This is an optimization exercise on Yosys and OpenROAD, whose aim is a short achievable clock period and few clock cycles, not a production implementation. In this exercise RTL edits were held to simulation tests only and were not proved equivalent to the original. Not every run is shown, and edits may drop behaviour that the tests do not exercise. No activity file was given, so power comes from the tool's default toggle rates.

===== design/flow/run.sh =====
#!/bin/bash
# synth_recipe.tcl (not shown) runs the flow's synth.tcl, then flattens the netlist and writes it again
# the make line also repeats each setting of config.mk as NAME=value (left out here)
make -C /OpenROAD-flow-scripts/flow DESIGN_CONFIG=/design/flow/config.mk WORK_HOME=/design/flow/orfs CLKGATE_MAP_FILE= SYNTH_SCRIPT=/design/flow/synth_recipe.tcl finish

===== design/flow/config.mk =====
export PLATFORM = sky130hd
export DESIGN_NAME = BSV32I_SSC
export DESIGN_NICKNAME = BSV32I_SSC
export VERILOG_FILES = /design/flow/design.v
export SDC_FILE = /design/flow/constraint.sdc
export NUM_CORES = 4
export LEC_CHECK = 0
export CAP_MARGIN = 20
export CORE_MARGIN = 2
export CORE_UTILIZATION = 40
export SETUP_SLACK_MARGIN = 2.5
export SLEW_MARGIN = 20

===== design/flow/constraint.sdc =====
create_clock -name core_clock -period 9.0 [get_ports {clock}]
set_input_delay 1.8000 -clock core_clock [delete_from_list [all_inputs] [get_ports {clock}]]
set_output_delay 1.8000 -clock core_clock [all_outputs]
set_load 0.01 [all_outputs]

===== design/flow/design.v =====
`timescale 1ns / 1ps
module ALU#(parameter DataWidth=32)
(
    input [DataWidth-1:0]operand_A,
    input [DataWidth-1:0]operand_B,
    input [5:0]ALU_Control,
    output logic [DataWidth-1:0]ALU_result
);
wire [4:0]shamt = operand_B[4:0];
   assign ALU_result   = 
            (ALU_Control == 6'b000_000)? operand_A + operand_B:                 
            (ALU_Control == 6'b001_000)? operand_A - operand_B:                 
            (ALU_Control == 6'b000_100)? operand_A ^ operand_B:                 
            (ALU_Control == 6'b000_110)? operand_A | operand_B:                 
            (ALU_Control == 6'b000_111)? operand_A & operand_B:                 
            (ALU_Control == 6'b000_010)? {31'd0,($signed(operand_A) < $signed(operand_B))}:  
            (ALU_Control == 6'b000_011)? {31'd0,(operand_A < operand_B)}:                 
            (ALU_Control == 6'b000_001)? operand_A << shamt:                    
            (ALU_Control == 6'b000_101)? operand_A >> shamt:                    
            (ALU_Control == 6'b001_101)? $unsigned($signed(operand_A) >>> shamt):   
            (ALU_Control == 6'b011_111)? operand_A:                             
            (ALU_Control == 6'b010_000)? {31'd0,(operand_A == operand_B)}:              
            (ALU_Control == 6'b010_001)? {31'd0,(operand_A != operand_B)}:              
            (ALU_Control == 6'b010_100)? {31'd0,(operand_A < operand_B)}:               
            (ALU_Control == 6'b010_101)? {31'd0,(operand_A >= operand_B)}:              
            (ALU_Control == 6'b010_110)? {31'd0,(operand_A < operand_B)}:               
            (ALU_Control == 6'b010_111)? {31'd0,(operand_A >= operand_B)}: 32'd0;           
endmodule
`timescale 1ns / 1ps
module ALU_Control
(
    input [2:0]func3,
    input [1:0] func7,
    input [2:0]ALU_Operation,
    output logic [5:0]ALU_Control
);
always_comb begin   
     ALU_Control = (ALU_Operation == 3'b011)? 
               6'b011_111 :       
               (ALU_Operation == 3'b010)? 
               {3'b010,func3} :  
               ({ALU_Operation, func7} == {3'b000, 2'b00})? 
               {3'b000,func3} : 
               ({ALU_Operation, func7} == {3'b000, 2'b01})? 
               {3'b001,func3} :
               ({ALU_Operation, func3, func7} == {3'b001, 3'b101, 2'b00})? 
               {3'b000,func3} : 
               ({ALU_Operation, func3, func7} == {3'b001, 3'b101, 2'b01})? 
               {3'b001,func3} : 
               ({ALU_Operation, func3} == {3'b001, 3'b101})? 
               {3'b000,func3} : 
               (ALU_Operation == 3'b001)?                  
               {3'b000,func3} : 
               6'b000_000;       
 end
endmodule
`timescale 1ns / 1ps
module Branch_Controller_Unit#(parameter DataWidth=32)
(
    input [2:0]function3,
    input [DataWidth-1:0]SRC_1,
    input [DataWidth-1:0]SRC_2,
    output logic Branch
);
always_comb begin
    if(function3 == 3'b000) 
       if (SRC_1 == SRC_2)                             
          Branch = 1'b1;
       else
          Branch = 1'b0;
    else
    if((function3 == 3'b001) && (SRC_1 != SRC_2))                             
        Branch = 1'b1;
    else
    if((function3 == 3'b100) && ($signed(SRC_1) <  $signed(SRC_2)))           
        Branch = 1'b1;
    else
    if((function3 == 3'b101) && ($signed(SRC_1) >= $signed(SRC_2)))           
        Branch = 1'b1;
    else
    if((function3 == 3'b110) && ($unsigned(SRC_1) <  $unsigned(SRC_2)))       
        Branch =1'b1;
    else
    if((function3 == 3'b111) && ($unsigned(SRC_1) >= $unsigned(SRC_2)))       
        Branch =1'b1;
    else
        Branch =1'b0;
end
endmodule
`timescale 1ns / 1ps
module control_unit (
    input [6:0] opcode,
    output logic branch_op,memRead,memtoReg,memWrite,regWriteEn,operand_B_sel,
    output logic [1:0] next_PC_sel,operand_A_sel, 
    output logic [2:0] ALUOp,
    output logic [1:0] extend_sel
);
    localparam      R_TYPE  = 7'b0110011, 
                    I_TYPE  = 7'b0010011, 
                    STORE   = 7'b0100011,
                    LOAD    = 7'b0000011,
                    BRANCH  = 7'b1100011,
                    JALR    = 7'b1100111,
                    JAL     = 7'b1101111,
                    AUIPC   = 7'b0010111,
                    LUI     = 7'b0110111;
    assign regWriteEn    = ((opcode == R_TYPE) | (opcode == I_TYPE) | (opcode == LOAD)
                            | (opcode == JALR) | (opcode == JAL) | (opcode == AUIPC) 
                            | (opcode == LUI))? 1'b1 : 1'b0; 
    assign memWrite      = (opcode == STORE)?   1'b1 : 1'b0; 
    assign branch_op     = (opcode == BRANCH)?  1'b1 : 1'b0; 
    assign memRead       = (opcode == LOAD)?    1'b1 : 1'b0; 
    assign memtoReg      = (opcode == LOAD)?    1'b1 : 1'b0; 
    assign ALUOp         = (opcode == R_TYPE)?  3'b000 : 
                           (opcode == I_TYPE)?  3'b001 :
                           (opcode == STORE)?   3'b101 :   
                           (opcode == LOAD)?    3'b100 : 
                           (opcode == BRANCH)?  3'b010 : 
                           ((opcode == JALR)  | (opcode == JAL))? 3'b011 :
                           ((opcode == AUIPC) | (opcode == LUI))? 3'b110 : 3'b000; 
    assign operand_A_sel = (opcode == AUIPC)?  2'b01 : 
                           (opcode == LUI)?    2'b11 : 
                           ((opcode == JALR)  | (opcode == JAL))?  2'b10 : 2'b00; 
    assign operand_B_sel = ((opcode == I_TYPE) | (opcode == STORE)| 
                           (opcode == LOAD) | (opcode == AUIPC) | | 
			   (opcode == JALR) | 
                           (opcode == LUI))? 1'b1 : 1'b0; 
    assign extend_sel    = ((opcode == I_TYPE)  | (opcode == JALR) | (opcode == LOAD))?  2'b00 : 
                           (opcode == STORE)?   2'b01  : 
                           ((opcode == AUIPC) | (opcode == LUI))? 2'b10 : 2'b00;
    assign next_PC_sel   =(opcode == BRANCH)?  2'b01  : 
                           (opcode == JAL)?     2'b10 : 
                           (opcode == JALR)?    2'b11 : 2'b00; 
endmodule
`timescale 1ns / 1ps
module ImmGen#(
parameter DataWidth=32
)
(
    input [DataWidth-1:0]pc,
    input [(DataWidth-1)-7:0]instruction,
    output logic [DataWidth-1:0]i_type,
    output logic [DataWidth-1:0]u_type,
    output logic [DataWidth-1:0]s_type,
    output logic [DataWidth-1:0]sb_type,
    output logic [DataWidth-1:0]uj_type
);
logic [11:0] I_type;
logic [19:0] U_type;
logic [11:0] S_type;
logic [12:0] SB_type;
logic [20:0] UJ_type;
always_comb begin
    I_type  = instruction[24:13];
    U_type  = instruction[24:5];
    S_type  = {instruction[24:18],instruction[4:0]};
    SB_type = {instruction[24],instruction[0],instruction[23:18],instruction[4:1],1'b0};
    UJ_type = {instruction[24],instruction[12:5],instruction[13],instruction[23:14],1'b0};
    u_type  = {U_type ,12'b0 };
    i_type  = {I_type [11]  ? 20'hFFFFF : 20'd0,I_type };
    s_type  = {S_type [11]  ? 20'hFFFFF : 20'd0,S_type };
    sb_type = {SB_type[12]  ? 19'h7FFFF : 19'd0,SB_type} + pc;
    uj_type = {UJ_type[20]  ? 11'h7FF   : 11'd0,UJ_type} + pc;
end
endmodule
`timescale 1ns / 1ps
module Forwarding_Unit#
(
parameter DataWidth = 32, 
parameter RegAddrWidth = 5
)
(   
    input Reg_File_EN_Memory_stage,
    input Reg_File_EN_WrBk_stage,
    input Reg_File_EN_EXE_stage,
    input Mem_Read_EN,
    input [RegAddrWidth-1:0]WriteBack_reg_Memory_stage,
    input [RegAddrWidth-1:0]WriteBack_reg_WrBk_stage,
    input [RegAddrWidth-1:0]WriteBack_reg_EXE_stage,
    input [RegAddrWidth-1:0]ID_EX_RS1,
    input [RegAddrWidth-1:0]ID_EX_RS2,
    output logic [2:0]Operand_A_control,
    output logic [2:0]Operand_B_control   
);
always_comb begin
    if ((WriteBack_reg_EXE_stage == ID_EX_RS1) && Reg_File_EN_EXE_stage == 1'b1 && ID_EX_RS1 != 5'd0)
        Operand_A_control = 3'b011;
    else
    if((WriteBack_reg_Memory_stage == ID_EX_RS1) && (Reg_File_EN_Memory_stage == 1'b1) && (Mem_Read_EN == 1'b0) && ID_EX_RS1 != 5'd0)
        Operand_A_control = 3'b001;
    else
    if ((WriteBack_reg_Memory_stage == ID_EX_RS1) && (Reg_File_EN_Memory_stage == 1'b1) && (Mem_Read_EN == 1'b1) && ID_EX_RS1 != 5'd0)
        Operand_A_control = 3'b110;
    else
    if ((WriteBack_reg_WrBk_stage == ID_EX_RS1) && Reg_File_EN_WrBk_stage == 1'b1 && ID_EX_RS1 != 5'd0)
        Operand_A_control = 3'b010;
    else
        Operand_A_control = 3'b000;
end
always_comb begin
    if ((WriteBack_reg_EXE_stage == ID_EX_RS2) && Reg_File_EN_EXE_stage == 1'b1 && ID_EX_RS2 != 5'd0)
        Operand_B_control = 3'b011;
    else
    if((WriteBack_reg_Memory_stage == ID_EX_RS2) && (Reg_File_EN_Memory_stage == 1'b1) && (Mem_Read_EN == 1'b0) && ID_EX_RS2 != 5'd0)
        Operand_B_control = 3'b001;
    else
    if ((WriteBack_reg_Memory_stage == ID_EX_RS2) && (Reg_File_EN_Memory_stage == 1'b1) && (Mem_Read_EN == 1'b1) && ID_EX_RS2 != 5'd0)
        Operand_B_control = 3'b110;
    else
    if ((WriteBack_reg_WrBk_stage == ID_EX_RS2) && Reg_File_EN_WrBk_stage == 1'b1 && ID_EX_RS2 != 5'd0)
        Operand_B_control = 3'b010;
    else
        Operand_B_control = 3'b000;
end
endmodule
`timescale 1ns / 1ps
module regFile#(
parameter DataWidth=32,
parameter Registers=32,
parameter AddrRegWidth=5
)
(
    input clock,
    input reset,
    input writeEn,
    input [AddrRegWidth-1:0]source1,
    input [AddrRegWidth-1:0]source2,
    input [AddrRegWidth-1:0]writeDataSel,
    input [DataWidth-1:0]writeData,
    output logic [DataWidth-1:0]readData1,
    output logic [DataWidth-1:0]readData2 ,
    output logic [DataWidth-1:0]Reg_Out
);
localparam number_of_registers = 2**AddrRegWidth;
logic [DataWidth-1:0]regs [0:(number_of_registers)-1];
integer i;
always @ (posedge clock)begin
    if (reset==1'b1) begin
        for (i=0;i<(number_of_registers);i=i+1)
            regs[i]<=0;
        end
    else if (reset==1'b0 && writeEn==1'b1)begin
            if (writeDataSel==5'd0)
                regs[0]<=32'h00000000;
            else
                regs[writeDataSel]<=writeData;       
        end
end
assign readData1 = regs[source1];
assign readData2 = regs[source2];
assign Reg_Out   = regs[7];
endmodule
`timescale 1ns / 1ps
module Fetch#(
parameter DataWidth=32,
parameter AddrWidth=10
)
(
    input clock,
    input reset,
    input [1:0]next_PC_sel,
    input Branch,flush,stall,
    input [DataWidth-1:0]Branch_target,
    input [DataWidth-1:0]Jal_target,
    input [DataWidth-1:0]Jalr_target,
    output [AddrWidth-1:0]Inst_mem_address,
    output logic [DataWidth-1:0]PC_OUT 
);
logic [DataWidth-1:0]PC_reg;
logic [DataWidth-1:0]PC;
always @ (posedge clock)begin
    if (reset)
        PC_reg <= 32'b0;  
    else if (stall)
        PC_reg <= PC_reg;           
    else begin
        if (next_PC_sel == 2'b10) begin                
            PC_reg <=  Jal_target;
	end
        else if (next_PC_sel == 2'b11)begin            
            PC_reg <=  Jalr_target;
	end
        else if (next_PC_sel == 2'b01) begin      
                  if (Branch == 1'b1) begin
                      PC_reg <= Branch_target;
		  end
                  else begin
                      PC_reg <= PC_reg + 32'd4;
		  end 
        end
        else if (next_PC_sel == 2'b00)begin       
                  PC_reg <= PC_reg + 32'd4;
        end
	else begin
		  PC_reg <= PC_reg + 32'd4;
	end
    end
end
assign PC = PC_reg;
assign Inst_mem_address  = PC[11:2];
    always@(posedge clock)begin
        if(flush)begin
            PC_OUT <= 32'd0;
        end
	else if(reset)begin
	    PC_OUT <= 32'd0;
	end
        else if(stall)begin
            PC_OUT <= PC_OUT;
        end
        else begin
            PC_OUT <= PC;
        end    
    end  
endmodule
`timescale 1ns / 1ps
module Decode#(
parameter DataWidth=32,
parameter RegAddrWidth=5
)
(
    input clock,
    input reset,
    input regEN_EX,regEN_MEM,regEN_WB,Memory_Read_EN,
    input [RegAddrWidth-1:0]destReg_EX,destReg_MEM,destReg_WB,
    input [DataWidth-1:0]Forwarded_Data_EX,Forwarded_Data_MEM1,Forwarded_Data_MEM2,Forwarded_Data_WB,
    input [DataWidth-1:0]Instruction_IN,
    input [DataWidth-1:0]PC,
    input [DataWidth-1:0]writeBackData,                  
    output logic Branch,
    output logic regWriteEn,
    output logic [RegAddrWidth-1:0]writeBackReg,    
    output logic memRead,memtoReg,memWrite,FLUSH_REG,
    output logic stall,                             
    output logic [2:0] ALUOp,
    output logic [1:0]next_PC_sel,
    output logic [2:0]function3,
    output logic [1:0]function7,
    output logic [DataWidth-1:0]BRANCH_TARGET,JAL_TARGET,JALR_TARGET,
    output logic [DataWidth-1:0]alu_src1,
    output logic [DataWidth-1:0]alu_src2,
    output logic [DataWidth-1:0]Mem_Data,
    output logic [DataWidth-1:0]RegOut
);
logic [DataWidth-1:0]Instruction;
logic [DataWidth-1:0]ImmOUT;
logic Branch_controller;
logic Branch_control_unit;
logic [DataWidth-1:0]readData1;
logic [DataWidth-1:0]readData2;
logic [RegAddrWidth-1:0]SRC_Reg_1;
logic [RegAddrWidth-1:0]SRC_Reg_2;
logic [1:0]ImmSel;
logic [31:0]SOURCE_A;
logic [31:0]SOURCE_B;
logic [31:0]Forwarded_SOURCE_A;
logic [31:0]Forwarded_SOURCE_B;
logic [1:0]OPERAND_A_SEL;
logic OPERAND_B_SEL;
logic [2:0]func3;
logic [1:0]func7;
logic mem_Read,mem_write;
logic regFileWriteEn,memtoRegister;
logic [2:0]ALU_Op;
logic [RegAddrWidth-1:0]destReg;
logic [6:0]opcode;
logic [DataWidth-1:0]I_imm;
logic [DataWidth-1:0]S_imm;
logic [DataWidth-1:0]U_imm;
logic [(DataWidth-1)-7:0]instruction_imm;  
logic [2:0]op_A_sel;
logic [2:0]op_B_sel;
logic [1:0]next_PC_sel_dec;
assign opcode    = Instruction[6:0];
assign destReg   = Instruction[11:7];
assign SRC_Reg_1 = Instruction[19:15];
assign SRC_Reg_2 = Instruction[24:20];
assign func3     = Instruction[14:12];
assign func7     = Instruction[31:30];
localparam No_of_registers = 32;
 always_comb begin
    if (next_PC_sel == 2'b10 || next_PC_sel == 2'b11)
        FLUSH_REG = 1'b1;
    else if (next_PC_sel == 2'b01 && Branch == 1'b1)
	FLUSH_REG = 1'b1;
    else 
	FLUSH_REG = 1'b0;
 end
assign stall = memRead & regWriteEn & (writeBackReg != 5'd0) &
               ((writeBackReg == SRC_Reg_1) | (writeBackReg == SRC_Reg_2));
assign next_PC_sel = stall ? 2'b00 : next_PC_sel_dec;
always @(posedge clock)begin
	if (reset)
	      Instruction <=32'd0;
	else if (stall)
	      Instruction <= Instruction;
	else if (FLUSH_REG == 1'b1)
	      Instruction <=32'd0;
        else
	      Instruction <= Instruction_IN;
end
always @(posedge clock)begin
    if (reset)begin
        function3         <= 3'b0;
        function7         <= 2'b0;
        regWriteEn        <= 1'b0;
        memRead           <= 1'b0;
        memWrite          <= 1'b0;
        memtoReg          <= 1'b0;
        ALUOp		  <= 3'b0;
        writeBackReg      <= 5'b0;
        alu_src1          <= 32'b0;
        alu_src2          <= 32'b0; 
        Mem_Data          <= 32'b0;
    end
    else begin
        writeBackReg      <= destReg;
        function3         <= func3;
        function7         <= func7;
        regWriteEn        <= regFileWriteEn & ~stall;
        memRead           <= mem_Read & ~stall;
        memWrite          <= mem_write & ~stall;
        memtoReg          <= memtoRegister;
        ALUOp		  <= ALU_Op;
        alu_src1          <= SOURCE_A;
        alu_src2          <= SOURCE_B;
        Mem_Data          <= Forwarded_SOURCE_B;
    end
end
regFile #(DataWidth,No_of_registers,RegAddrWidth) RegisterFile
     (
        .clock(clock),
        .reset(reset),
        .writeEn(regEN_WB),
        .source1(SRC_Reg_1),
        .source2(SRC_Reg_2),
        .writeDataSel(destReg_WB),
        .writeData(writeBackData),
        .readData1(readData1),
        .readData2(readData2),
        .Reg_Out(RegOut)
     );
control_unit Control (
        .opcode(opcode),
        .branch_op(Branch_control_unit),
        .memRead(mem_Read),
        .memtoReg(memtoRegister),
        .memWrite(mem_write),
        .regWriteEn(regFileWriteEn),
        .next_PC_sel(next_PC_sel_dec),
        .operand_A_sel(OPERAND_A_SEL),
        .operand_B_sel(OPERAND_B_SEL),
        .ALUOp(ALU_Op),
        .extend_sel(ImmSel)
    );
ImmGen #(DataWidth) ImmediateGeneration
    (
        .pc(PC),
        .instruction(instruction_imm),
        .i_type(I_imm),
        .u_type(U_imm),
        .s_type(S_imm),
        .sb_type(BRANCH_TARGET),
        .uj_type(JAL_TARGET)        
    );
assign ImmOUT = (ImmSel==2'b00) ? I_imm:
                (ImmSel==2'b01) ? S_imm:
                (ImmSel==2'b10) ? U_imm: 32'd0 ;
assign instruction_imm = Instruction[31:7];
assign JALR_TARGET = (ImmOUT + Forwarded_SOURCE_A) & 32'hfffffffe;
Forwarding_Unit#(DataWidth,RegAddrWidth) Forwarding_For_Data_Hazard
(   
     .Reg_File_EN_Memory_stage(regEN_MEM),
     .Reg_File_EN_WrBk_stage(regEN_WB),
     .Reg_File_EN_EXE_stage(regEN_EX),
     .Mem_Read_EN(Memory_Read_EN),
     .WriteBack_reg_EXE_stage(destReg_EX),
     .WriteBack_reg_Memory_stage(destReg_MEM),
     .WriteBack_reg_WrBk_stage(destReg_WB),
     .ID_EX_RS1(SRC_Reg_1),
     .ID_EX_RS2(SRC_Reg_2),
     .Operand_A_control(op_A_sel),
     .Operand_B_control(op_B_sel)  
);
always_comb begin
    SOURCE_A = (OPERAND_A_SEL==2'b01)? PC :
               (OPERAND_A_SEL==2'b10)? PC + 32'd4 :
               (OPERAND_A_SEL==2'b11)? 32'd0 : Forwarded_SOURCE_A;    
    SOURCE_B = (OPERAND_B_SEL==1'b1)?ImmOUT : Forwarded_SOURCE_B;          
end
always_comb begin
	Forwarded_SOURCE_A = op_A_sel == 3'b001 ?  Forwarded_Data_MEM1:
                             op_A_sel == 3'b010 ?  Forwarded_Data_WB  :
                             op_A_sel == 3'b011 ?  Forwarded_Data_EX  :
		             op_A_sel == 3'b110 ?  Forwarded_Data_MEM2:
                             readData1;
        Forwarded_SOURCE_B = op_B_sel == 3'b001 ?  Forwarded_Data_MEM1:
                             op_B_sel == 3'b010 ?  Forwarded_Data_WB  :
                             op_B_sel == 3'b011 ?  Forwarded_Data_EX  : 
		             op_B_sel == 3'b110 ?  Forwarded_Data_MEM2:
                             readData2;
end
Branch_Controller_Unit#(DataWidth) Branch_Controller_Unit
( 
    .function3(func3),
    .SRC_1(Forwarded_SOURCE_A),
    .SRC_2(Forwarded_SOURCE_B),
    .Branch(Branch_controller)
);
assign Branch = Branch_control_unit & Branch_controller;
endmodule
`timescale 1ns / 1ps
module Execute #(
parameter DataWidth=32,
parameter AddrWidth=10,
parameter RegAddrWidth=5
)
(	
    input   clock,reset,
    input  [DataWidth-1:0]DataMemDataIn,
    input  [DataWidth-1:0]Operand_A,
    input  [DataWidth-1:0]Operand_B,
    input  [2:0]Func3,
    input  [1:0]Func7,
    input  [2:0]ALU_op,
    input  memtoreg,writeEn,readEn,regfileEN,
    input  [RegAddrWidth-1:0]writeBack_reg,
    output logic [2:0]Func_3,
    output logic Reg_EN,MEM_READ,MEM_WRITE,MEM_to_REG,
    output logic [RegAddrWidth-1:0]WB_REG,
    output logic [DataWidth-1:0]ALU_Result,
    output logic [DataWidth-1:0]ALU_result_delay,
    output logic [AddrWidth-1:0]D_MEM_ADDR,
    output logic [DataWidth-1:0]DataIN_MEM
);
logic [5:0]ALU_MUX_CONTROL;
logic [AddrWidth-1:0]Mem_addr;
ALU #(DataWidth)alu
(
    .operand_A(Operand_A),  
    .operand_B(Operand_B),
    .ALU_Control(ALU_MUX_CONTROL),
    .ALU_result(ALU_Result)
);
ALU_Control aluControl
(
    .func3(Func3),
    .func7(Func7),
    .ALU_Operation(ALU_op),
    .ALU_Control(ALU_MUX_CONTROL)
);
assign Mem_addr = ALU_Result[9:0] ;   
always @(posedge clock)begin
    if(reset)begin
        Reg_EN    	 <= 1'b0;
        WB_REG    	 <= 5'b0;
        MEM_READ  	 <= 1'b0;
        MEM_WRITE 	 <= 1'b0;
        MEM_to_REG	 <= 1'b0;
        ALU_result_delay <= 32'd0;
        D_MEM_ADDR	 <= 10'd0;
        DataIN_MEM	 <= 32'd0;
        Func_3           <= 3'd0;
    end
    else begin
        Reg_EN           <= regfileEN;
        WB_REG     	 <= writeBack_reg;
        MEM_READ    	 <= readEn;
        MEM_WRITE  	 <= writeEn;
        MEM_to_REG 	 <= memtoreg;
        ALU_result_delay <= ALU_Result;
        D_MEM_ADDR	 <= Mem_addr;
        DataIN_MEM	 <= DataMemDataIn;
        Func_3           <= Func3;
    end
end
endmodule
`timescale 1ns / 1ps
module MEM_WB#(
parameter DataWidth = 32,
parameter RegAddrWidth = 5
)
(
    input clock,
    input reset,
    input RegEn_IN,
    input [DataWidth-1:0]ALU_result_IN,
    input [DataWidth-1:0]Mem_Data_IN,
    input [RegAddrWidth-1:0]WB_REG_IN,
    input Mem_to_Reg_IN,
    output logic RegEn_OUT,
    output logic [DataWidth-1:0]ALU_result_OUT,
    output logic [DataWidth-1:0]Mem_Data_OUT,
    output logic [RegAddrWidth-1:0]WB_REG_OUT,
    output logic Mem_to_Reg_OUT
 );
always @ (posedge clock)begin
    if (reset)begin
        ALU_result_OUT  <= 32'd0;
        Mem_Data_OUT    <= 32'd0;
        WB_REG_OUT      <= 5'd0;
        Mem_to_Reg_OUT  <= 1'b0;
        RegEn_OUT       <= 1'b0;      
    end
    else begin
        ALU_result_OUT  <= ALU_result_IN;
        Mem_Data_OUT    <= Mem_Data_IN;
        WB_REG_OUT      <= WB_REG_IN;
        Mem_to_Reg_OUT  <= Mem_to_Reg_IN;
        RegEn_OUT       <= RegEn_IN;
    end
end
endmodule
`timescale 1ns / 1ps
module WriteBack#(
parameter DataWidth=32,
parameter RegAddrWidth=10
)
(
    input [RegAddrWidth-1:0]writeback_reg,
    input memtoreg,
    input [DataWidth-1:0]Data_from_ALU,
    input [DataWidth-1:0]Data_from_Mem,
    output logic [DataWidth-1:0]WriteBackData,
    output logic [RegAddrWidth-1:0]writeBack_reg
);
always_comb begin
    if(memtoreg)
        WriteBackData = Data_from_Mem;
    else
        WriteBackData = Data_from_ALU;
end
assign writeBack_reg = writeback_reg;
endmodule
`timescale 1ns / 1ps
module BSV32I_SSC#(
parameter DataWidth=32,
parameter AddrWidth=10,
parameter RegAddrWidth=5
)
(
    input  clock,
    input  reset,
    input  [DataWidth-1:0]program_in,
    input  [AddrWidth-1:0]address_in,
    input  [DataWidth-1:0]Inst_mem_dataOut,Data_mem_dataOut,
    output logic [DataWidth-1:0]Inst_mem_dataIn,Data_mem_dataIn,
    output logic [AddrWidth-1:0]Inst_mem_address,Data_mem_address,
    output logic Inst_mem_read_en,Data_mem_read_en,
    output logic Inst_mem_write_en,Data_mem_write_en,
    output logic [2:0]func3,
    output logic [DataWidth-1:0]reg_out
);
logic [DataWidth-1:0]Mem_WB_Data;
logic [1:0]NEXT_PC_SEL;
logic  BRANCH;
logic [DataWidth-1:0]ALUresult;
logic [DataWidth-1:0]PROGRAM_COUNTER;
logic [DataWidth-1:0]BRANCH_TARG;
logic [DataWidth-1:0]JAL_TARG;
logic [DataWidth-1:0]JALR_TARG;
logic [DataWidth-1:0]WB_DATA;
logic [RegAddrWidth-1:0]WB_REG;
logic [RegAddrWidth-1:0]DEST_REG;
logic [RegAddrWidth-1:0]DEST_REGISTER;
logic [DataWidth-1:0]SOURCE1;
logic [DataWidth-1:0]SOURCE2;
logic MEM_TO_REG_DEC_EX;
logic MEM_READ_EN_DEC_EX;
logic MEM_WRITE_EN_DEC_EX;
logic [DataWidth-1:0]aluOutput;
logic [2:0]ALU_OPCODE;
logic [2:0]FUNC_3;
logic [1:0]FUNC_7;
logic RF_EN_DEC_to_EX;           
logic RF_EN_EX_to_WB;            
logic FLUSH;
logic mem_to_register;
logic [DataWidth-1:0]Mem_Data_WB;
logic [DataWidth-1:0]ALU_RESULT;
logic [RegAddrWidth-1:0]reg_WB;
logic EN_reg_file;
logic Mem2Reg;
logic STALL;
Fetch #(DataWidth,AddrWidth) Fetch_unit
(
     .clock(clock),
     .reset(reset),
     .next_PC_sel(NEXT_PC_SEL),
     .Branch(BRANCH),
     .flush(FLUSH),
     .stall(STALL),
     .Branch_target(BRANCH_TARG),
     .Jal_target(JAL_TARG),
     .Jalr_target(JALR_TARG),
     .Inst_mem_address(Inst_mem_address),
     .PC_OUT(PROGRAM_COUNTER) 
);
Decode #(DataWidth,RegAddrWidth) Decode_unit
(
     .clock(clock),
     .reset(reset),
     .regEN_EX(RF_EN_DEC_to_EX),
     .regEN_MEM(RF_EN_EX_to_WB),
     .regEN_WB(EN_reg_file),
     .Instruction_IN(Inst_mem_dataOut),
     .Memory_Read_EN(Data_mem_read_en),
     .destReg_EX(DEST_REG),
     .destReg_MEM(DEST_REGISTER),
     .destReg_WB(reg_WB),
     .Forwarded_Data_EX(ALU_RESULT),
     .Forwarded_Data_MEM1(aluOutput),    
     .Forwarded_Data_MEM2(Data_mem_dataOut),
     .Forwarded_Data_WB(WB_DATA),
     .PC(PROGRAM_COUNTER),
     .writeBackData(WB_DATA),      
     .writeBackReg(DEST_REG),      
     .alu_src1(SOURCE1),
     .alu_src2(SOURCE2),
     .memRead(MEM_READ_EN_DEC_EX),
     .memtoReg(MEM_TO_REG_DEC_EX),
     .memWrite(MEM_WRITE_EN_DEC_EX),
     .FLUSH_REG(FLUSH),
     .stall(STALL),
     .Branch(BRANCH),
     .next_PC_sel(NEXT_PC_SEL),
     .ALUOp(ALU_OPCODE),
     .BRANCH_TARGET(BRANCH_TARG),
     .JAL_TARGET(JAL_TARG),
     .JALR_TARGET(JALR_TARG),
     .function3(FUNC_3),
     .function7(FUNC_7),
     .regWriteEn(RF_EN_DEC_to_EX),
     .Mem_Data(Mem_WB_Data),
     .RegOut(reg_out)
);
Execute #(DataWidth,AddrWidth,RegAddrWidth) Execute_unit
(
     .clock(clock),
     .reset(reset),
     .DataMemDataIn(Mem_WB_Data),
     .Operand_A(SOURCE1), 
     .Operand_B(SOURCE2),
     .Func3(FUNC_3),
     .Func7(FUNC_7),
     .ALU_op(ALU_OPCODE),
     .memtoreg(MEM_TO_REG_DEC_EX),
     .writeEn(MEM_WRITE_EN_DEC_EX),
     .readEn(MEM_READ_EN_DEC_EX),
     .regfileEN(RF_EN_DEC_to_EX),
     .writeBack_reg(DEST_REG), 
     .Func_3(func3),
     .MEM_to_REG(mem_to_register),
     .MEM_WRITE(Data_mem_write_en),
     .MEM_READ(Data_mem_read_en),
     .Reg_EN(RF_EN_EX_to_WB),
     .D_MEM_ADDR(Data_mem_address),            
     .ALU_Result(ALU_RESULT),
     .ALU_result_delay(aluOutput),
     .WB_REG(DEST_REGISTER),
     .DataIN_MEM(Data_mem_dataIn)
);
MEM_WB#(DataWidth,RegAddrWidth)MEM_WB_REG       
(
     .clock(clock),
     .reset(reset),
     .ALU_result_IN(aluOutput),
     .Mem_Data_IN(Data_mem_dataOut),
     .WB_REG_IN(DEST_REGISTER),
     .Mem_to_Reg_IN(mem_to_register),
     .RegEn_IN(RF_EN_EX_to_WB),
     .ALU_result_OUT(ALUresult),
     .Mem_Data_OUT(Mem_Data_WB),
     .WB_REG_OUT(reg_WB),
     .Mem_to_Reg_OUT(Mem2Reg),
     .RegEn_OUT(EN_reg_file)
);
WriteBack#(DataWidth,RegAddrWidth) WriteBack_unit
( 
     .writeback_reg(reg_WB),
     .memtoreg(Mem2Reg),
     .Data_from_ALU(ALUresult),
     .Data_from_Mem(Mem_Data_WB), 
     .WriteBackData(WB_DATA),
     .writeBack_reg(WB_REG)
);
assign Inst_mem_read_en  =  1'b1;
assign Inst_mem_write_en =  1'b0;
assign Inst_mem_dataIn   =  32'd0;
endmodule

Fig. 1: run 1, signal wires on met1
Supply wires on this layer in grey.
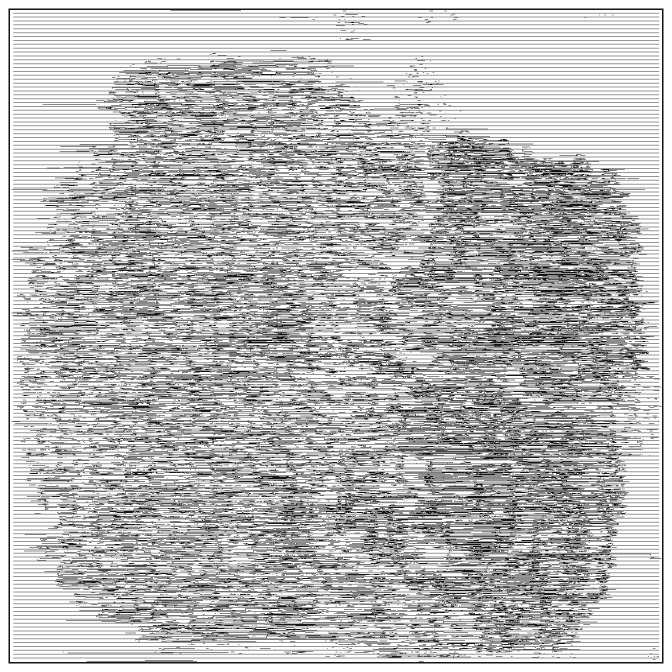
share of all routed wire: 36%
wire length on this layer: 121 mm
longest straight run: 95.2 um
main direction: horizontal
WL final: 338 mm
total number of vias: 65600
met1 usage: 39.1%

Fig. 2: run 1, M2 wires
Bar = 100 um. Cells faint in the background.
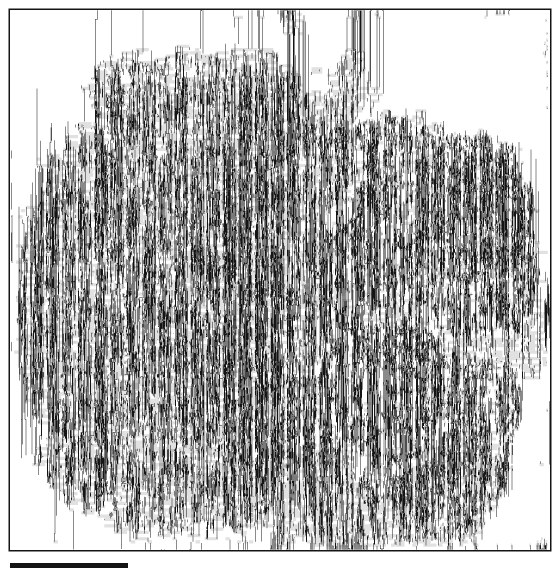
wire length on this layer: 158 mm
nets with wire on the layer: 6529
longest straight run: 153 um
share of all routed wire: 47%
GR Layer Usage met2: 50.7%

Fig. 3: run 1, met3 routing
Bar = 100 um. Cells faint in the background.
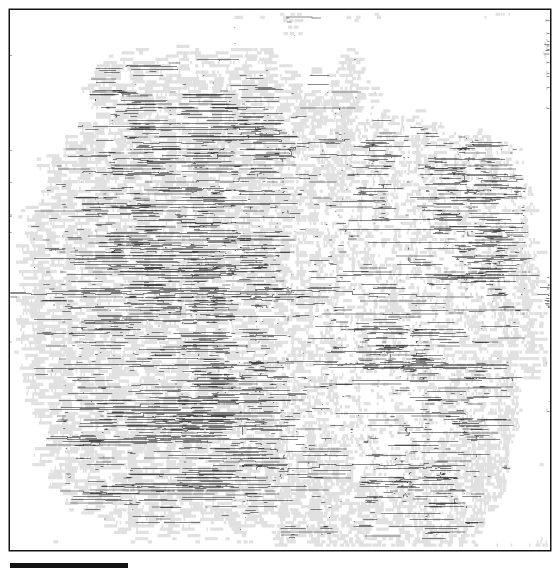
longest straight run: 152 um
nets with wire on the layer: 956
wire length on this layer: 34.7 mm
main direction: horizontal
share of all routed wire: 10%
GR Layer Usage met3: 6.59%

==> flow_summary.toml, run 1 <==
[status]
status = "complete, no violations"

[grt]
antenna_found_initial = 13
grt_overflow_total = 0
grt_pass1_wl_mm = 474
grt_usage_pct = 31.7

[logic_synthesis]
muxShareOfSynthArea_pct = 20.8
ys_seq_area_share_pct = 46.5
yosysWarnings = 10
synth_xor_area_share_pct = 1.76
postSynthCellCount = 7252
synthFlopType = "edfxtp_1"
ys_types = 94
synth_top_family_by_area = "multiplexers"
synth_compound_area_share_pct = 10.9
syn_area_mm2 = 0.0819
synth_top_area_share_pct = 37.5
synth.avg_cell_area_um2 = 11.3

[sta]
fin_crit_ns = 6.82
fmax_mhz = 147
final.setup.worst_slack_ns = 2.18
fin_crit_sh_pct = 75.7
relSlewSlack_pct = 1.89
hold_viol_final = 0
final-setup-viol-count = 0
tightest_slew_ns = 1.46
slew_viol_final = 0
finalSetupTns_ns = 0

[route]
drtIter0Drc = 8403
drc = 0
vias_per_cell = 6.44
antenna_left = 0

[floorplan]
die_w_um = 456
num_rows = 166
die_y_um = 456
initial_core_util_pct = 40.1

[power]
switchingPower_w = 0.00541
vdd_drop_max_mv = 0.214
pwr-share-clk_pct = 36.0
p_int_w = 0.0121
seq_power_share_pct = 42.2
power.leakage_nw = 33.3

[worst_setup_path]
reg2reg_slack_ns = 2.18
required_ns = 9.77
path_max_fanout = 8
critPathArrivalTime_ns = 7.59
cp-end-kind = "flop"
r2r_start = "Decode_unit.alu_src2[1]"
cp-startpoint = "Decode_unit.alu_src2[1]"
cpMostUsedCell = "buf_12"
cp_slowest_cell = "dfxtp_4"
critPathKind = "reg2reg"
rr_worst_depth = 28

[cells_and_area]
nets = 7684
area_delta_synth_final_pct = 17.9
largest_register_ffs = 1024
instances_no_fill = 10200
top_register = "Decode_unit.RegisterFile.regs"
final_cell_mix = "nor2_1 (1422), edfxtp_1 (1024), mux4_2 (682)"

[clock_tree]
cts_tree = "yes"
hold_buffers = 0
cts_max_level = 4
cts_setup_buffers = 94
cts.sinks = 1390
clkSlewWorstSetupHoldPaths_ns = 0.07
clockBufferDepth = 3

[placement]
dp_hpwl_mm = 218
dp_slack_ns = 0.886
gp_congestion = 0.990

[worst_hold_path]
hold_start = "Decode_unit.Mem_Data[21]"
holdPathStages = 1
Testbench counts for the RTL of run 1, summed over its fixed seeds: cycles 63,016.
[run 1: layout make-up]
type                            count  area [um2]
Sequential cell                  1390       38200
Fill cell                       18300      108000
Clock buffer                      192        4100
Clock inverter                     83         858
Antenna cell                        5        12.5
Tap cell                         2688        3360
Inverter                          140         534
Multi-Input combinational cell   5097       43500
Timing Repair Buffer              584        5990
[run 1: per-layer routing]
metal / vias to the layer above / global-route usage (%) / wire length, um
met2: 4161 / 50.7 / 158000
met1: 33100 / 39.1 / 121000
met3: 950 / 6.59 / 34700
met4: 10 / 20.2 / 25200
met5: - / 0 / 83
li1: 27300 / - / -
[run 1: synthesized netlist by cell type, drive strengths merged, types with 9 or more instances]
cell	number
nor2	1439
edfxtp	1024
mux4	682
clkbuf	524
nand2	454
a21oi	404
dfxtp	366
o21ai	284
ha	204
buf	166
nor2b	153
mux2i	141
inv	138
a211oi	135
xnor2	98
nor3	95
a21o	82
o211ai	81
nand3	76
xor2	67
a31oi	41
a22o	35
and3	35
and2	34
nor4	34
nand4	31
a221oi	30
o22ai	30
a22oi	25
nand2b	25
o21bai	23
mux2	22
o31ai	21
a2111oi	20
or3	16
o21a	15
o221ai	15
nor3b	11
a221o	10
a211o	9
o211a	9
[run 1: cell families after synthesis]
| kind of cell | count (synthesis) |
|---|---|
| compound gates | 1375 |
| simple gates | 2436 |
| flops | 1390 |
| buf+inv | 830 |
| xor+xnor | 165 |
| mux | 845 |
| other cells | 2 |
| fa+ha+maj | 209 |
[run 1: power by group through the flow]
stage / combinational [W] / clock [W] / sequential [W]
finish: 0.00382 / 0.00632 / 0.00741
global route: 0.00397 / 0.00659 / 0.00744
CTS: 0.00353 / 0.00634 / 0.00740
detailed placement: 0.00324 / 0 / 0.00755
global placement: 0.00323 / 0 / 0.00753
floorplan: 0.00209 / 0 / 0.00739
[run 1: stage by stage]
stage	util [%]	area, um2	power (W)
floorplan	-	82300	0.00948
global route	47.3	96500	0.0180
finish	47.3	96500	0.0175
CTS	46.3	94500	0.0173
detailed placement	42.8	87400	0.0108
global placement	42.8	87400	0.0108
[run 1: worst max-delay path, delay by kind of cell, from the launching register on]
family / cells / cell delay (ns)
AO/OA/AOI/OAI: 12 / 3.38
adder cells (fa/ha/maj): 1 / 0.31
buffers and inverters: 6 / 1.03
flip-flops: 1 / 0.49
multiplexers: 3 / 0.69
AND/OR/NAND/NOR: 6 / 0.81
==> run 2: a larger rewrite; changed files in full <==
==> design/flow/design.v <==
`timescale 1ns / 1ps
module ALU (
    input  logic [31:0] a,
    input  logic [31:0] b_x,
    input  logic        sub,
    input  logic        s_add, s_xor, s_or, s_and, s_slt, s_sltu, s_sll, s_sr, s_link,
    input  logic        sra,
    input  logic [31:0] link,
    output logic [31:0] result,
    output logic [31:0] sum,
    output logic        eq, lt, ltu
);
logic [32:0] sum33;
logic [31:0] sll_r, sr_r;
logic [32:0] sr33;
logic [4:0]  sh;
assign sum33 = {1'b0, a} + {1'b0, b_x} + {32'd0, sub};
assign sum   = sum33[31:0];
assign ltu   = ~sum33[32];
assign lt    = (a[31] == b_x[31]) ? a[31] : sum33[31];
assign eq    = &(a ^ b_x);
assign sh    = b_x[4:0];
assign sll_r = a << sh;
assign sr33  = $signed({sra & a[31], a}) >>> sh;
assign sr_r  = sr33[31:0];
assign result = ({32{s_add}}  & sum)
              | ({32{s_xor}}  & (a ^ b_x))
              | ({32{s_or}}   & (a | b_x))
              | ({32{s_and}}  & (a & b_x))
              | ({32{s_slt}}  & {31'd0, lt})
              | ({32{s_sltu}} & {31'd0, ltu})
              | ({32{s_sll}}  & sll_r)
              | ({32{s_sr}}   & sr_r)
              | ({32{s_link}} & link);
endmodule
`timescale 1ns / 1ps
module BSV32I_SSC#(
parameter DataWidth=32,
parameter AddrWidth=10,
parameter RegAddrWidth=5
)
(
    input  clock,
    input  reset,
    input  [DataWidth-1:0]program_in,
    input  [AddrWidth-1:0]address_in,
    input  [DataWidth-1:0]Inst_mem_dataOut,Data_mem_dataOut,
    output logic [DataWidth-1:0]Inst_mem_dataIn,Data_mem_dataIn,
    output logic [AddrWidth-1:0]Inst_mem_address,Data_mem_address,
    output logic Inst_mem_read_en,Data_mem_read_en,
    output logic Inst_mem_write_en,Data_mem_write_en,
    output logic [2:0]func3,
    output logic [DataWidth-1:0]reg_out
);
localparam [4:0] OP_LUI   = 5'b01101,
                 OP_AUIPC = 5'b00101,
                 OP_JAL   = 5'b11011,
                 OP_JALR  = 5'b11001,
                 OP_BR    = 5'b11000,
                 OP_LD    = 5'b00000,
                 OP_ST    = 5'b01000,
                 OP_OPI   = 5'b00100,
                 OP_OP    = 5'b01100;
logic [9:0]  pcF;                        
logic [31:0] IR;                         
logic [9:0]  pcD;
logic        validD, predD;
logic [31:0] aE, bxE, sdE, linkE;        
logic [9:0]  altE;
logic [4:0]  rdE;
logic [2:0]  f3E;
logic        rwE, ldE, stE, brE, jalrE, predE, subE, sraE;
logic        s_addE, s_xorE, s_orE, s_andE, s_sltE, s_sltuE, s_sllE, s_srE, s_linkE;
logic [31:0] resM;                       
logic [4:0]  rdM;
logic        rwM;
logic [31:0] regs [1:31];
logic [31:0] resE, sumE;
logic        eqE, ltE, ltuE, takenE, redirect;
logic [9:0]  redirPC;
ALU alu (
    .a(aE), .b_x(bxE), .sub(subE),
    .s_add(s_addE), .s_xor(s_xorE), .s_or(s_orE), .s_and(s_andE),
    .s_slt(s_sltE), .s_sltu(s_sltuE), .s_sll(s_sllE), .s_sr(s_srE), .s_link(s_linkE),
    .sra(sraE), .link(linkE),
    .result(resE), .sum(sumE), .eq(eqE), .lt(ltE), .ltu(ltuE)
);
assign takenE   = f3E[2] ? ((f3E[1] ? ltuE : ltE) ^ f3E[0]) : (eqE ^ f3E[0]);
assign redirect = (brE & (takenE ^ predE)) | jalrE;
assign redirPC  = jalrE ? sumE[11:2] : altE;
logic [31:0] wdataM;
assign wdataM = Data_mem_read_en ? Data_mem_dataOut : resM;
logic [4:0]  opc, rs1, rs2, rd;
logic [2:0]  f3;
logic        isLUI, isAUIPC, isJAL, isJALR, isBR, isLD, isST, isOPI, isOP;
logic        uses1, uses2, writes, stall, subD, useImmB;
logic [31:0] immI, immS, immU, imm;
logic [31:0] rf1, rf2, fw1, fw2, aBase, aNext, bNext;
logic        fE1, fE2, fM1, fM2;
logic [9:0]  offB, brTgtD, pcD1;
logic [10:0] link11;
assign opc = IR[6:2];
assign rd  = IR[11:7];
assign rs1 = IR[19:15];
assign rs2 = IR[24:20];
assign f3  = IR[14:12];
assign isLUI   = (opc == OP_LUI);
assign isAUIPC = (opc == OP_AUIPC);
assign isJAL   = (opc == OP_JAL);
assign isJALR  = (opc == OP_JALR);
assign isBR    = (opc == OP_BR);
assign isLD    = (opc == OP_LD);
assign isST    = (opc == OP_ST);
assign isOPI   = (opc == OP_OPI);
assign isOP    = (opc == OP_OP);
assign uses1  = isJALR | isBR | isLD | isST | isOPI | isOP;
assign uses2  = isBR | isST | isOP;
assign writes = (isLUI | isAUIPC | isJAL | isJALR | isLD | isOPI | isOP) & (rd != 5'd0);
assign immI = {{20{IR[31]}}, IR[31:20]};
assign immS = {{20{IR[31]}}, IR[31:25], IR[11:7]};
assign immU = {IR[31:12], 12'd0};
assign imm  = (isLUI | isAUIPC) ? immU : isST ? immS : immI;
assign useImmB = ~(isOP | isBR);
assign stall = validD & ldE & rwE & (((rdE == rs1) & uses1) | ((rdE == rs2) & uses2));
assign rf1 = (rs1 == 5'd0) ? 32'd0 : regs[rs1];
assign rf2 = (rs2 == 5'd0) ? 32'd0 : regs[rs2];
assign fE1 = rwE & (rdE == rs1);
assign fE2 = rwE & (rdE == rs2);
assign fM1 = rwM & (rdM == rs1);
assign fM2 = rwM & (rdM == rs2);
assign fw1 = fE1 ? resE : fM1 ? wdataM : rf1;
assign fw2 = fE2 ? resE : fM2 ? wdataM : rf2;
assign pcD1   = pcD + 10'd1;
assign link11 = {1'b0, pcD} + 11'd1;
assign offB   = {IR[7], IR[30:25], IR[11:9]};
assign brTgtD = pcD + offB;
assign aBase = isLUI ? 32'd0 : {20'd0, pcD, 2'b00};
assign aNext = (isLUI | isAUIPC) ? aBase : fw1;
assign bNext = useImmB ? imm : fw2;
assign subD = isBR | ((isOP | isOPI) & ((f3 == 3'b010) | (f3 == 3'b011)))
                   | (isOP & (f3 == 3'b000) & IR[30]);
always_ff @(posedge clock) begin
    aE    <= aNext;
    bxE   <= bNext ^ {32{subD}};
    sdE   <= fw2;
    linkE <= {19'd0, link11, 2'b00};
    altE  <= predD ? pcD1 : brTgtD;
    f3E   <= f3;
    rdE   <= rd;
    subE  <= subD;
    sraE  <= IR[30];
    s_addE  <= ((isOP | isOPI) & (f3 == 3'b000)) | isLD | isST | isLUI | isAUIPC;
    s_xorE  <= (isOP | isOPI) & (f3 == 3'b100);
    s_orE   <= (isOP | isOPI) & (f3 == 3'b110);
    s_andE  <= (isOP | isOPI) & (f3 == 3'b111);
    s_sltE  <= (isOP | isOPI) & (f3 == 3'b010);
    s_sltuE <= (isOP | isOPI) & (f3 == 3'b011);
    s_sllE  <= (isOP | isOPI) & (f3 == 3'b001);
    s_srE   <= (isOP | isOPI) & (f3 == 3'b101);
    s_linkE <= isJAL | isJALR;
    predE   <= predD;
    if (reset | redirect | stall | ~validD) begin
        rwE   <= 1'b0;
        ldE   <= 1'b0;
        stE   <= 1'b0;
        brE   <= 1'b0;
        jalrE <= 1'b0;
    end else begin
        rwE   <= writes;
        ldE   <= isLD;
        stE   <= isST;
        brE   <= isBR;
        jalrE <= isJALR;
    end
end
logic [31:0] inst;
logic        predF;
logic [9:0]  offJ, offBF, tgtJ, tgtB, pcF1;
assign inst  = Inst_mem_dataOut;
assign offJ  = {inst[20], inst[30:22]};
assign offBF = {inst[7], inst[30:25], inst[11:9]};
assign tgtJ  = pcF + offJ;
assign tgtB  = pcF + offBF;
assign pcF1  = pcF + 10'd1;
assign predF = (inst[6:2] == OP_JAL) | ((inst[6:2] == OP_BR) & inst[31]);
always_ff @(posedge clock) begin
    if (reset)
        pcF <= 10'd0;
    else if (redirect)
        pcF <= redirPC;
    else if (stall)
        pcF <= pcF;
    else if (predF)
        pcF <= inst[2] ? tgtJ : tgtB;
    else
        pcF <= pcF1;
end
always_ff @(posedge clock) begin
    if (reset | redirect)
        validD <= 1'b0;
    else if (!stall)
        validD <= 1'b1;
    if (!stall) begin
        IR    <= inst;
        pcD   <= pcF;
        predD <= predF;
    end
end
always_ff @(posedge clock) begin
    if (reset) begin
        Data_mem_write_en <= 1'b0;
        Data_mem_read_en  <= 1'b0;
        Data_mem_address  <= 10'd0;
        Data_mem_dataIn   <= 32'd0;
        func3             <= 3'd0;
        rwM               <= 1'b0;
    end else begin
        Data_mem_write_en <= stE;
        Data_mem_read_en  <= ldE;
        Data_mem_address  <= sumE[9:0];
        Data_mem_dataIn   <= sdE;
        func3             <= f3E;
        rwM               <= rwE;
    end
    rdM  <= rdE;
    resM <= resE;
end
integer i;
always_ff @(posedge clock) begin
    if (reset) begin
        for (i = 1; i < 32; i = i + 1)
            regs[i] <= 32'd0;
    end else if (rwM) begin
        regs[rdM] <= wdataM;
    end
end
assign reg_out = regs[7];
assign Inst_mem_address  = pcF;
assign Inst_mem_read_en  = 1'b1;
assign Inst_mem_write_en = 1'b0;
assign Inst_mem_dataIn   = 32'd0;
endmodule
==> design/flow/config.mk <==
export PLATFORM = sky130hd
export DESIGN_NAME = BSV32I_SSC
export DESIGN_NICKNAME = BSV32I_SSC
export VERILOG_FILES = /design/flow/design.v
export SDC_FILE = /design/flow/constraint.sdc
export NUM_CORES = 4
export LEC_CHECK = 0
export ABC_CLOCK_PERIOD_IN_PS = 3000
export CAP_MARGIN = 20
export CORE_MARGIN = 2
export CORE_UTILIZATION = 40
export SETUP_SLACK_MARGIN = 5
export SLEW_MARGIN = 20
Fig. 4: run 2, M2 wires
Bar = 100 um. Cells faint in the background.
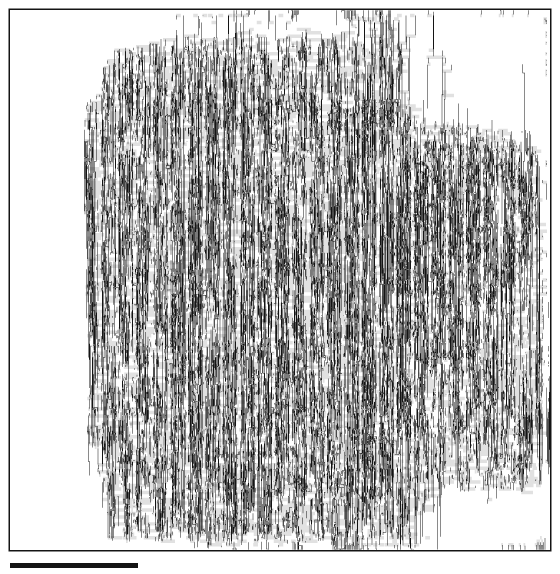
longest straight run: 249 um
nets with wire on the layer: 4576
share of all routed wire: 48%
wire length on this layer: 121 mm
total number of vias: 48200
GR Layer Usage met2: 45.5%

Fig. 5: run 2, signal wires on met1
Supply wires on this layer in grey.
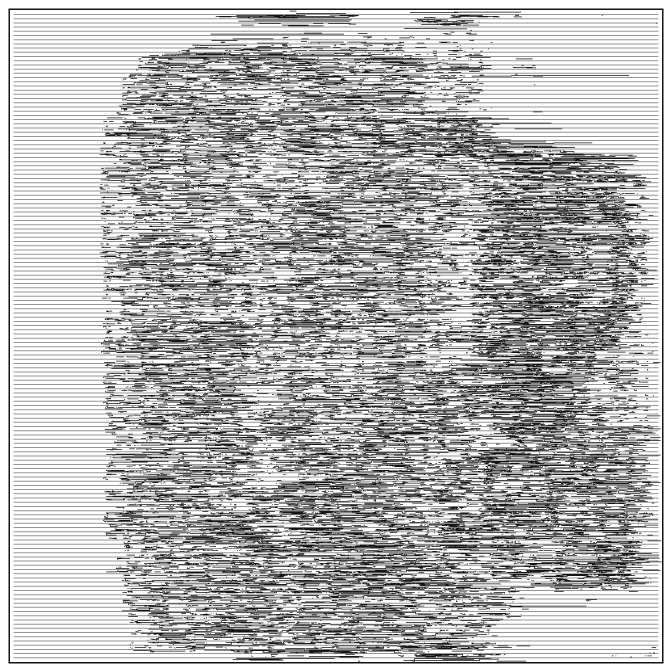
longest straight run: 86.0 um
share of all routed wire: 36%
wire length on this layer: 90.8 mm
main direction: horizontal
met1 usage: 35.0%
WL final: 251 mm

==> flow_summary.toml, run 2 <==
[status]
status = "complete, no violations"

[sta]
slew_viol_final = 0
fin_crit_sh_pct = 44.5
finalSetupTns_ns = 0
relSlewSlack_pct = 27.6
fmax_mhz = 250
tightest_slew_ns = 1.08
fin_crit_ns = 4.01
finClkSkew_ns = 0.0421
final-setup-viol-count = 0
rsz0062_at_grt = "false"
hold_viol_final = 0
final.setup.worst_slack_ns = 4.99

[worst_setup_path]
cp_slowest_cell = "nand2_2"
crit_cells = 9
required_ns = 9.43
critPathKind = "in2reg"
r2r_end = "bxE[0]"
path_max_fanout = 33
cp_cell_sequence = "buf_2 > nor2b_1 > nand2_1 > nor2_1 > buf_4 > nand2_2 > buf_4 > nand2_2 > buf_4"
worst_setup_path_start_kind = "input pin"
cpPeakStageDelay_ns = 0.58
cp-end-kind = "flop"
path_delay_family = "simple AND/OR/NAND/NOR gates"
cpMostUsedCell = "buf_4"
r2r_start = "bxE[1]"
cp_num_buf_inv = 4
rr_worst_depth = 10
critPathArrivalTime_ns = 4.44
reg2reg_slack_ns = 5.03

[floorplan]
die_y_um = 422
num_io_pins = 231
num_rows = 153
die_w_um = 422
core_area_mm2 = 0.174
initial_core_util_pct = 40.2
dieArea_mm2 = 0.178

[logic_synthesis]
async_reset_ff_share_pct = 0
synth-edff-count = 1065
postSynthCellCount = 5222
ys_ff_latch = 1313
yosysTopAreaCell = "edfxtp_1"
syn_area_mm2 = 0.0698
ys_seq_area_share_pct = 52.9
synth_top_area_share_pct = 45.8
synthTopCellsByCount = "nor2_1 (1174), edfxtp_1 (1065), mux4_2 (715)"
synthFlopType = "edfxtp_1"
yosysWarnings = 1
ys_types = 83
synthTopCellsByArea = "edfxtp_1 (46%), mux4_2 (23%), dfxtp_1 (7.1%)"
synth.avg_cell_area_um2 = 13.4
synth_most_common_cell = "nor2_1"

[grt]
grt_usage_pct = 27.8
grt_max_degree = 112
grt_overflow_total = 0
grt_pass1_wl_mm = 354
first_global_vias = 47500
antenna_found_initial = 6

[route]
drtIter0Drc = 6631
wl_per_cell_um = 32.9
antenna_left = 0
vias_per_cell = 6.31
drc = 0
dr.pass1.iters = 7

[clock_tree]
clk_latency_ns = 0.81
clkSlewWorstSetupHoldPaths_ns = 0.06
clockBufferDepth = 3
cts_max_level = 4
cts_tree = "yes"
cts-buffers-inserted = 143
cts-root-buf = "clkbuf_16"
cts.sinks = 1313

[worst_hold_path]
hold_path_class = "reg2reg"
holdPathStages = 0
hold_start = "rdE[4]"
holdPathEnd = "rdM[4]"

[placement]
io_buffers = 152
dp_slack_ns = 3.75
dp_hpwl_mm = 161
gp_congestion = 0.985

[cells_and_area]
layout_commonest_cell = "nor2_1"
final_cell_mix = "nor2_1 (1172), edfxtp_1 (1065), mux4_2 (715)"
nets = 5397
antenna_cells = 0
drive_gt1_share_pct = 24.9
top_register = "regs"
largest_register_ffs = 1024
area_delta_synth_final_pct = 13.9

[power]
power.leakage_nw = 27.4
fin_total_pwr_w = 0.0159
vdd_drop_max_mv = 0.172
power_density_mw_per_mm2 = 200

[run]
drv_cap = 0
Testbench counts for the RTL of run 2, summed over its fixed seeds: cycles 63,072.
run 2: cell types whose count changed in the layout (fill, tap and decap cells not counted), sizes merged, moves of 58 or more:
cell	before	now
nor2	1439	1174
a21o	82	18
dfxtp	366	248
buf	416	174
o21ai	284	129
a211oi	135	36
a21oi	404	120
nor2b	153	55
ha	204	84
o211ai	81	23
nand2	454	207
run 2: worst max path at each step:
stage | from | end
after floorplan | Inst_mem_dataOut[2] | pcF[9]
after global placement | Inst_mem_dataOut[2] | pcF[9]
after detailed placement | Inst_mem_dataOut[2] | pcF[9]
after CTS | bxE[3] | bxE[31]
after global routing | Inst_mem_dataOut[24] | pcF[6]
final | reset | regs[1][16]
run 2: cells by family after synthesis:
| family | count (synthesis) | synth area share (%) |
|---|---|---|
| muxes | 887 | 25.6 |
| xor gates and xnor gates | 89 | 1.12 |
| adders and majority gates | 88 | 1.62 |
| and+or+nand+nor | 1631 | 9.60 |
| AOI/OAI and AO/OA | 546 | 5.23 |
| other | 2 | 0.0108 |
| DFF | 1313 | 52.9 |
| buffers and inverters | 666 | 3.92 |
run 2: power breakdown:
part / internal (W) / switching (W) / leakage, nW
Combinational: 0.00110 / 0.00166 / 12.1
Clock: 0.00338 / 0.00259 / 2.28
Sequential: 0.00684 / 0.000302 / 13.0
run 2: layer usage:
layer,track usage [%],routed length [um],vias to the layer above
li1,-,-,19700
met1,35.0,90800,25000
met2,45.5,121000,2968
met3,5.57,23900,622
met4,14.9,15700,6
met5,0,34,-
run 2: per-stage QoR:
step           instances  hold slack (ns)  util [%]  cell area, um2
2_1_floorplan       5254            0.362         -           70000
3_3_place_gp        7357            0.380      42.6           74000
3_5_place_dp        7358            0.383      42.7           74100
4_1_cts             7624            0.385      45.5           79100
5_1_grt             7639            0.386      45.8           79500
6_report            7639            0.395      45.8           79500
run 2: timing repair:
action / CTS / global route
cloned: 0 / 1
hold buffers: 0 / 0
setup endpoints to repair: 144 / 35
setup buffers: 8 / 4
resized for setup: 42 / 36
pin swaps: 2 / 9
run 2: final cells by class:
| type | instances | area [um2] |
|---|---|---|
| fillers | 15300 | 94100 |
| flip-flops and latches | 1313 | 37000 |
| repair buffers | 326 | 3210 |
| well taps | 2325 | 2910 |
| multi-input cells | 3275 | 31200 |
| clock buffers | 182 | 3850 |
| clock inverters | 76 | 851 |
| inverters | 142 | 533 |
--- run 3 (changed files replaced; the others as in run 2) ---
removed: design/flow/run.sh
==> design/flow/design.v <==
`timescale 1ns / 1ps
module ALU (
    input  logic [31:0] a,
    input  logic [31:0] b_x,
    input  logic        sub,
    input  logic        s_add, s_xor, s_or, s_and, s_slt, s_sltu, s_sll, s_sr, s_link,
    input  logic        sra,
    input  logic [31:0] link,
    output logic [31:0] result,
    output logic [31:0] sum,
    output logic        eq, lt, ltu
);
function automatic [32:0] add32(input [31:0] x, input [31:0] y, input cin);
    logic [31:0] g, p, G, P;
    g = x & y;
    p = x ^ y;
    G = {g[31:1], g[0] | (p[0] & cin)};
    P = p;
    for (int d = 1; d < 32; d = d * 2) begin
        G = G | (P & (G << d));
        P = P & ((P << d) | ((32'd1 << d) - 32'd1));
    end
    add32 = {G[31], p ^ {G[30:0], cin}};
endfunction
logic [32:0] sum33;
logic [31:0] sll_r, sr_r;
logic [32:0] sr33;
logic [4:0]  sh;
assign sum33 = add32(a, b_x, sub);
assign sum   = sum33[31:0];
assign ltu   = ~sum33[32];
assign lt    = (a[31] == b_x[31]) ? a[31] : sum33[31];
assign eq    = &(a ^ b_x);
assign sh    = b_x[4:0];
assign sll_r = a << sh;
assign sr33  = $signed({sra & a[31], a}) >>> sh;
assign sr_r  = sr33[31:0];
assign result = ({32{s_add}}  & sum)
              | ({32{s_xor}}  & (a ^ b_x))
              | ({32{s_or}}   & (a | b_x))
              | ({32{s_and}}  & (a & b_x))
              | ({32{s_slt}}  & {31'd0, lt})
              | ({32{s_sltu}} & {31'd0, ltu})
              | ({32{s_sll}}  & sll_r)
              | ({32{s_sr}}   & sr_r)
              | ({32{s_link}} & link);
endmodule
`timescale 1ns / 1ps
module BSV32I_SSC#(
parameter DataWidth=32,
parameter AddrWidth=10,
parameter RegAddrWidth=5
)
(
    input  clock,
    input  reset,
    input  [DataWidth-1:0]program_in,
    input  [AddrWidth-1:0]address_in,
    input  [DataWidth-1:0]Inst_mem_dataOut,Data_mem_dataOut,
    output logic [DataWidth-1:0]Inst_mem_dataIn,Data_mem_dataIn,
    output logic [AddrWidth-1:0]Inst_mem_address,Data_mem_address,
    output logic Inst_mem_read_en,Data_mem_read_en,
    output logic Inst_mem_write_en,Data_mem_write_en,
    output logic [2:0]func3,
    output logic [DataWidth-1:0]reg_out
);
localparam [4:0] OP_LUI   = 5'b01101,
                 OP_AUIPC = 5'b00101,
                 OP_JAL   = 5'b11011,
                 OP_JALR  = 5'b11001,
                 OP_BR    = 5'b11000,
                 OP_LD    = 5'b00000,
                 OP_ST    = 5'b01000,
                 OP_OPI   = 5'b00100,
                 OP_OP    = 5'b01100;
logic [9:0]  pcF;                        
logic [31:0] IR;                         
logic [9:0]  pcD;
logic        validD, predD;
logic [31:0] rf1D, rf2D;
logic        fE1D, fE2D, fM1D, fM2D;
logic [31:0] aE, bxE, sdE, linkE;        
logic [9:0]  altE;
logic [4:0]  rdE;
logic [2:0]  f3E;
logic        rwE, ldE, stE, brE, jalrE, predE, subE, sraE;
logic        s_addE, s_xorE, s_orE, s_andE, s_sltE, s_sltuE, s_sllE, s_srE, s_linkE;
logic [31:0] resM;                       
logic [4:0]  rdM;
logic        rwM, ldM;            
logic [31:0] regs [1:31];
logic [31:0] resE, sumE;
logic        eqE, ltE, ltuE, takenE, redirect;
logic [9:0]  redirPC;
ALU alu (
    .a(aE), .b_x(bxE), .sub(subE),
    .s_add(s_addE), .s_xor(s_xorE), .s_or(s_orE), .s_and(s_andE),
    .s_slt(s_sltE), .s_sltu(s_sltuE), .s_sll(s_sllE), .s_sr(s_srE), .s_link(s_linkE),
    .sra(sraE), .link(linkE),
    .result(resE), .sum(sumE), .eq(eqE), .lt(ltE), .ltu(ltuE)
);
assign takenE   = f3E[2] ? ((f3E[1] ? ltuE : ltE) ^ f3E[0]) : (eqE ^ f3E[0]);
assign redirect = (brE & (takenE ^ predE)) | jalrE;
assign redirPC  = jalrE ? sumE[11:2] : altE;
logic [31:0] wdataM;
assign wdataM = ldM ? Data_mem_dataOut : resM;
logic [4:0]  opc, rs1, rs2, rd;
logic [2:0]  f3;
logic        isLUI, isAUIPC, isJAL, isJALR, isBR, isLD, isST, isOPI, isOP;
logic        uses1, uses2, writes, stall, subD, useImmB;
logic [31:0] immI, immS, immU, imm;
logic [31:0] rf1, rf2, fw1, fw2, aBase, aNext, bNext;
logic        fE1, fE2, fM1, fM2;
logic [9:0]  offB, brTgtD, pcD1;
logic [10:0] link11;
assign opc = IR[6:2];
assign rd  = IR[11:7];
assign rs1 = IR[19:15];
assign rs2 = IR[24:20];
assign f3  = IR[14:12];
assign isLUI   = (opc == OP_LUI);
assign isAUIPC = (opc == OP_AUIPC);
assign isJAL   = (opc == OP_JAL);
assign isJALR  = (opc == OP_JALR);
assign isBR    = (opc == OP_BR);
assign isLD    = (opc == OP_LD);
assign isST    = (opc == OP_ST);
assign isOPI   = (opc == OP_OPI);
assign isOP    = (opc == OP_OP);
assign uses1  = isJALR | isBR | isLD | isST | isOPI | isOP;
assign uses2  = isBR | isST | isOP;
assign writes = (isLUI | isAUIPC | isJAL | isJALR | isLD | isOPI | isOP) & (rd != 5'd0);
assign immI = {{20{IR[31]}}, IR[31:20]};
assign immS = {{20{IR[31]}}, IR[31:25], IR[11:7]};
assign immU = {IR[31:12], 12'd0};
assign imm  = (isLUI | isAUIPC) ? immU : isST ? immS : immI;
assign useImmB = ~(isOP | isBR);
assign stall = validD & ldE & rwE & (((rdE == rs1) & uses1) | ((rdE == rs2) & uses2));
assign rf1 = rf1D;
assign rf2 = rf2D;
assign fE1 = fE1D;
assign fE2 = fE2D;
assign fM1 = fM1D;
assign fM2 = fM2D;
assign fw1 = fE1 ? resE : fM1 ? wdataM : rf1;
assign fw2 = fE2 ? resE : fM2 ? wdataM : rf2;
assign pcD1   = pcD + 10'd1;
assign link11 = {1'b0, pcD} + 11'd1;
assign offB   = {IR[7], IR[30:25], IR[11:9]};
assign brTgtD = pcD + offB;
assign aBase = isLUI ? 32'd0 : {20'd0, pcD, 2'b00};
assign aNext = (isLUI | isAUIPC) ? aBase : fw1;
assign bNext = useImmB ? imm : fw2;
function automatic addeq(input [31:0] a, input [31:0] b, input cin, input [31:0] k);
    logic [31:0] c;
    c = {((a[30:0] & b[30:0]) | ((a[30:0] | b[30:0]) & ~k[30:0])), cin};
    addeq = &(~(a ^ b ^ k ^ c));
endfunction
function automatic ltu32(input [31:0] x, input [31:0] y);
    logic [31:0] g, p, G, P;
    g = x & ~y;
    p = x ^ ~y;
    G = {g[31:1], g[0] | p[0]};
    P = p;
    for (int d = 1; d < 32; d = d * 2) begin
        G = G | (P & (G << d));
        P = P & ((P << d) | ((32'd1 << d) - 32'd1));
    end
    ltu32 = ~G[31];
endfunction
logic [9:0]  altD;
logic        earlyOK, eqD, ltD, ltuD, takenD, redirectD;
logic        early1, early2, earlyEq;
logic        eqRR, eqMR, eqRM, luRR, luMR, luRM, ltRR, ltMR, ltRM, aeR1, aeR2, aeM;
logic        m1, m2;
assign early1  = ~fE1 & ~(ldM & fM1);          
assign early2  = ~fE2 & ~(ldM & fM2);
assign earlyEq = validD & isBR & ~f3[2] & ~f3[1] & s_addE & ~stall &
                 ((fE1 & early2) | (fE2 & early1) | (fE1 & fE2));
assign earlyOK = (validD & isBR & early1 & early2) | earlyEq;
assign eqRR = (rf1D == rf2D);
assign eqMR = (resM == rf2D);
assign eqRM = (rf1D == resM);
assign luRR = ltu32(rf1D, rf2D);
assign luMR = ltu32(resM, rf2D);
assign luRM = ltu32(rf1D, resM);
assign ltRR = (rf1D[31] != rf2D[31]) ? rf1D[31] : luRR;
assign ltMR = (resM[31] != rf2D[31]) ? resM[31] : luMR;
assign ltRM = (rf1D[31] != resM[31]) ? rf1D[31] : luRM;
assign aeR1 = addeq(aE, bxE, subE, rf1D);
assign aeR2 = addeq(aE, bxE, subE, rf2D);
assign aeM  = addeq(aE, bxE, subE, resM);
assign m1 = fM1 & ~fE1;
assign m2 = fM2 & ~fE2;
always_comb begin
    if (fE1 & fE2)    begin eqD = 1'b1;  ltuD = 1'b0; ltD = 1'b0; end
    else if (fE1)     begin eqD = m2 ? aeM : aeR2; ltuD = 1'b0; ltD = 1'b0; end
    else if (fE2)     begin eqD = m1 ? aeM : aeR1; ltuD = 1'b0; ltD = 1'b0; end
    else if (m1 & m2) begin eqD = 1'b1;  ltuD = 1'b0; ltD = 1'b0; end
    else if (m1)      begin eqD = eqMR;  ltuD = luMR; ltD = ltMR; end
    else if (m2)      begin eqD = eqRM;  ltuD = luRM; ltD = ltRM; end
    else              begin eqD = eqRR;  ltuD = luRR; ltD = ltRR; end
end
assign takenD = f3[2] ? ((f3[1] ? ltuD : ltD) ^ f3[0]) : (eqD ^ f3[0]);
assign redirectD = earlyOK & (takenD ^ predD) & ~redirect;
assign altD = predD ? pcD1 : brTgtD;
assign subD = isBR | ((isOP | isOPI) & ((f3 == 3'b010) | (f3 == 3'b011)))
                   | (isOP & (f3 == 3'b000) & IR[30]);
always_ff @(posedge clock) begin
    aE    <= aNext;
    bxE   <= bNext ^ {32{subD}};
    sdE   <= fw2;
    linkE <= {19'd0, link11, 2'b00};
    altE  <= altD;
    f3E   <= f3;
    rdE   <= rd;
    subE  <= subD;
    sraE  <= IR[30];
    s_addE  <= ((isOP | isOPI) & (f3 == 3'b000)) | isLD | isST | isLUI | isAUIPC;
    s_xorE  <= (isOP | isOPI) & (f3 == 3'b100);
    s_orE   <= (isOP | isOPI) & (f3 == 3'b110);
    s_andE  <= (isOP | isOPI) & (f3 == 3'b111);
    s_sltE  <= (isOP | isOPI) & (f3 == 3'b010);
    s_sltuE <= (isOP | isOPI) & (f3 == 3'b011);
    s_sllE  <= (isOP | isOPI) & (f3 == 3'b001);
    s_srE   <= (isOP | isOPI) & (f3 == 3'b101);
    s_linkE <= isJAL | isJALR;
    predE   <= predD;
    if (reset | redirect | stall | ~validD) begin
        rwE   <= 1'b0;
        ldE   <= 1'b0;
        stE   <= 1'b0;
        brE   <= 1'b0;
        jalrE <= 1'b0;
    end else begin
        rwE   <= writes;
        ldE   <= isLD;
        stE   <= isST;
        brE   <= isBR & ~earlyOK;
        jalrE <= isJALR;
    end
end
function automatic [9:0] add10(input [9:0] x, input [9:0] y);
    logic [9:0] g, p, g1, p1, g2, p2, g3, p3, g4;
    g = x & y;
    p = x ^ y;
    g1 = g | (p & {g[8:0], 1'b0});
    p1 = p & {p[8:0], 1'b0};
    g2 = g1 | (p1 & {g1[7:0], 2'b0});
    p2 = p1 & {p1[7:0], 2'b0};
    g3 = g2 | (p2 & {g2[5:0], 4'b0});
    p3 = p2 & {p2[5:0], 4'b0};
    g4 = g3 | (p3 & {g3[1:0], 8'b0});
    add10 = p ^ {g4[8:0], 1'b0};
endfunction
logic [31:0] inst;
logic        predF, predTake;
logic [9:0]  offJ, offBF, tgtJ, tgtB, pcF1, tgtF, pcSeq;
assign inst  = Inst_mem_dataOut;
assign offJ  = {inst[20], inst[30:22]};
assign offBF = {inst[7], inst[30:25], inst[11:9]};
assign tgtJ  = add10(pcF, offJ);
assign tgtB  = add10(pcF, offBF);
assign tgtF  = inst[2] ? tgtJ : tgtB;
assign pcF1  = pcF + 10'd1;
assign predF = (inst[6:2] == OP_JAL) | ((inst[6:2] == OP_BR) & inst[31]);
assign predTake = predF & ~redirect & ~redirectD & ~stall;
assign pcSeq = redirect ? redirPC : redirectD ? altD : stall ? pcF : pcF1;
always_ff @(posedge clock) begin
    if (reset)
        pcF <= 10'd0;
    else
        pcF <= predTake ? tgtF : pcSeq;
end
logic [4:0]  rs1F, rs2F;
logic [31:0] rdF1, rdF2;
assign rs1F = inst[19:15];
assign rs2F = inst[24:20];
assign rdF1 = (rs1F == 5'd0) ? 32'd0 : regs[rs1F];
assign rdF2 = (rs2F == 5'd0) ? 32'd0 : regs[rs2F];
always_ff @(posedge clock) begin
    if (!stall) begin
        fE1D <= validD & writes & (rd == rs1F);
        fE2D <= validD & writes & (rd == rs2F);
        fM1D <= rwE & (rdE == rs1F);
        fM2D <= rwE & (rdE == rs2F);
    end else begin
        fE1D <= 1'b0;
        fE2D <= 1'b0;
        fM1D <= rwE & (rdE == rs1);
        fM2D <= rwE & (rdE == rs2);
    end
end
always_ff @(posedge clock) begin
    if (!stall) begin
        rf1D <= (rwM & (rdM == rs1F)) ? wdataM : rdF1;
        rf2D <= (rwM & (rdM == rs2F)) ? wdataM : rdF2;
    end else begin
        if (fM1) rf1D <= wdataM;
        if (fM2) rf2D <= wdataM;
    end
end
always_ff @(posedge clock) begin
    if (reset | redirect | redirectD)
        validD <= 1'b0;
    else if (!stall)
        validD <= 1'b1;
    if (!stall) begin
        IR    <= inst;
        pcD   <= pcF;
        predD <= predF;
    end
end
always_ff @(posedge clock) begin
    if (reset) begin
        Data_mem_write_en <= 1'b0;
        Data_mem_read_en  <= 1'b0;
        Data_mem_address  <= 10'd0;
        Data_mem_dataIn   <= 32'd0;
        func3             <= 3'd0;
        rwM               <= 1'b0;
        ldM               <= 1'b0;
    end else begin
        Data_mem_write_en <= stE;
        Data_mem_read_en  <= ldE;
        Data_mem_address  <= sumE[9:0];
        Data_mem_dataIn   <= sdE;
        func3             <= f3E;
        rwM               <= rwE;
        ldM               <= ldE & rwE;
    end
    rdM  <= rdE;
    resM <= resE;
end
integer i;
always_ff @(posedge clock) begin
    if (reset) begin
        for (i = 1; i < 32; i = i + 1)
            regs[i] <= 32'd0;
    end else if (rwM) begin
        regs[rdM] <= wdataM;
    end
end
logic [31:0] x7_out;
always_ff @(posedge clock) begin
    if (reset)
        x7_out <= 32'd0;
    else if (rwM & (rdM == 5'd7))
        x7_out <= wdataM;
    else
        x7_out <= regs[7];
end
assign reg_out = x7_out;
assign Inst_mem_address  = pcF;
assign Inst_mem_read_en  = 1'b1;
assign Inst_mem_write_en = 1'b0;
assign Inst_mem_dataIn   = 32'd0;
endmodule
==> design/flow/flow/run.sh <==
#!/bin/bash
set -o pipefail
bash standard.sh SETUP_SLACK_MARGIN=7 finish > make_flow.log 2>&1
==> design/flow/standard.sh <==
#!/bin/bash
# synth_recipe.tcl (not shown) runs the flow's synth.tcl, then flattens the netlist and writes it again
# the make line also repeats each setting of config.mk as NAME=value (left out here)
make -C /OpenROAD-flow-scripts/flow DESIGN_CONFIG=/design/flow/config.mk WORK_HOME=/design/flow/orfs CLKGATE_MAP_FILE= SYNTH_SCRIPT=/design/flow/synth_recipe.tcl "${@:-finish}"
==> design/flow/config.mk <==
export PLATFORM = sky130hd
export DESIGN_NAME = BSV32I_SSC
export DESIGN_NICKNAME = BSV32I_SSC
export VERILOG_FILES = /design/flow/design.v
export SDC_FILE = /design/flow/constraint.sdc
export NUM_CORES = 4
export LEC_CHECK = 0
export ABC_CLOCK_PERIOD_IN_PS = 2500
export CAP_MARGIN = 20
export CORE_MARGIN = 2
export CORE_UTILIZATION = 40
export SETUP_SLACK_MARGIN = 5
export SLEW_MARGIN = 20
export TNS_END_PERCENT = 20
Fig. 6: run 3, clock tree branches
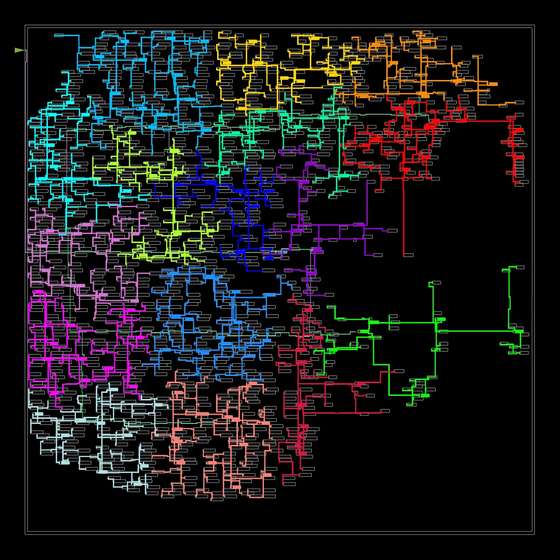
number of CTS-inserted buffers: 155
H-tree depth: 4

Fig. 7: run 3, M2 wires
Bar = 100 um. Cells faint in the background.
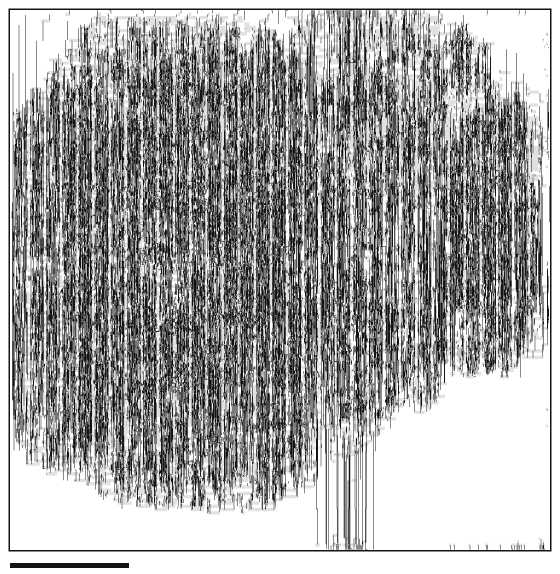
total number of vias: 74200
WL final: 426 mm
GR Layer Usage met2: 57.8%

==> flow_summary.toml, run 3 <==
[status]
status = "failed layout checks"
violations = "max-capacitance violations, max-slew violations"

[sta]
relSlewSlack_pct = -14.1
hold-worst-slack_ns = 0.433
final-setup-viol-count = 0
final.setup.worst_slack_ns = 4.79
slew_viol_final = 4
tightest_slew_ns = 1.70
hold_viol_final = 0
rsz0062_at_grt = "true"
fin_crit_sh_pct = 46.7
finClkSkew_ns = 0.107
finalSetupTns_ns = 0
fmax_mhz = 238
fin_crit_ns = 4.21

[logic_synthesis]
synth.avg_cell_area_um2 = 11.0
synth-edff-count = 1065
synthTopCellsByCount = "nor2_1 (1457), edfxtp_1 (1065), mux2i_1 (550)"
synth_top_area_share_pct = 39.5
ys_types = 93
postSynthCellCount = 7344
yosysWarnings = 2
syn_area_mm2 = 0.0810
ys_seq_area_share_pct = 47.9
async_reset_ff_share_pct = 0
yosysTopAreaCell = "edfxtp_1"
synthTopCellsByArea = "edfxtp_1 (39%), mux4_2 (9.0%), dfxtp_1 (8.4%)"
ys_ff_latch = 1404
synthFlopType = "edfxtp_1"
synth_most_common_cell = "nor2_1"

[cells_and_area]
layout_commonest_cell = "nor2_1"
nets = 8546
final_cell_mix = "nor2_1 (1402), edfxtp_1 (1065), buf_4 (527)"
ff_latch_area_mm2 = 0.0391
largest_register_ffs = 1024
instances_no_fill = 11000
area_delta_synth_final_pct = 37.6
top_register = "regs"
multi_input_area_mm2 = 0.0459
final_area_mm2 = 0.111
n_fill_cell = 16200
drive_gt1_share_pct = 35.3
final_core_utilization_pct = 55.2

[clock_tree]
clkSlewWorstSetupHoldPaths_ns = 0.06
cts_tree = "yes"
clockBufferDepth = 3
hold_buffers = 0
clk_latency_ns = 0.90
cts-root-buf = "clkbuf_16"
cts.sinks = 1404

[floorplan]
num_io_pins = 231
die_y_um = 454
die_w_um = 454
core_area_mm2 = 0.202
dieArea_mm2 = 0.206
num_rows = 165
initial_core_util_pct = 40.1

[run]
drv_cap = 2

[worst_setup_path]
path_max_fanout = 18
critPathArrivalTime_ns = 5.03
critPathKind = "in2reg"
cp-end-kind = "flop"
required_ns = 9.82
worst_setup_path_start_kind = "input pin"

[placement]
place_inst = 9726
dp_slack_ns = 3.23
io_buffers = 152
gp_congestion = 1.01
dp_hpwl_mm = 219
post_dp_cell_area_mm2 = 0.0861

[route]
dr.pass1.iters = 7
wl_per_cell_um = 38.9
drc = 0
met2RoutedLength_mm = 179
drtIter0Drc = 12700
maxUsedRoutingLayer = "met5"
vias_per_cell = 6.77
route.met3.wl_mm = 61.0
antenna_left = 0
met1Wirelength_mm = 136

[power]
power_density_mw_per_mm2 = 183
power.leakage_nw = 42.2
fin_total_pwr_w = 0.0204
vdd_drop_max_mv = 0.219

[grt]
grt_pass1_wl_mm = 544
antenna_found_initial = 12
first_global_vias = 68300
grt_max_degree = 90
grt_overflow_total = 0
grt_usage_pct = 38.0

[worst_hold_path]
hold_path_class = "reg2reg"
Testbench counts for the RTL of run 3, summed over its fixed seeds: cycles 59,681.
==> run 3: cell types whose count changed in the layout (fill, tap and decap cells not counted), sizes merged, moves of 94 or more <==
| cell | delta |
|---|---|
| a21oi | +251 |
| clkdlybuf4s50 | -101 |
| nor2 | +284 |
| ha | +98 |
| a221oi | +213 |
| fa | +94 |
| buf | +952 |
| a22oi | +120 |
| mux4 | -393 |
| mux2i | +407 |
| inv | +127 |
| o21ai | +188 |
==> run 3: timing repair <==
action	CTS	global route
gates resized for setup	1388	918
gates cloned	141	50
pin swaps	300	337
setup endpoints to repair	2479	2478
setup buffers	460	293
==> run 3: power by group <==
part	internal (W)	switching, W
Combinational	0.00253	0.00371
Clock	0.00349	0.00291
Sequential	0.00731	0.000428
==> run 3: critical path: stages <==
cell	delay, ns
buf_16	0.13
nor2b_4	0.16
buf_12	0.16
buf_12	0.14
buf_16	0.22
a221oi_4	0.31
nor2_1	0.08
o211ai_1	1.32
o21ai_1	0.22
o22ai_1	0.24
nor2_2	0.10
a21oi_2	0.10
==> run 3: cells by family after synthesis <==
| group | share of synthesized area [%] |
|---|---|
| and+or+nand+nor | 10.7 |
| other | 0.00928 |
| muxes | 16.8 |
| xor gates and xnor gates | 2.65 |
| adders and majority gates | 5.24 |
| buffers and inverters | 4.51 |
| AOI/OAI and AO/OA | 12.1 |
| DFF | 47.9 |
==> run 3: worst paths after layout <==
check | start | endpoint | slack, ns | cells past startpoint
max reg2reg | aE[7] | pcF[8] | 5.13 | 13
max | Inst_mem_dataOut[21] | rf2D[26] | 4.79 | 12
min | sdE[25] | Data_mem_dataIn[25] | 0.43 | 1
min reg2reg | sdE[25] | Data_mem_dataIn[25] | 0.43 | 1
==> run 3: layout make-up <==
cell class,count,share of cell area (%)
sequential,1404,35.1
timing repair inverter,5,0.0393
multi-input combinational,5071,41.2
clock inverter,70,0.562
inverter,269,1.01
antenna,11,0.0247
timing repair buffer,1252,15.2
tap,2672,3.00
clock buffer,205,3.87
==> run 3: per-layer routing <==
layer  vias to the layer above  GRT usage, %
met5                         -         0.583
met1                     36200          44.0
met4                        13          31.7
met2                      6779          57.8
li1                      28900             -
met3                      2293          11.7
==> run 3 -> run 4 <==
--- a/design/flow/design.v
+++ b/design/flow/design.v
@@ -81,2 +81,3 @@
 logic        fE1D, fE2D, fM1D, fM2D;
+logic        bE1D, bE2D, bM1D, bM2D;     
 logic [31:0] aE, bxE, sdE, linkE;        
@@ -175,6 +176,6 @@
 logic        m1, m2;
-assign early1  = ~fE1 & ~(ldM & fM1);          
-assign early2  = ~fE2 & ~(ldM & fM2);
+assign early1  = ~bE1D & ~(ldM & bM1D);          
+assign early2  = ~bE2D & ~(ldM & bM2D);
 assign earlyEq = validD & isBR & ~f3[2] & ~f3[1] & s_addE & ~stall &
-                 ((fE1 & early2) | (fE2 & early1) | (fE1 & fE2));
+                 ((bE1D & early2) | (bE2D & early1) | (bE1D & bE2D));
 assign earlyOK = (validD & isBR & early1 & early2) | earlyEq;
@@ -192,8 +193,8 @@
 assign aeM  = addeq(aE, bxE, subE, resM);
-assign m1 = fM1 & ~fE1;
-assign m2 = fM2 & ~fE2;
+assign m1 = bM1D & ~bE1D;
+assign m2 = bM2D & ~bE2D;
 always_comb begin
-    if (fE1 & fE2)    begin eqD = 1'b1;  ltuD = 1'b0; ltD = 1'b0; end
-    else if (fE1)     begin eqD = m2 ? aeM : aeR2; ltuD = 1'b0; ltD = 1'b0; end
-    else if (fE2)     begin eqD = m1 ? aeM : aeR1; ltuD = 1'b0; ltD = 1'b0; end
+    if (bE1D & bE2D)    begin eqD = 1'b1;  ltuD = 1'b0; ltD = 1'b0; end
+    else if (bE1D)     begin eqD = m2 ? aeM : aeR2; ltuD = 1'b0; ltD = 1'b0; end
+    else if (bE2D)     begin eqD = m1 ? aeM : aeR1; ltuD = 1'b0; ltD = 1'b0; end
     else if (m1 & m2) begin eqD = 1'b1;  ltuD = 1'b0; ltD = 1'b0; end
@@ -275,4 +276,6 @@
 logic [4:0]  rs1F, rs2F;
+logic        brF;
 logic [31:0] rdF1, rdF2;
 assign rs1F = inst[19:15];
+assign brF  = (inst[6:2] == OP_BR);
 assign rs2F = inst[24:20];
@@ -286,3 +289,11 @@
         fM2D <= rwE & (rdE == rs2F);
+        bE1D <= validD & writes & (rd == rs1F) & brF;
+        bE2D <= validD & writes & (rd == rs2F) & brF;
+        bM1D <= rwE & (rdE == rs1F) & brF;
+        bM2D <= rwE & (rdE == rs2F) & brF;
     end else begin
+        bE1D <= 1'b0;
+        bE2D <= 1'b0;
+        bM1D <= rwE & (rdE == rs1) & isBR;
+        bM2D <= rwE & (rdE == rs2) & isBR;
         fE1D <= 1'b0;
--- a/design/flow/config.mk
+++ b/design/flow/config.mk
@@ -8,3 +8,3 @@
 export ABC_CLOCK_PERIOD_IN_PS = 2500
-export CAP_MARGIN = 20
+export CAP_MARGIN = 40
 export CORE_MARGIN = 2
@@ -12,3 +12,2 @@
 export SETUP_SLACK_MARGIN = 5
-export SLEW_MARGIN = 20
-export TNS_END_PERCENT = 20
+export SLEW_MARGIN = 40
==> flow_summary.toml, run 4 <==
[status]
stop_stage = "global routing (5_1_grt)"
firstError = "[ERROR GRT-0232] Routing congestion too high. Check the congestion heatmap in the GUI."
status = "stopped before the end"

[logic_synthesis]
yosysTopAreaCell = "edfxtp_1"
synthFlopType = "edfxtp_1"
synthTopCellsByArea = "edfxtp_1 (39%), mux4_2 (12%), dfxtp_1 (8.5%)"
synth.avg_cell_area_um2 = 11.5
synth_top_area_share_pct = 39.5
synth_most_common_cell = "nor2_1"
syn_area_mm2 = 0.0810
ys_seq_area_share_pct = 48.0
ys_ff_latch = 1408
ys_types = 101
yosysWarnings = 2
synthTopCellsByCount = "nor2_1 (1420), edfxtp_1 (1065), mux2i_1 (466)"
async_reset_ff_share_pct = 0
synth-edff-count = 1065
postSynthCellCount = 7044

[clock_tree]
cts.sinks = 1408
cts_max_level = 4
cts-root-buf = "clkbuf_16"
cts-buffers-inserted = 156
clockBufferDepth = 3
hold_buffers = 0

[floorplan]
num_io_pins = 231
num_rows = 165
initial_core_util_pct = 40.2
die_y_um = 454
die_w_um = 454

[placement]
gp_congestion = 1.03
dp_hpwl_mm = 225
io_buffers = 152

[grt]
grt_usage_pct = 60.4
grt_overflow_total = 8
grt_max_degree = 87
Testbench counts for the RTL of run 4, summed over its fixed seeds: cycles 59,681.
## run 4: cell families after synthesis
logic type	count (synthesis)	synth area share, %
buf+inv	878	4.44
compound gates	1226	10.4
fa+ha+maj	280	5.23
xor+xnor	244	2.64
simple gates	2054	10.7
flops	1408	48.0
mux	952	18.5
other cells	2	0.00927
## run 4: how the worst min path moves through the flow
stage	from	end	slack, ns
3_5_place_dp	sdE[2]	Data_mem_dataIn[2]	0.42
3_3_place_gp	sdE[27]	Data_mem_dataIn[27]	0.42
2_1_floorplan	IR[12]	f3E[0]	0.35
4_1_cts	rdE[4]	rdM[4]	0.44
## run 4: routing by layer
metal / GRT overflow / global-route usage (%)
met1: 0 / 58.7
met2: 3 / 72.8
met3: 2 / 51.5
met4: 3 / 58.0
met5: 0 / 34.7
## run 4: what timing repair did
action,CTS
setup endpoints to repair,2483
cloned,331
buffers inserted,856
pin swaps,341
gates resized for setup,3081
## run 4: through the flow
step	area, um2	utilization, %	cells	setup WS [ns]	total power (W)
detailed placement	87100	43.2	9458	3.47	0.0120
global placement	87000	43.1	9457	3.44	0.0120
floorplan	85700	-	7076	4.68	0.0104
CTS	119000	59.1	10900	5.31	0.0206
## run 4: power by group through the flow
stage / clock (W) / combinational (W) / sequential, W
after floorplan: 0 / 0.00268 / 0.00769
after global placement: 0 / 0.00409 / 0.00786
after detailed placement: 0 / 0.00412 / 0.00788
after CTS: 0.00652 / 0.00636 / 0.00773
==> run 4 -> run 5 <==
==> design/flow/run.sh (new file) <==
#!/bin/bash
# synth_recipe.tcl (not shown) runs the flow's synth.tcl, then flattens the netlist and writes it again
# the make line also repeats each setting of config.mk as NAME=value (left out here)
make -C /OpenROAD-flow-scripts/flow DESIGN_CONFIG=/design/flow/config.mk WORK_HOME=/design/flow/orfs CLKGATE_MAP_FILE= SYNTH_SCRIPT=/design/flow/synth_recipe.tcl finish
--- a/design/flow/config.mk
+++ b/design/flow/config.mk
@@ -8,3 +8,3 @@
 export ABC_CLOCK_PERIOD_IN_PS = 2500
-export CAP_MARGIN = 40
+export CAP_MARGIN = 30
 export CORE_MARGIN = 2
@@ -12,2 +12,2 @@
 export SETUP_SLACK_MARGIN = 5
-export SLEW_MARGIN = 40
+export SLEW_MARGIN = 30
removed: design/flow/flow/run.sh
removed: design/flow/standard.sh
Fig. 8: run 5, clock tree branches
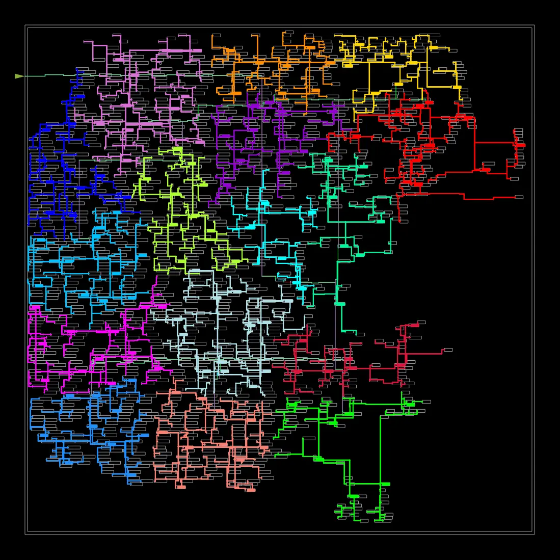
num sequential: 1408
number of CTS-inserted buffers: 156
CTS Root Cell: clkbuf_16
clock sink count: 1408

Fig. 9: run 5, signal wires on met1
Supply wires on this layer in grey.
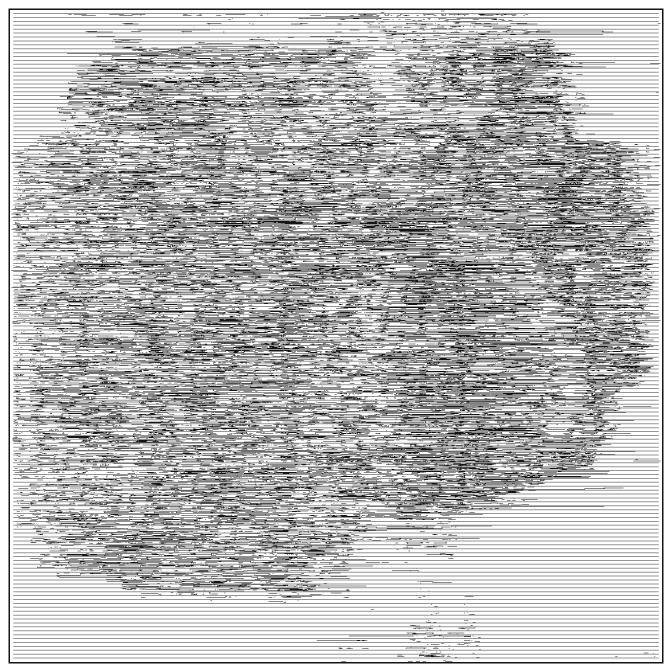
longest straight run: 109 um
nets with wire on the layer: 6983
main direction: horizontal

==> flow_summary.toml, run 5 <==
[status]
status = "complete, no violations"

[worst_setup_path]
worst_setup_path_start_kind = "flop"
critPathKind = "reg2reg"
critical_path.endpoint = "bxE[22]"
r2r_end = "bxE[22]"
cp_num_buf_inv = 1
rr_worst_depth = 11
cp_cell_sequence = "buf_8 > mux4_2 > mux2_2 > nand2_1 > o21ai_0 > o21ai_0 > o2111ai_1 > a221oi_2 > mux2i_1 > a221oi_2 > xnor2_1"
required_ns = 9.68
reg2reg_slack_ns = 4.77
path_max_fanout = 24
path_delay_family = "compound AO/OA/AOI/OAI gates"
crit_cells = 11
cp-startpoint = "bxE[0]"
r2r_start = "bxE[0]"
cp_slowest_cell = "o21ai_0"
critPathArrivalTime_ns = 4.91
cpPeakStageDelay_ns = 0.61
cp-end-kind = "flop"

[run]
drv_cap = 0

[cells_and_area]
largest_register_ffs = 1024
drive_gt1_share_pct = 17.6
final_cell_mix = "nor2_1 (1413), edfxtp_1 (1065), mux4_2 (434)"
multi_input_area_mm2 = 0.0402
instances_no_fill = 9800
nets = 7384
n_fill_cell = 18300
area_delta_synth_final_pct = 14.5
ff_latch_area_mm2 = 0.0389
layout_commonest_cell = "nor2_1"
top_register = "regs"

[placement]
dp_slack_ns = 3.33
io_buffers = 152
gp_congestion = 1.02
place_inst = 9467
dp_hpwl_mm = 215

[route]
vias_per_cell = 6.45
dr.pass1.iters = 6
drtIter0Drc = 9092
drc = 0
wirelength_mm = 336
antenna_left = 0
vias = 63200
wl_per_cell_um = 34.3

[sta]
fmax_mhz = 236
final-setup-viol-count = 0
final.setup.worst_slack_ns = 4.77
hold_viol_final = 0
finalSetupTns_ns = 0
fin_crit_sh_pct = 47.0
rsz0062_at_grt = "true"
tightest_slew_ns = 0.954
fin_crit_ns = 4.23
slew_viol_final = 0
finClkSkew_ns = 0.0764
relSlewSlack_pct = 36.4

[logic_synthesis]
yosysTopAreaCell = "edfxtp_1"
ys_types = 101
synth.avg_cell_area_um2 = 11.5
synth_top_area_share_pct = 39.5
postSynthCellCount = 7044
synth-edff-count = 1065
synthTopCellsByArea = "edfxtp_1 (39%), mux4_2 (12%), dfxtp_1 (8.5%)"
synthFlopType = "edfxtp_1"
async_reset_ff_share_pct = 0
yosysWarnings = 2
ys_seq_area_share_pct = 48.0
ys_ff_latch = 1408
synthTopCellsByCount = "nor2_1 (1420), edfxtp_1 (1065), mux2i_1 (466)"
synth_most_common_cell = "nor2_1"
syn_area_mm2 = 0.0810

[grt]
antenna_found_initial = 7
grt_pass1_wl_mm = 463
grt_overflow_total = 0
grt_max_degree = 107
first_global_vias = 60700
grt_usage_pct = 31.8

[floorplan]
num_rows = 165
initial_core_util_pct = 40.2
core_area_mm2 = 0.202
dieArea_mm2 = 0.206
die_w_um = 454
die_y_um = 454
num_io_pins = 231

[power]
vdd_drop_max_mv = 0.204
power_density_mw_per_mm2 = 201
power.leakage_nw = 33.8

[worst_hold_path]
hold_path_class = "reg2reg"

[clock_tree]
cts_tree = "yes"
clkSlewWorstSetupHoldPaths_ns = 0.06
cts_max_level = 4
clockBufferDepth = 3
clk_latency_ns = 0.86
-- run 5: cell counts after synthesis --
No cell type changed its count.
-- run 5: final cells by class --
| cell class | instances | area share (%) |
|---|---|---|
| Multi-Input combinational cell | 4791 | 43.3 |
| Sequential cell | 1408 | 42.0 |
| Clock buffer | 196 | 4.49 |
| Timing Repair Buffer | 380 | 4.44 |
| Tap cell | 2672 | 3.60 |
| Clock inverter | 86 | 1.10 |
| Inverter | 259 | 1.05 |
| Antenna cell | 8 | 0.0216 |
-- run 5: power by group --
part | internal [W] | leakage, nW | switching [W]
Combinational | 0.00158 | 17.4 | 0.00271
Clock | 0.00376 | 2.51 | 0.00283
Sequential | 0.00731 | 13.8 | 0.000417
Total | 0.0127 | 33.8 | 0.00595
-- run 5: kinds of logic (layout without fill, tap and decap cells) --
kind of cell	after synthesis	count (layout)	share of synthesized area, %
buffers and inverters	878	921	4.44
other	2	42	0.00927
adder cells (fa/ha/maj)	280	280	5.23
AND/OR/NAND/NOR	2054	2055	10.7
multiplexers	952	952	18.5
flip-flops	1408	1408	48.0
XOR/XNOR	244	244	2.64
AO/OA/AOI/OAI	1226	1226	10.4
-- run 5: through the flow --
step	util [%]	cell area [um2]	power [W]	hold slack, ns
floorplan	-	81200	0.0101	0.346
global placement	42.4	85600	0.0117	0.429
detailed placement	42.5	85600	0.0118	0.425
CTS	45.6	92000	0.0184	0.438
global route	46.0	92800	0.0191	0.448
finish	46.0	92800	0.0186	0.428
-- run 5: how the worst min path moves through the flow --
stage               startpoint             endpoint  slack (ns)  cells after the start
CTS                     sdE[0]   Data_mem_dataIn[0]        0.44                      1
floorplan               IR[12]               f3E[0]        0.35                      0
detailed placement      sdE[0]   Data_mem_dataIn[0]        0.42                      1
finish                 sdE[27]  Data_mem_dataIn[27]        0.43                      1
global route           sdE[27]  Data_mem_dataIn[27]        0.45                      1
global placement       sdE[13]  Data_mem_dataIn[13]        0.43                      1
-- run 5: layer usage --
layer	wire, um	up-vias	track usage, %
met5	12	-	0
met4	25900	2	20.6
met3	37000	961	7.19
met2	153000	4462	50.0
met1	120000	31700	39.5
li1	-	26000	-
-- run 5: repair_timing --
item	CTS	global route
resized for setup	181	106
cloned	8	8
hold buffers	0	0
setup endpoints to repair	388	277
pin swaps	19	24
hold endpoints to repair	0	0
setup buffers	13	13
==> run 5 -> run 6 <==
--- a/design/flow/design.v
+++ b/design/flow/design.v
@@ -205,4 +205,13 @@
 assign takenD = f3[2] ? ((f3[1] ? ltuD : ltD) ^ f3[0]) : (eqD ^ f3[0]);
-assign redirectD = earlyOK & (takenD ^ predD) & ~redirect;
-assign altD = predD ? pcD1 : brTgtD;
+logic [11:0] jS, jC, jT, jTR, jTM, jTE;
+logic        jalrOK;
+assign jalrOK = validD & isJALR & ~stall & (bE1D ? s_addE : ~(ldM & bM1D));
+assign jS  = aE[11:0] ^ bxE[11:0] ^ immI[11:0];
+assign jC  = {(aE[10:0] & bxE[10:0]) | (aE[10:0] & immI[10:0]) | (bxE[10:0] & immI[10:0]), subE};
+assign jTE = jS + jC;
+assign jTM = resM[11:0] + immI[11:0];
+assign jTR = rf1D[11:0] + immI[11:0];
+assign jT  = bE1D ? jTE : bM1D ? jTM : jTR;
+assign redirectD = ((earlyOK & (takenD ^ predD)) | jalrOK) & ~redirect;
+assign altD = isJALR ? jT[11:2] : predD ? pcD1 : brTgtD;
 assign subD = isBR | ((isOP | isOPI) & ((f3 == 3'b010) | (f3 == 3'b011)))
@@ -240,3 +249,3 @@
         brE   <= isBR & ~earlyOK;
-        jalrE <= isJALR;
+        jalrE <= isJALR & ~jalrOK;
     end
@@ -279,3 +288,3 @@
 assign rs1F = inst[19:15];
-assign brF  = (inst[6:2] == OP_BR);
+assign brF  = (inst[6:2] == OP_BR) | (inst[6:2] == OP_JALR);
 assign rs2F = inst[24:20];
@@ -296,4 +305,4 @@
         bE2D <= 1'b0;
-        bM1D <= rwE & (rdE == rs1) & isBR;
-        bM2D <= rwE & (rdE == rs2) & isBR;
+        bM1D <= rwE & (rdE == rs1) & (isBR | isJALR);
+        bM2D <= rwE & (rdE == rs2) & (isBR | isJALR);
         fE1D <= 1'b0;
==> design/flow/flow/run.sh (new file) <==
#!/bin/bash
set -o pipefail
bash standard.sh SETUP_SLACK_MARGIN=6 finish > make_flow.log 2>&1
==> design/flow/standard.sh (new file) <==
#!/bin/bash
# synth_recipe.tcl (not shown) runs the flow's synth.tcl, then flattens the netlist and writes it again
# the make line also repeats each setting of config.mk as NAME=value (left out here)
make -C /OpenROAD-flow-scripts/flow DESIGN_CONFIG=/design/flow/config.mk WORK_HOME=/design/flow/orfs CLKGATE_MAP_FILE= SYNTH_SCRIPT=/design/flow/synth_recipe.tcl "${@:-finish}"
--- a/design/flow/config.mk
+++ b/design/flow/config.mk
@@ -10,3 +10,3 @@
 export CORE_MARGIN = 2
-export CORE_UTILIZATION = 40
+export CORE_UTILIZATION = 35
 export SETUP_SLACK_MARGIN = 5
removed: design/flow/run.sh
Fig. 10: run 6, met3 routing
Bar = 100 um. Cells faint in the background.
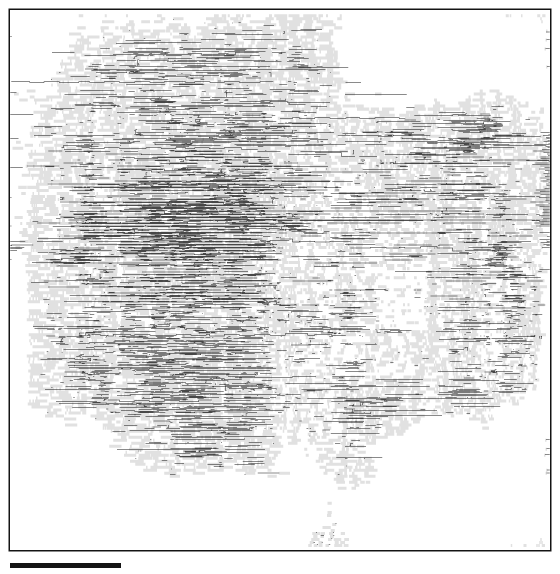
WL final: 394 mm
total number of vias: 71000

Fig. 11: run 6, clock tree branches
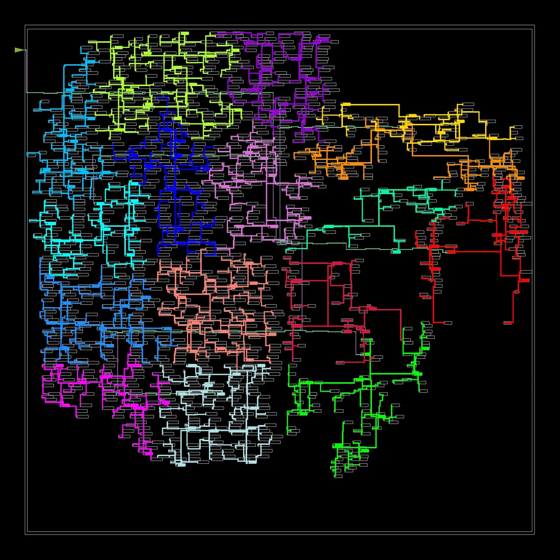

==> flow_summary.toml, run 6 <==
[power]
power_density_mw_per_mm2 = 189
power.leakage_nw = 40.4
vdd_drop_max_mv = 0.196
fin_total_pwr_w = 0.0206

[sta]
final.setup.worst_slack_ns = 4.90
fin_crit_ns = 4.10
tightest_slew_ns = 1.29
finClkSkew_ns = 0.0750
rsz0062_at_grt = "true"
finalSetupTns_ns = 0
hold-worst-slack_ns = 0.418
slew_viol_final = 0
fin_crit_sh_pct = 45.5
fmax_mhz = 244
final-setup-viol-count = 0
relSlewSlack_pct = 13.4

[grt]
grt_max_degree = 100
grt_usage_pct = 32.0
use_met1_pct = 37.9
grt_pass1_wl_mm = 534
grt_overflow_total = 0
grt_busiest_layer = "met2"
grt_util_met2_pct = 48.4
first_global_vias = 68600
use_met3_pct = 8.89

[cells_and_area]
n_fill_cell = 20500
final_core_utilization_pct = 46.8
drive_gt1_share_pct = 33.4
final_cell_mix = "nor2_1 (1428), edfxtp_1 (1065), mux2i_1 (511)"
layout_commonest_cell = "nor2_1"
instances_no_fill = 11300
largest_register_ffs = 1024
top_register = "regs"

[logic_synthesis]
synth.avg_cell_area_um2 = 10.9
synthTopCellsByArea = "edfxtp_1 (39%), dfxtp_1 (8.4%), mux4_2 (8.1%)"
ys_types = 93
yosysTopAreaCell = "edfxtp_1"
synth_top_area_share_pct = 39.0
syn_area_mm2 = 0.0820
yosysWarnings = 2
synthTopCellsByCount = "nor2_1 (1472), edfxtp_1 (1065), mux2i_1 (586)"
synth-edff-count = 1065
synth_most_common_cell = "nor2_1"
ys_ff_latch = 1408
synthFlopType = "edfxtp_1"
async_reset_ff_share_pct = 0
ys_seq_area_share_pct = 47.4
postSynthCellCount = 7536

[floorplan]
core_area_mm2 = 0.233
num_rows = 177
die_w_um = 488
dieArea_mm2 = 0.238
initial_core_util_pct = 35.2
num_io_pins = 231
die_y_um = 488

[placement]
dp_slack_ns = 3.29
dp_hpwl_mm = 226
post_dp_cell_area_mm2 = 0.0882
gp_congestion = 0.980
place_inst = 10400

[worst_setup_path]
worst_setup_path_start_kind = "flop"
r2r_end = "pcF[2]"
required_ns = 9.70
reg2reg_slack_ns = 4.90
r2r_start = "resM[31]"
critPathKind = "reg2reg"
rr_worst_depth = 15
cp-end-kind = "flop"
path_max_fanout = 5

[clock_tree]
clockBufferDepth = 3
hold_buffers = 0
cts-root-buf = "clkbuf_16"
cts_max_level = 4
cts_tree = "yes"
cts-buffers-inserted = 156
clkSlewWorstSetupHoldPaths_ns = 0.07

[route]
vias_per_cell = 6.28
dr.pass1.iters = 6
drtIter0Drc = 9652
wl_per_cell_um = 34.9

[worst_hold_path]
hold_path_class = "reg2reg"
holdPathEnd = "Data_mem_dataIn[6]"
holdPathStages = 1
hold_start = "sdE[6]"

[status]
status = "complete, no violations"

[run]
drv_cap = 0
Testbench counts for the RTL of run 6, summed over its fixed seeds: cycles 59,379.
-- run 6: critical path, stage by stage (launching register included) --
cell       delay, ns
dfxtp_2         0.45
inv_1           0.10
ha_1            0.38
nand4_1         0.34
nor4_4          0.55
o2111ai_1       0.27
a31oi_1         0.35
o31ai_4         0.12
a21oi_4         0.17
buf_12          0.15
buf_12          0.12
mux2i_4         0.30
buf_4           0.17
nand2_4         0.07
a311oi_1        0.26
a31oi_1         0.11
-- run 6: final cells by class --
| class | count | area [um2] | share of cell area, % |
|---|---|---|---|
| multi-input cells | 5285 | 47300 | 43.4 |
| flip-flops and latches | 1408 | 39300 | 36.0 |
| repair buffers | 934 | 12200 | 11.2 |
| clock buffers | 207 | 4280 | 3.92 |
| well taps | 3132 | 3920 | 3.59 |
| inverters | 256 | 1030 | 0.947 |
| clock inverters | 82 | 943 | 0.865 |
| diodes | 8 | 20.0 | 0.0184 |
| repair inverters | 1 | 8.76 | 0.00803 |
-- run 6: worst max path at each step --
stage / end / depth (start not counted) / slack, ns
global placement: rf1D[14] / 10 / 3.30
global route: pcF[7] / 17 / 4.94
CTS: pcF[1] / 16 / 5.00
floorplan: pcF[8] / 17 / 5.01
finish: pcF[2] / 15 / 4.90
detailed placement: rf1D[12] / 10 / 3.29
-- run 6: per-layer routing --
metal	vias up	routed length, um
met5	-	202
met3	1472	44800
met2	5206	172000
met4	14	39900
met1	35400	137000
li1	28900	-
-- run 6: repair_timing --
item | 4_1_cts | 5_1_grt
gates resized for setup | 1806 | 574
endpoints found under the setup margin | 1681 | 446
buffers inserted | 380 | 149
pin swaps | 345 | 389
gates cloned | 106 | 10
-- run 6: cells by family (layout without fill, tap and decap cells) --
family | after synthesis | count (layout) | share of synthesized area (%)
multiplexers | 975 | 976 | 16.6
other | 2 | 42 | 0.00916
adder cells (fa/ha/maj) | 311 | 311 | 5.74
buffers and inverters | 901 | 1480 | 4.34
flip-flops | 1408 | 1408 | 47.4
AO/OA/AOI/OAI | 1549 | 1551 | 12.3
XOR/XNOR | 260 | 260 | 2.78
AND/OR/NAND/NOR | 2130 | 2153 | 10.9
-- run 6: power breakdown --
group	total, W	internal, W	switching (W)
clock	0.00665	0.00371	0.00295
combinational	0.00618	0.00251	0.00367
sequential	0.00777	0.00734	0.000433
total	0.0206	0.0136	0.00705
==> run 6 -> run 7 <==
--- a/design/flow/design.v
+++ b/design/flow/design.v
@@ -275,3 +275,4 @@
 assign pcF1  = pcF + 10'd1;
-assign predF = (inst[6:2] == OP_JAL) | ((inst[6:2] == OP_BR) & inst[31]);
+assign predF = (inst[6:2] == OP_JAL) |
+               ((inst[6:2] == OP_BR) & (inst[31] | (inst[14:12] == 3'b001)));
 assign predTake = predF & ~redirect & ~redirectD & ~stall;
--- a/design/flow/config.mk
+++ b/design/flow/config.mk
@@ -8,6 +8,6 @@
 export ABC_CLOCK_PERIOD_IN_PS = 2500
-export CAP_MARGIN = 30
+export CAP_MARGIN = 40
 export CORE_MARGIN = 2
-export CORE_UTILIZATION = 35
+export CORE_UTILIZATION = 40
 export SETUP_SLACK_MARGIN = 5
-export SLEW_MARGIN = 30
+export SLEW_MARGIN = 40
Fig. 12: run 7, signal wires on met4
Bar = 100 um. Supply wires on this layer in grey.
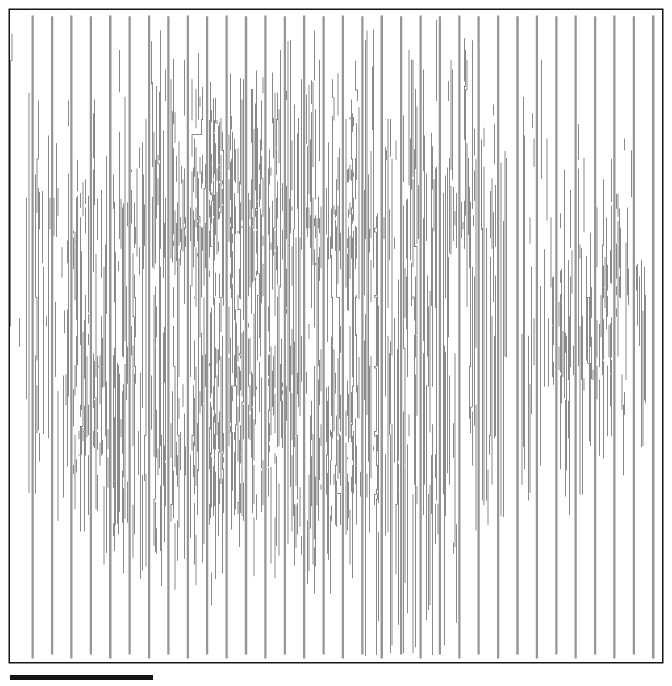
wire length on this layer: 48.3 mm
share of all routed wire: 12%
longest straight run: 280 um
main direction: vertical
nets with wire on the layer: 605
WL final: 416 mm
total number of vias: 73000

Fig. 13: run 7, signal wires on met1
Supply wires on this layer in grey.
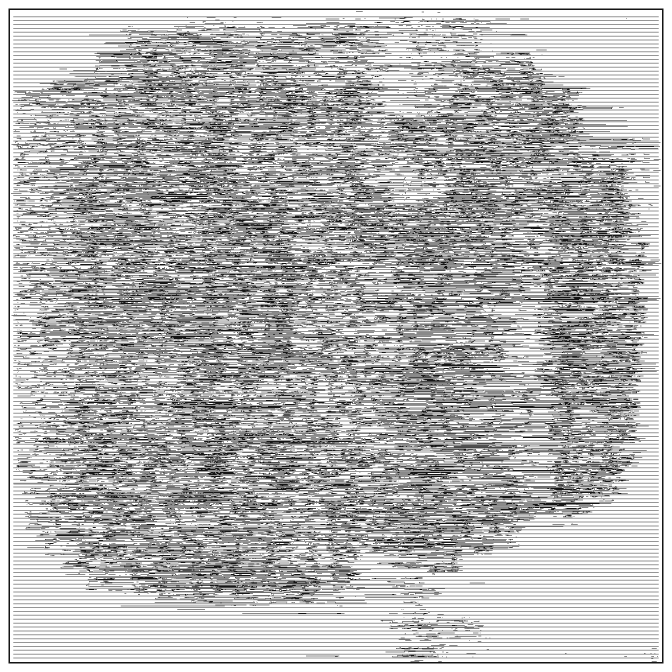
main direction: horizontal
share of all routed wire: 33%
longest straight run: 98.9 um

==> flow_summary.toml, run 7 <==
[floorplan]
die_y_um = 456
initial_core_util_pct = 40.3
die_w_um = 456
dieArea_mm2 = 0.208
num_io_pins = 231
core_area_mm2 = 0.203
num_rows = 165

[grt]
antenna_found_initial = 15
grt_max_degree = 97
grt_pass1_wl_mm = 539
grt_usage_pct = 36.9
first_global_vias = 68300
grt_overflow_total = 0

[worst_setup_path]
worst_setup_path_start_kind = "input pin"
cp_slowest_cell = "o211ai_1"
critPathKind = "in2reg"
cp-end-kind = "flop"
critPathArrivalTime_ns = 4.78
cpPeakStageDelay_ns = 0.99
path_max_fanout = 6
rr_worst_depth = 18
required_ns = 9.72
cp_cell_sequence = "buf_16 > buf_16 > nor2_4 > buf_12 > buf_12 > buf_16 > buf_12 > a221oi_4 > nor2_1 > o211ai_1 > o21ai_4 > o22ai_2 > nor2_1 > a21oi_1"

[cells_and_area]
drive_gt1_share_pct = 33.9
layout_commonest_cell = "nor2_1"
instances_no_fill = 10900
final_cell_mix = "nor2_1 (1402), edfxtp_1 (1065), mux2i_1 (491)"
top_register = "regs"
nets = 8553
area_delta_synth_final_pct = 36.3
largest_register_ffs = 1024

[worst_hold_path]
holdPathStages = 1
hold_path_class = "reg2reg"

[placement]
place_inst = 9822
io_buffers = 152
dp_slack_ns = 3.14
gp_congestion = 0.981
dp_hpwl_mm = 221

[sta]
hold-worst-slack_ns = 0.413
slew_viol_final = 0
final.setup.worst_slack_ns = 4.93
fmax_mhz = 246
finalSetupTns_ns = 0
tightest_slew_ns = 1.26
finClkSkew_ns = 0.0886
rsz0062_at_grt = "true"
final-setup-viol-count = 0
hold_viol_final = 0
fin_crit_ns = 4.07
fin_crit_sh_pct = 45.2
relSlewSlack_pct = 15.5

[route]
dr.pass1.iters = 10
drc = 0
wl_per_cell_um = 38.0
drtIter0Drc = 11600
antenna_left = 0
vias_per_cell = 6.67

[logic_synthesis]
ys_types = 80
synthTopCellsByCount = "nor2_1 (1450), edfxtp_1 (1065), mux2i_1 (568)"
synth-edff-count = 1065
syn_area_mm2 = 0.0818
synthTopCellsByArea = "edfxtp_1 (39%), mux4_2 (9.0%), dfxtp_1 (8.4%)"
async_reset_ff_share_pct = 0
synth_top_area_share_pct = 39.1
yosysTopAreaCell = "edfxtp_1"
synthFlopType = "edfxtp_1"
postSynthCellCount = 7439
synth_most_common_cell = "nor2_1"
yosysWarnings = 2
synth.avg_cell_area_um2 = 11.0
ys_seq_area_share_pct = 47.5
ys_ff_latch = 1408

[clock_tree]
clkSlewWorstSetupHoldPaths_ns = 0.06
hold_buffers = 0
cts-buffers-inserted = 157
cts_tree = "yes"
clockBufferDepth = 3
cts.sinks = 1408
cts_max_level = 4
cts-root-buf = "clkbuf_16"
clk_latency_ns = 0.87

[status]
status = "complete, no violations"

[power]
vdd_drop_max_mv = 0.218
power_density_mw_per_mm2 = 188
power.leakage_nw = 42.0
fin_total_pwr_w = 0.0209

[run]
drv_cap = 0
Testbench counts for the RTL of run 7, summed over its fixed seeds: cycles 58,910.
-- run 7: worst paths after layout --
check / slack, ns / start / endpoint
worst max register to register: 4.94 / aE[0] / pcF[6]
worst min register to register: 0.41 / sdE[0] / Data_mem_dataIn[0]
worst max-delay path: 4.93 / Inst_mem_dataOut[17] / rf1D[15]
worst min-delay path: 0.41 / sdE[0] / Data_mem_dataIn[0]
-- run 7: layout make-up --
| cell class | count | area (um2) |
|---|---|---|
| clock inverters | 75 | 978 |
| fillers | 16500 | 91200 |
| flip-flops and latches | 1408 | 39100 |
| inverters | 267 | 1100 |
| well taps | 2672 | 3340 |
| repair inverters | 2 | 17.5 |
| diodes | 8 | 20.0 |
| clock buffers | 219 | 4410 |
| multi-input cells | 5207 | 48000 |
| repair buffers | 1091 | 14500 |
-- run 7: kinds of logic after synthesis --
kind of cell,synth area share [%]
compound gates,11.9
fa+ha+maj,5.76
mux,16.9
buf+inv,4.40
flops,47.5
simple gates,10.6
xor+xnor,2.93
other cells,0.00918
-- run 7: worst max-delay path, delay by kind of cell --
| family | cells | cell delay, ns |
|---|---|---|
| AO/OA/AOI/OAI | 5 | 1.84 |
| buffers and inverters | 6 | 0.87 |
| AND/OR/NAND/NOR | 3 | 0.19 |
-- run 7: stage by stage --
stage	utilization, %	area, um2
finish	55.0	111000
floorplan	-	84900
global route	55.0	111000
global placement	43.1	87400
detailed placement	43.1	87400
CTS	52.0	105000
-- run 7: where the power goes --
| group | internal (W) | switching (W) |
|---|---|---|
| registers | 0.00733 | 0.000424 |
| logic | 0.00258 | 0.00378 |
| clock network | 0.00387 | 0.00295 |
-- run 7: layer usage --
layer | track usage [%] | up-vias | wire [um]
li1 | - | 29000 | -
met1 | 42.5 | 35900 | 135000
met2 | 56.4 | 6094 | 177000
met3 | 11.0 | 1966 | 54500
met4 | 31.2 | 16 | 48300
met5 | 0.505 | - | 348
-- run 7: timing repair --
item / in CTS / in global routing
setup endpoints to repair: 2137 / 1265
gates cloned: 120 / 51
resized for setup: 1749 / 615
pin swaps: 331 / 389
setup buffers: 398 / 255
==> run 7 -> run 8 <==
--- a/design/flow/config.mk
+++ b/design/flow/config.mk
@@ -10,3 +10,4 @@
 export CORE_MARGIN = 2
-export CORE_UTILIZATION = 40
+export CORE_UTILIZATION = 45
+export PLACE_DENSITY = 0.65
 export SETUP_SLACK_MARGIN = 5
Fig. 14: run 8, signal wires on met4
Bar = 100 um. Supply wires on this layer in grey.
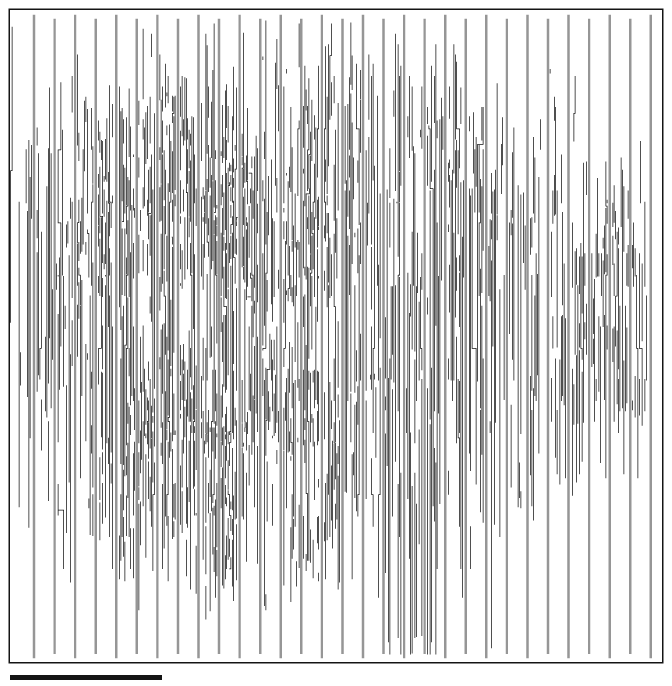
WL final: 398 mm
total number of vias: 72700

Fig. 15: run 8, clock tree branches
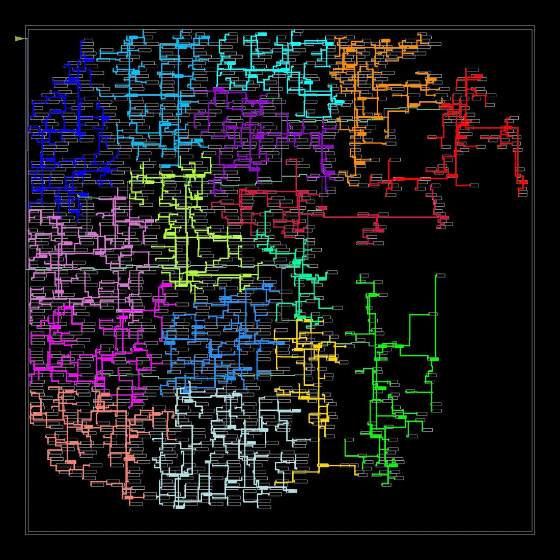
number of CTS-inserted buffers: 157

==> flow_summary.toml, run 8 <==
[grt]
grt_pass1_wl_mm = 527
antenna_found_initial = 10
grt_overflow_total = 0
grt_max_degree = 102
first_global_vias = 68700

[sta]
rsz0062_at_grt = "true"
tightest_slew_ns = 1.22
fmax_mhz = 246
relSlewSlack_pct = 18.5
finClkSkew_ns = 0.116
final-setup-viol-count = 0
finalSetupTns_ns = 0

[cells_and_area]
final_cell_mix = "nor2_1 (1413), edfxtp_1 (1065), mux2i_1 (497)"
layout_commonest_cell = "nor2_1"
nets = 8414
largest_register_ffs = 1024
n_fill_cell = 13900
area_delta_synth_final_pct = 32.4
instances_no_fill = 10500
top_register = "regs"

[logic_synthesis]
yosysTopAreaCell = "edfxtp_1"
yosysWarnings = 2
synth_xor_area_share_pct = 2.93
synthTopCellsByCount = "nor2_1 (1450), edfxtp_1 (1065), mux2i_1 (568)"
synth_most_common_cell = "nor2_1"
syn_area_mm2 = 0.0818
synth_compound_area_share_pct = 11.9
async_reset_ff_share_pct = 0
synthAdderAreaFrac_pct = 5.76
synth.avg_cell_area_um2 = 11.0
synthTopCellsByArea = "edfxtp_1 (39%), mux4_2 (9.0%), dfxtp_1 (8.4%)"
synthFlopType = "edfxtp_1"
postSynthCellCount = 7439
ys_ff_latch = 1408
muxShareOfSynthArea_pct = 16.9
ys_seq_area_share_pct = 47.5
synth-edff-count = 1065

[power]
switchingPower_w = 0.00705
power.leakage_nw = 40.6
vdd_drop_max_mv = 0.202
switching_share_pct = 34.2
p_int_w = 0.0136
pwr-share-clk_pct = 32.7
seq_power_share_pct = 37.6
power_density_mw_per_mm2 = 190

[worst_setup_path]
cp_num_buf_inv = 7
worst_setup_path_start_kind = "input pin"
crit_cells = 15
critPathArrivalTime_ns = 4.84
critical_path.endpoint = "rf2D[10]"
cp-startpoint = "Inst_mem_dataOut[22]"
cpPeakStageDelay_ns = 0.95
critPathKind = "in2reg"
cp_cell_sequence = "buf_12 > buf_12 > buf_16 > nor2b_4 > buf_6 > buf_12 > buf_12 > buf_6 > a221oi_4 > nor2_1 > o211ai_1 > o21ai_4 > o22ai_1 > nor2_1 > a21oi_1"
path_delay_family = "compound AO/OA/AOI/OAI gates"
required_ns = 9.77
rr_worst_depth = 15
r2r_end = "pcF[2]"
r2r_start = "bE2D"
cp_slowest_cell = "o211ai_1"
cpMostUsedCell = "buf_12"
path_max_fanout = 4

[clock_tree]
clk_latency_ns = 0.88
clockBufferDepth = 3
cts-root-buf = "clkbuf_16"
cts.sinks = 1408
clkSlewWorstSetupHoldPaths_ns = 0.06
cts_max_level = 4

[route]
wl_per_cell_um = 37.9
drc = 0
dr.pass1.iters = 8
antenna_left = 0
vias_per_cell = 6.92
drtIter0Drc = 12100

[placement]
gp_congestion = 1.04
place_inst = 9490
io_buffers = 152

[floorplan]
num_rows = 156
core_area_mm2 = 0.181
num_io_pins = 231
die_w_um = 430
die_y_um = 430
initial_core_util_pct = 45.3
dieArea_mm2 = 0.185

[status]
status = "complete, no violations"

[worst_hold_path]
hold_path_class = "reg2reg"

[run]
drv_cap = 0
run 8: layer usage:
metal / global-route usage [%] / part of all wire [%] / vias up
met5: 0 / 0.17 / -
met4: 37.3 / 12 / 16
met3: 13.3 / 14 / 2144
met2: 61.1 / 43 / 6414
met1: 45.8 / 31 / 35500
li1: - / - / 28700
run 8: cell type report:
type | instances | area, um2 | area share (%)
inverter | 267 | 1090 | 1.01
timing repair buffer | 971 | 12800 | 11.8
tap | 2370 | 2970 | 2.74
clock inverter | 76 | 933 | 0.862
antenna | 12 | 30.0 | 0.0277
sequential | 1408 | 39200 | 36.2
timing repair inverter | 1 | 6.26 | 0.00578
clock buffer | 211 | 4360 | 4.03
multi-input combinational | 5189 | 46900 | 43.3
run 8: cells by family (layout without fill, tap and decap cells):
family | Yosys count | after routing
mux | 965 | 965
simple gates | 2081 | 2118
other cells | 2 | 46
buf+inv | 911 | 1526
compound gates | 1487 | 1487
fa+ha+maj | 311 | 311
flops | 1408 | 1408
xor+xnor | 274 | 274
run 8: stage by stage:
step	hold slack [ns]	power (W)	util [%]	setup slack, ns	instance area [um2]
finish	0.417	0.0206	59.9	4.93	108000
global route	0.430	0.0210	59.9	4.92	108000
CTS	0.421	0.0197	56.9	5.09	103000
detailed placement	0.428	0.0122	48.1	3.22	86900
global placement	0.428	0.0121	48.0	3.18	86800
floorplan	0.346	0.0105	-	4.82	84900
run 8: how the worst min path moves through the flow:
stage,from,endpoint,slack (ns)
floorplan,IR[12],f3E[0],0.35
global placement,sdE[25],Data_mem_dataIn[25],0.43
detailed placement,sdE[0],Data_mem_dataIn[0],0.43
CTS,sdE[17],Data_mem_dataIn[17],0.42
global route,sdE[17],Data_mem_dataIn[17],0.43
finish,sdE[17],Data_mem_dataIn[17],0.42
run 8: power by group through the flow:
stage	combinational [W]	clock (W)	sequential [W]
floorplan	0.00279	0	0.00769
global placement	0.00425	0	0.00787
detailed placement	0.00431	0	0.00789
CTS	0.00532	0.00667	0.00773
global route	0.00626	0.00695	0.00777
finish	0.00611	0.00674	0.00776
run 8: repair_timing:
action                      CTS  global route
resized for setup          1526           649
pin swaps                   297           343
setup buffers               342           224
hold buffers                  0             0
setup endpoints to repair  2350           637
cloned                      118            27
==> run 8 -> run 9 <==
--- a/design/flow/config.mk
+++ b/design/flow/config.mk
@@ -11,2 +11,3 @@
 export CORE_UTILIZATION = 45
+export GPL_ROUTABILITY_DRIVEN = 0
 export PLACE_DENSITY = 0.65
Fig. 16: run 9, met3 routing
Bar = 100 um. Cells faint in the background.
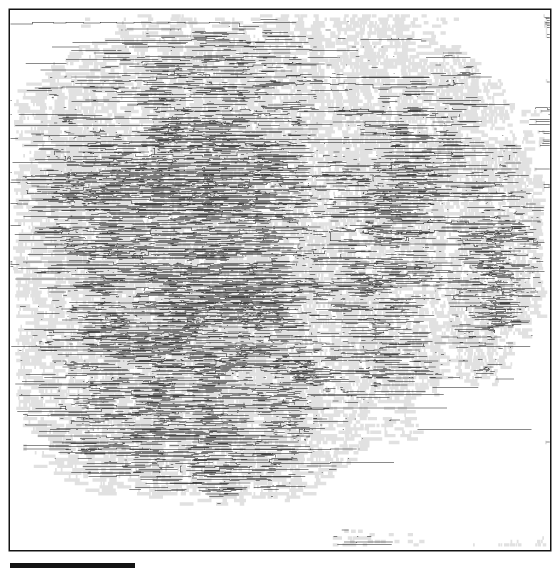
nets with wire on the layer: 1721
longest straight run: 178 um
share of all routed wire: 16%

Fig. 17: run 9, M2 wires
Bar = 100 um. Cells faint in the background.
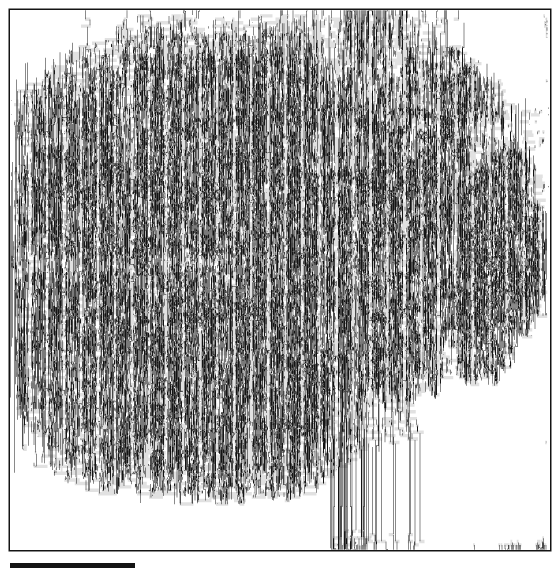
main direction: vertical
nets with wire on the layer: 7447

==> flow_summary.toml, run 9 <==
[placement]
io_buffers = 152
dp_hpwl_mm = 201
post_dp_cell_area_mm2 = 0.0868

[clock_tree]
cts.sinks = 1408
cts-root-buf = "clkbuf_16"
cts-buffers-inserted = 153
clk_latency_ns = 0.86
cts_max_level = 4
hold_buffers = 0
cts_tree = "yes"

[route]
maxUsedRoutingLayer = "met5"
met2RoutedLength_mm = 163
drtIter0Drc = 13100
route.met3.wl_mm = 61.8
met1Wirelength_mm = 118
vias_per_cell = 7.04

[worst_setup_path]
critPathArrivalTime_ns = 4.63
cp_slowest_cell = "o41a_1"
reg2reg_slack_ns = 5.00
r2r_end = "bxE[18]"
path_delay_family = "compound AO/OA/AOI/OAI gates"
cp-end-kind = "flop"
crit_cells = 16
rr_worst_depth = 16
path_max_fanout = 5
critPathKind = "reg2reg"
cp-startpoint = "bxE[0]"
cpPeakStageDelay_ns = 0.42
worst_setup_path_start_kind = "flop"

[status]
status = "complete, no violations"

[sta]
slew_viol_final = 0
hold_viol_final = 0
relSlewSlack_pct = 30.5
tightest_slew_ns = 1.04
finClkSkew_ns = 0.100
fin_crit_ns = 4.00
finalSetupTns_ns = 0

[logic_synthesis]
yosysTopAreaCell = "edfxtp_1"
synthFlopType = "edfxtp_1"
synth_most_common_cell = "nor2_1"
postSynthCellCount = 7439
ys_ff_latch = 1408
synth.avg_cell_area_um2 = 11.0
yosysWarnings = 2
synthTopCellsByArea = "edfxtp_1 (39%), mux4_2 (9.0%), dfxtp_1 (8.4%)"
async_reset_ff_share_pct = 0
ys_seq_area_share_pct = 47.5
syn_area_mm2 = 0.0818

[grt]
grt_pass1_wl_mm = 516
first_global_vias = 69100
use_met1_pct = 43.8
grt_max_degree = 68

[cells_and_area]
layout_commonest_cell = "nor2_1"
final_cell_mix = "nor2_1 (1400), edfxtp_1 (1065), mux2i_1 (476)"
top_register = "regs"
n_fill_cell = 13500

[floorplan]
core_area_mm2 = 0.181
dieArea_mm2 = 0.185
initial_core_util_pct = 45.3
die_w_um = 430

[power]
combPwrFrac_pct = 29.6
pwr-share-clk_pct = 32.1
power.leakage_nw = 40.8
power_density_mw_per_mm2 = 187
vdd_drop_max_mv = 0.173
seq_power_share_pct = 38.3

[run]
drv_cap = 0

[worst_hold_path]
hold_path_class = "reg2reg"
run 9: cell types whose count changed in the layout (fill, tap and decap cells not counted), sizes merged, moves of 2 or more:
cell,delta
buf,+48
bufbuf,-10
clkbuf,+5
inv,+5
bufinv,-4
clkinv,-4
clkinvlp,-4
clkdlybuf4s50,-3
dlygate4sd2,-3
diode,+2
nand2,-2
run 9: worst min-delay path by stage:
stage	from	endpoint	slack, ns	cells after the start
detailed placement	sdE[7]	Data_mem_dataIn[7]	0.42	1
global route	sdE[25]	Data_mem_dataIn[25]	0.44	1
floorplan	IR[12]	f3E[0]	0.35	0
finish	sdE[25]	Data_mem_dataIn[25]	0.44	1
global placement	sdE[18]	Data_mem_dataIn[18]	0.43	1
CTS	sdE[1]	Data_mem_dataIn[1]	0.44	1
run 9: kinds of logic after synthesis:
kind of cell	after synthesis	share of synthesized area, %
muxes	965	16.9
xor gates and xnor gates	274	2.93
adders and majority gates	311	5.76
AOI/OAI and AO/OA	1487	11.9
buffers and inverters	911	4.40
and+or+nand+nor	2081	10.6
other	2	0.00918
DFF	1408	47.5
run 9: through the flow:
| step | instances | setup WS (ns) | hold WS, ns | util (%) |
|---|---|---|---|---|
| final | 10500 | 5.00 | 0.437 | 60.2 |
| after global routing | 10500 | 4.96 | 0.444 | 60.1 |
| after CTS | 10200 | 5.10 | 0.439 | 56.7 |
| after detailed placement | 9477 | 3.19 | 0.425 | 48.0 |
| after global placement | 9473 | 3.15 | 0.427 | 47.9 |
| after floorplan | 7471 | 4.82 | 0.346 | - |
run 9: power by group through the flow:
stage / registers (W) / clock network [W] / logic [W]
after CTS: 0.00775 / 0.00646 / 0.00511
after detailed placement: 0.00793 / 0 / 0.00410
after global placement: 0.00791 / 0 / 0.00403
after global routing: 0.00781 / 0.00672 / 0.00616
final: 0.00780 / 0.00653 / 0.00602
after floorplan: 0.00769 / 0 / 0.00279
run 9: timing repair:
action,CTS,global route
buffers inserted,324,266
pin swaps,357,434
resized for setup,1572,736
setup endpoints to repair,1375,1002
cloned,132,28
run 9: final cells by class:
cell class / count / area, um2 / share of cell area (%)
inverters: 267 / 1090 / 1.00
clock buffers: 212 / 4320 / 3.98
well taps: 2370 / 2970 / 2.73
repair buffers: 1008 / 13200 / 12.2
flip-flops and latches: 1408 / 39200 / 36.1
multi-input cells: 5189 / 47100 / 43.3
clock inverters: 70 / 759 / 0.699
diodes: 14 / 35.0 / 0.0322

separate check: timing with driven ports:
No port has a modelled driver above. Below, the same layouts with a new extraction and two added sets of constraints. Step 1 (the two cells are an assumption about what drives the block):
set clk [get_ports {clock}]
set_driving_cell -lib_cell sky130_fd_sc_hd__clkbuf_16 $clk
set_driving_cell -lib_cell sky130_fd_sc_hd__buf_2 [delete_from_list [all_inputs] $clk]
Step 2 adds t to the input delays and takes it off the output delays; t is the mean of the earliest and latest rising clock arrival at the registers after step 1. Input paths then give back, and output paths get back, about the clock's delay inside the block. Three values: no drivers, after step 1, after step 2; two values: the first two.
| run | shift t [ns] | setup slack, ns | hold slack, ns | latest minus earliest clock arrival (ns) | worst slew at a driven data input, ns |
|---|---|---|---|---|---|
| run 1 | 0.920 | 2.184 / 2.184 / 2.184 | 0.435 / 0.435 / 0.435 | 0.094 / 0.094 | 0.13 |
| run 2 | 0.880 | 4.993 / 4.991 / 4.165 | 0.395 / 0.395 / 0.395 | 0.045 / 0.044 | 0.07 |
| run 3 | 0.947 | 4.795 / 4.496 / 3.549 | 0.433 / 0.433 / 0.433 | 0.108 / 0.108 | 0.53 |
| run 5 | 0.913 | 4.767 / 4.767 / 3.991 | 0.428 / 0.428 / 0.428 | 0.078 / 0.078 | 0.25 |
| run 6 | 0.945 | 4.901 / 4.901 / 4.093 | 0.418 / 0.418 / 0.418 | 0.079 / 0.080 | 0.50 |
| run 7 | 0.927 | 4.935 / 4.633 / 3.705 | 0.413 / 0.413 / 0.413 | 0.090 / 0.091 | 0.54 |
| run 8 | 0.913 | 4.929 / 4.926 / 4.012 | 0.417 / 0.417 / 0.417 | 0.115 / 0.115 | 0.32 |
| run 9 | 0.902 | 5.003 / 5.003 / 4.114 | 0.437 / 0.437 / 0.437 | 0.101 / 0.101 | 0.50 |
For run 3, which loses most, drivers alone change the setup slack by -0.299 ns; drivers and shift together by -1.246 ns.
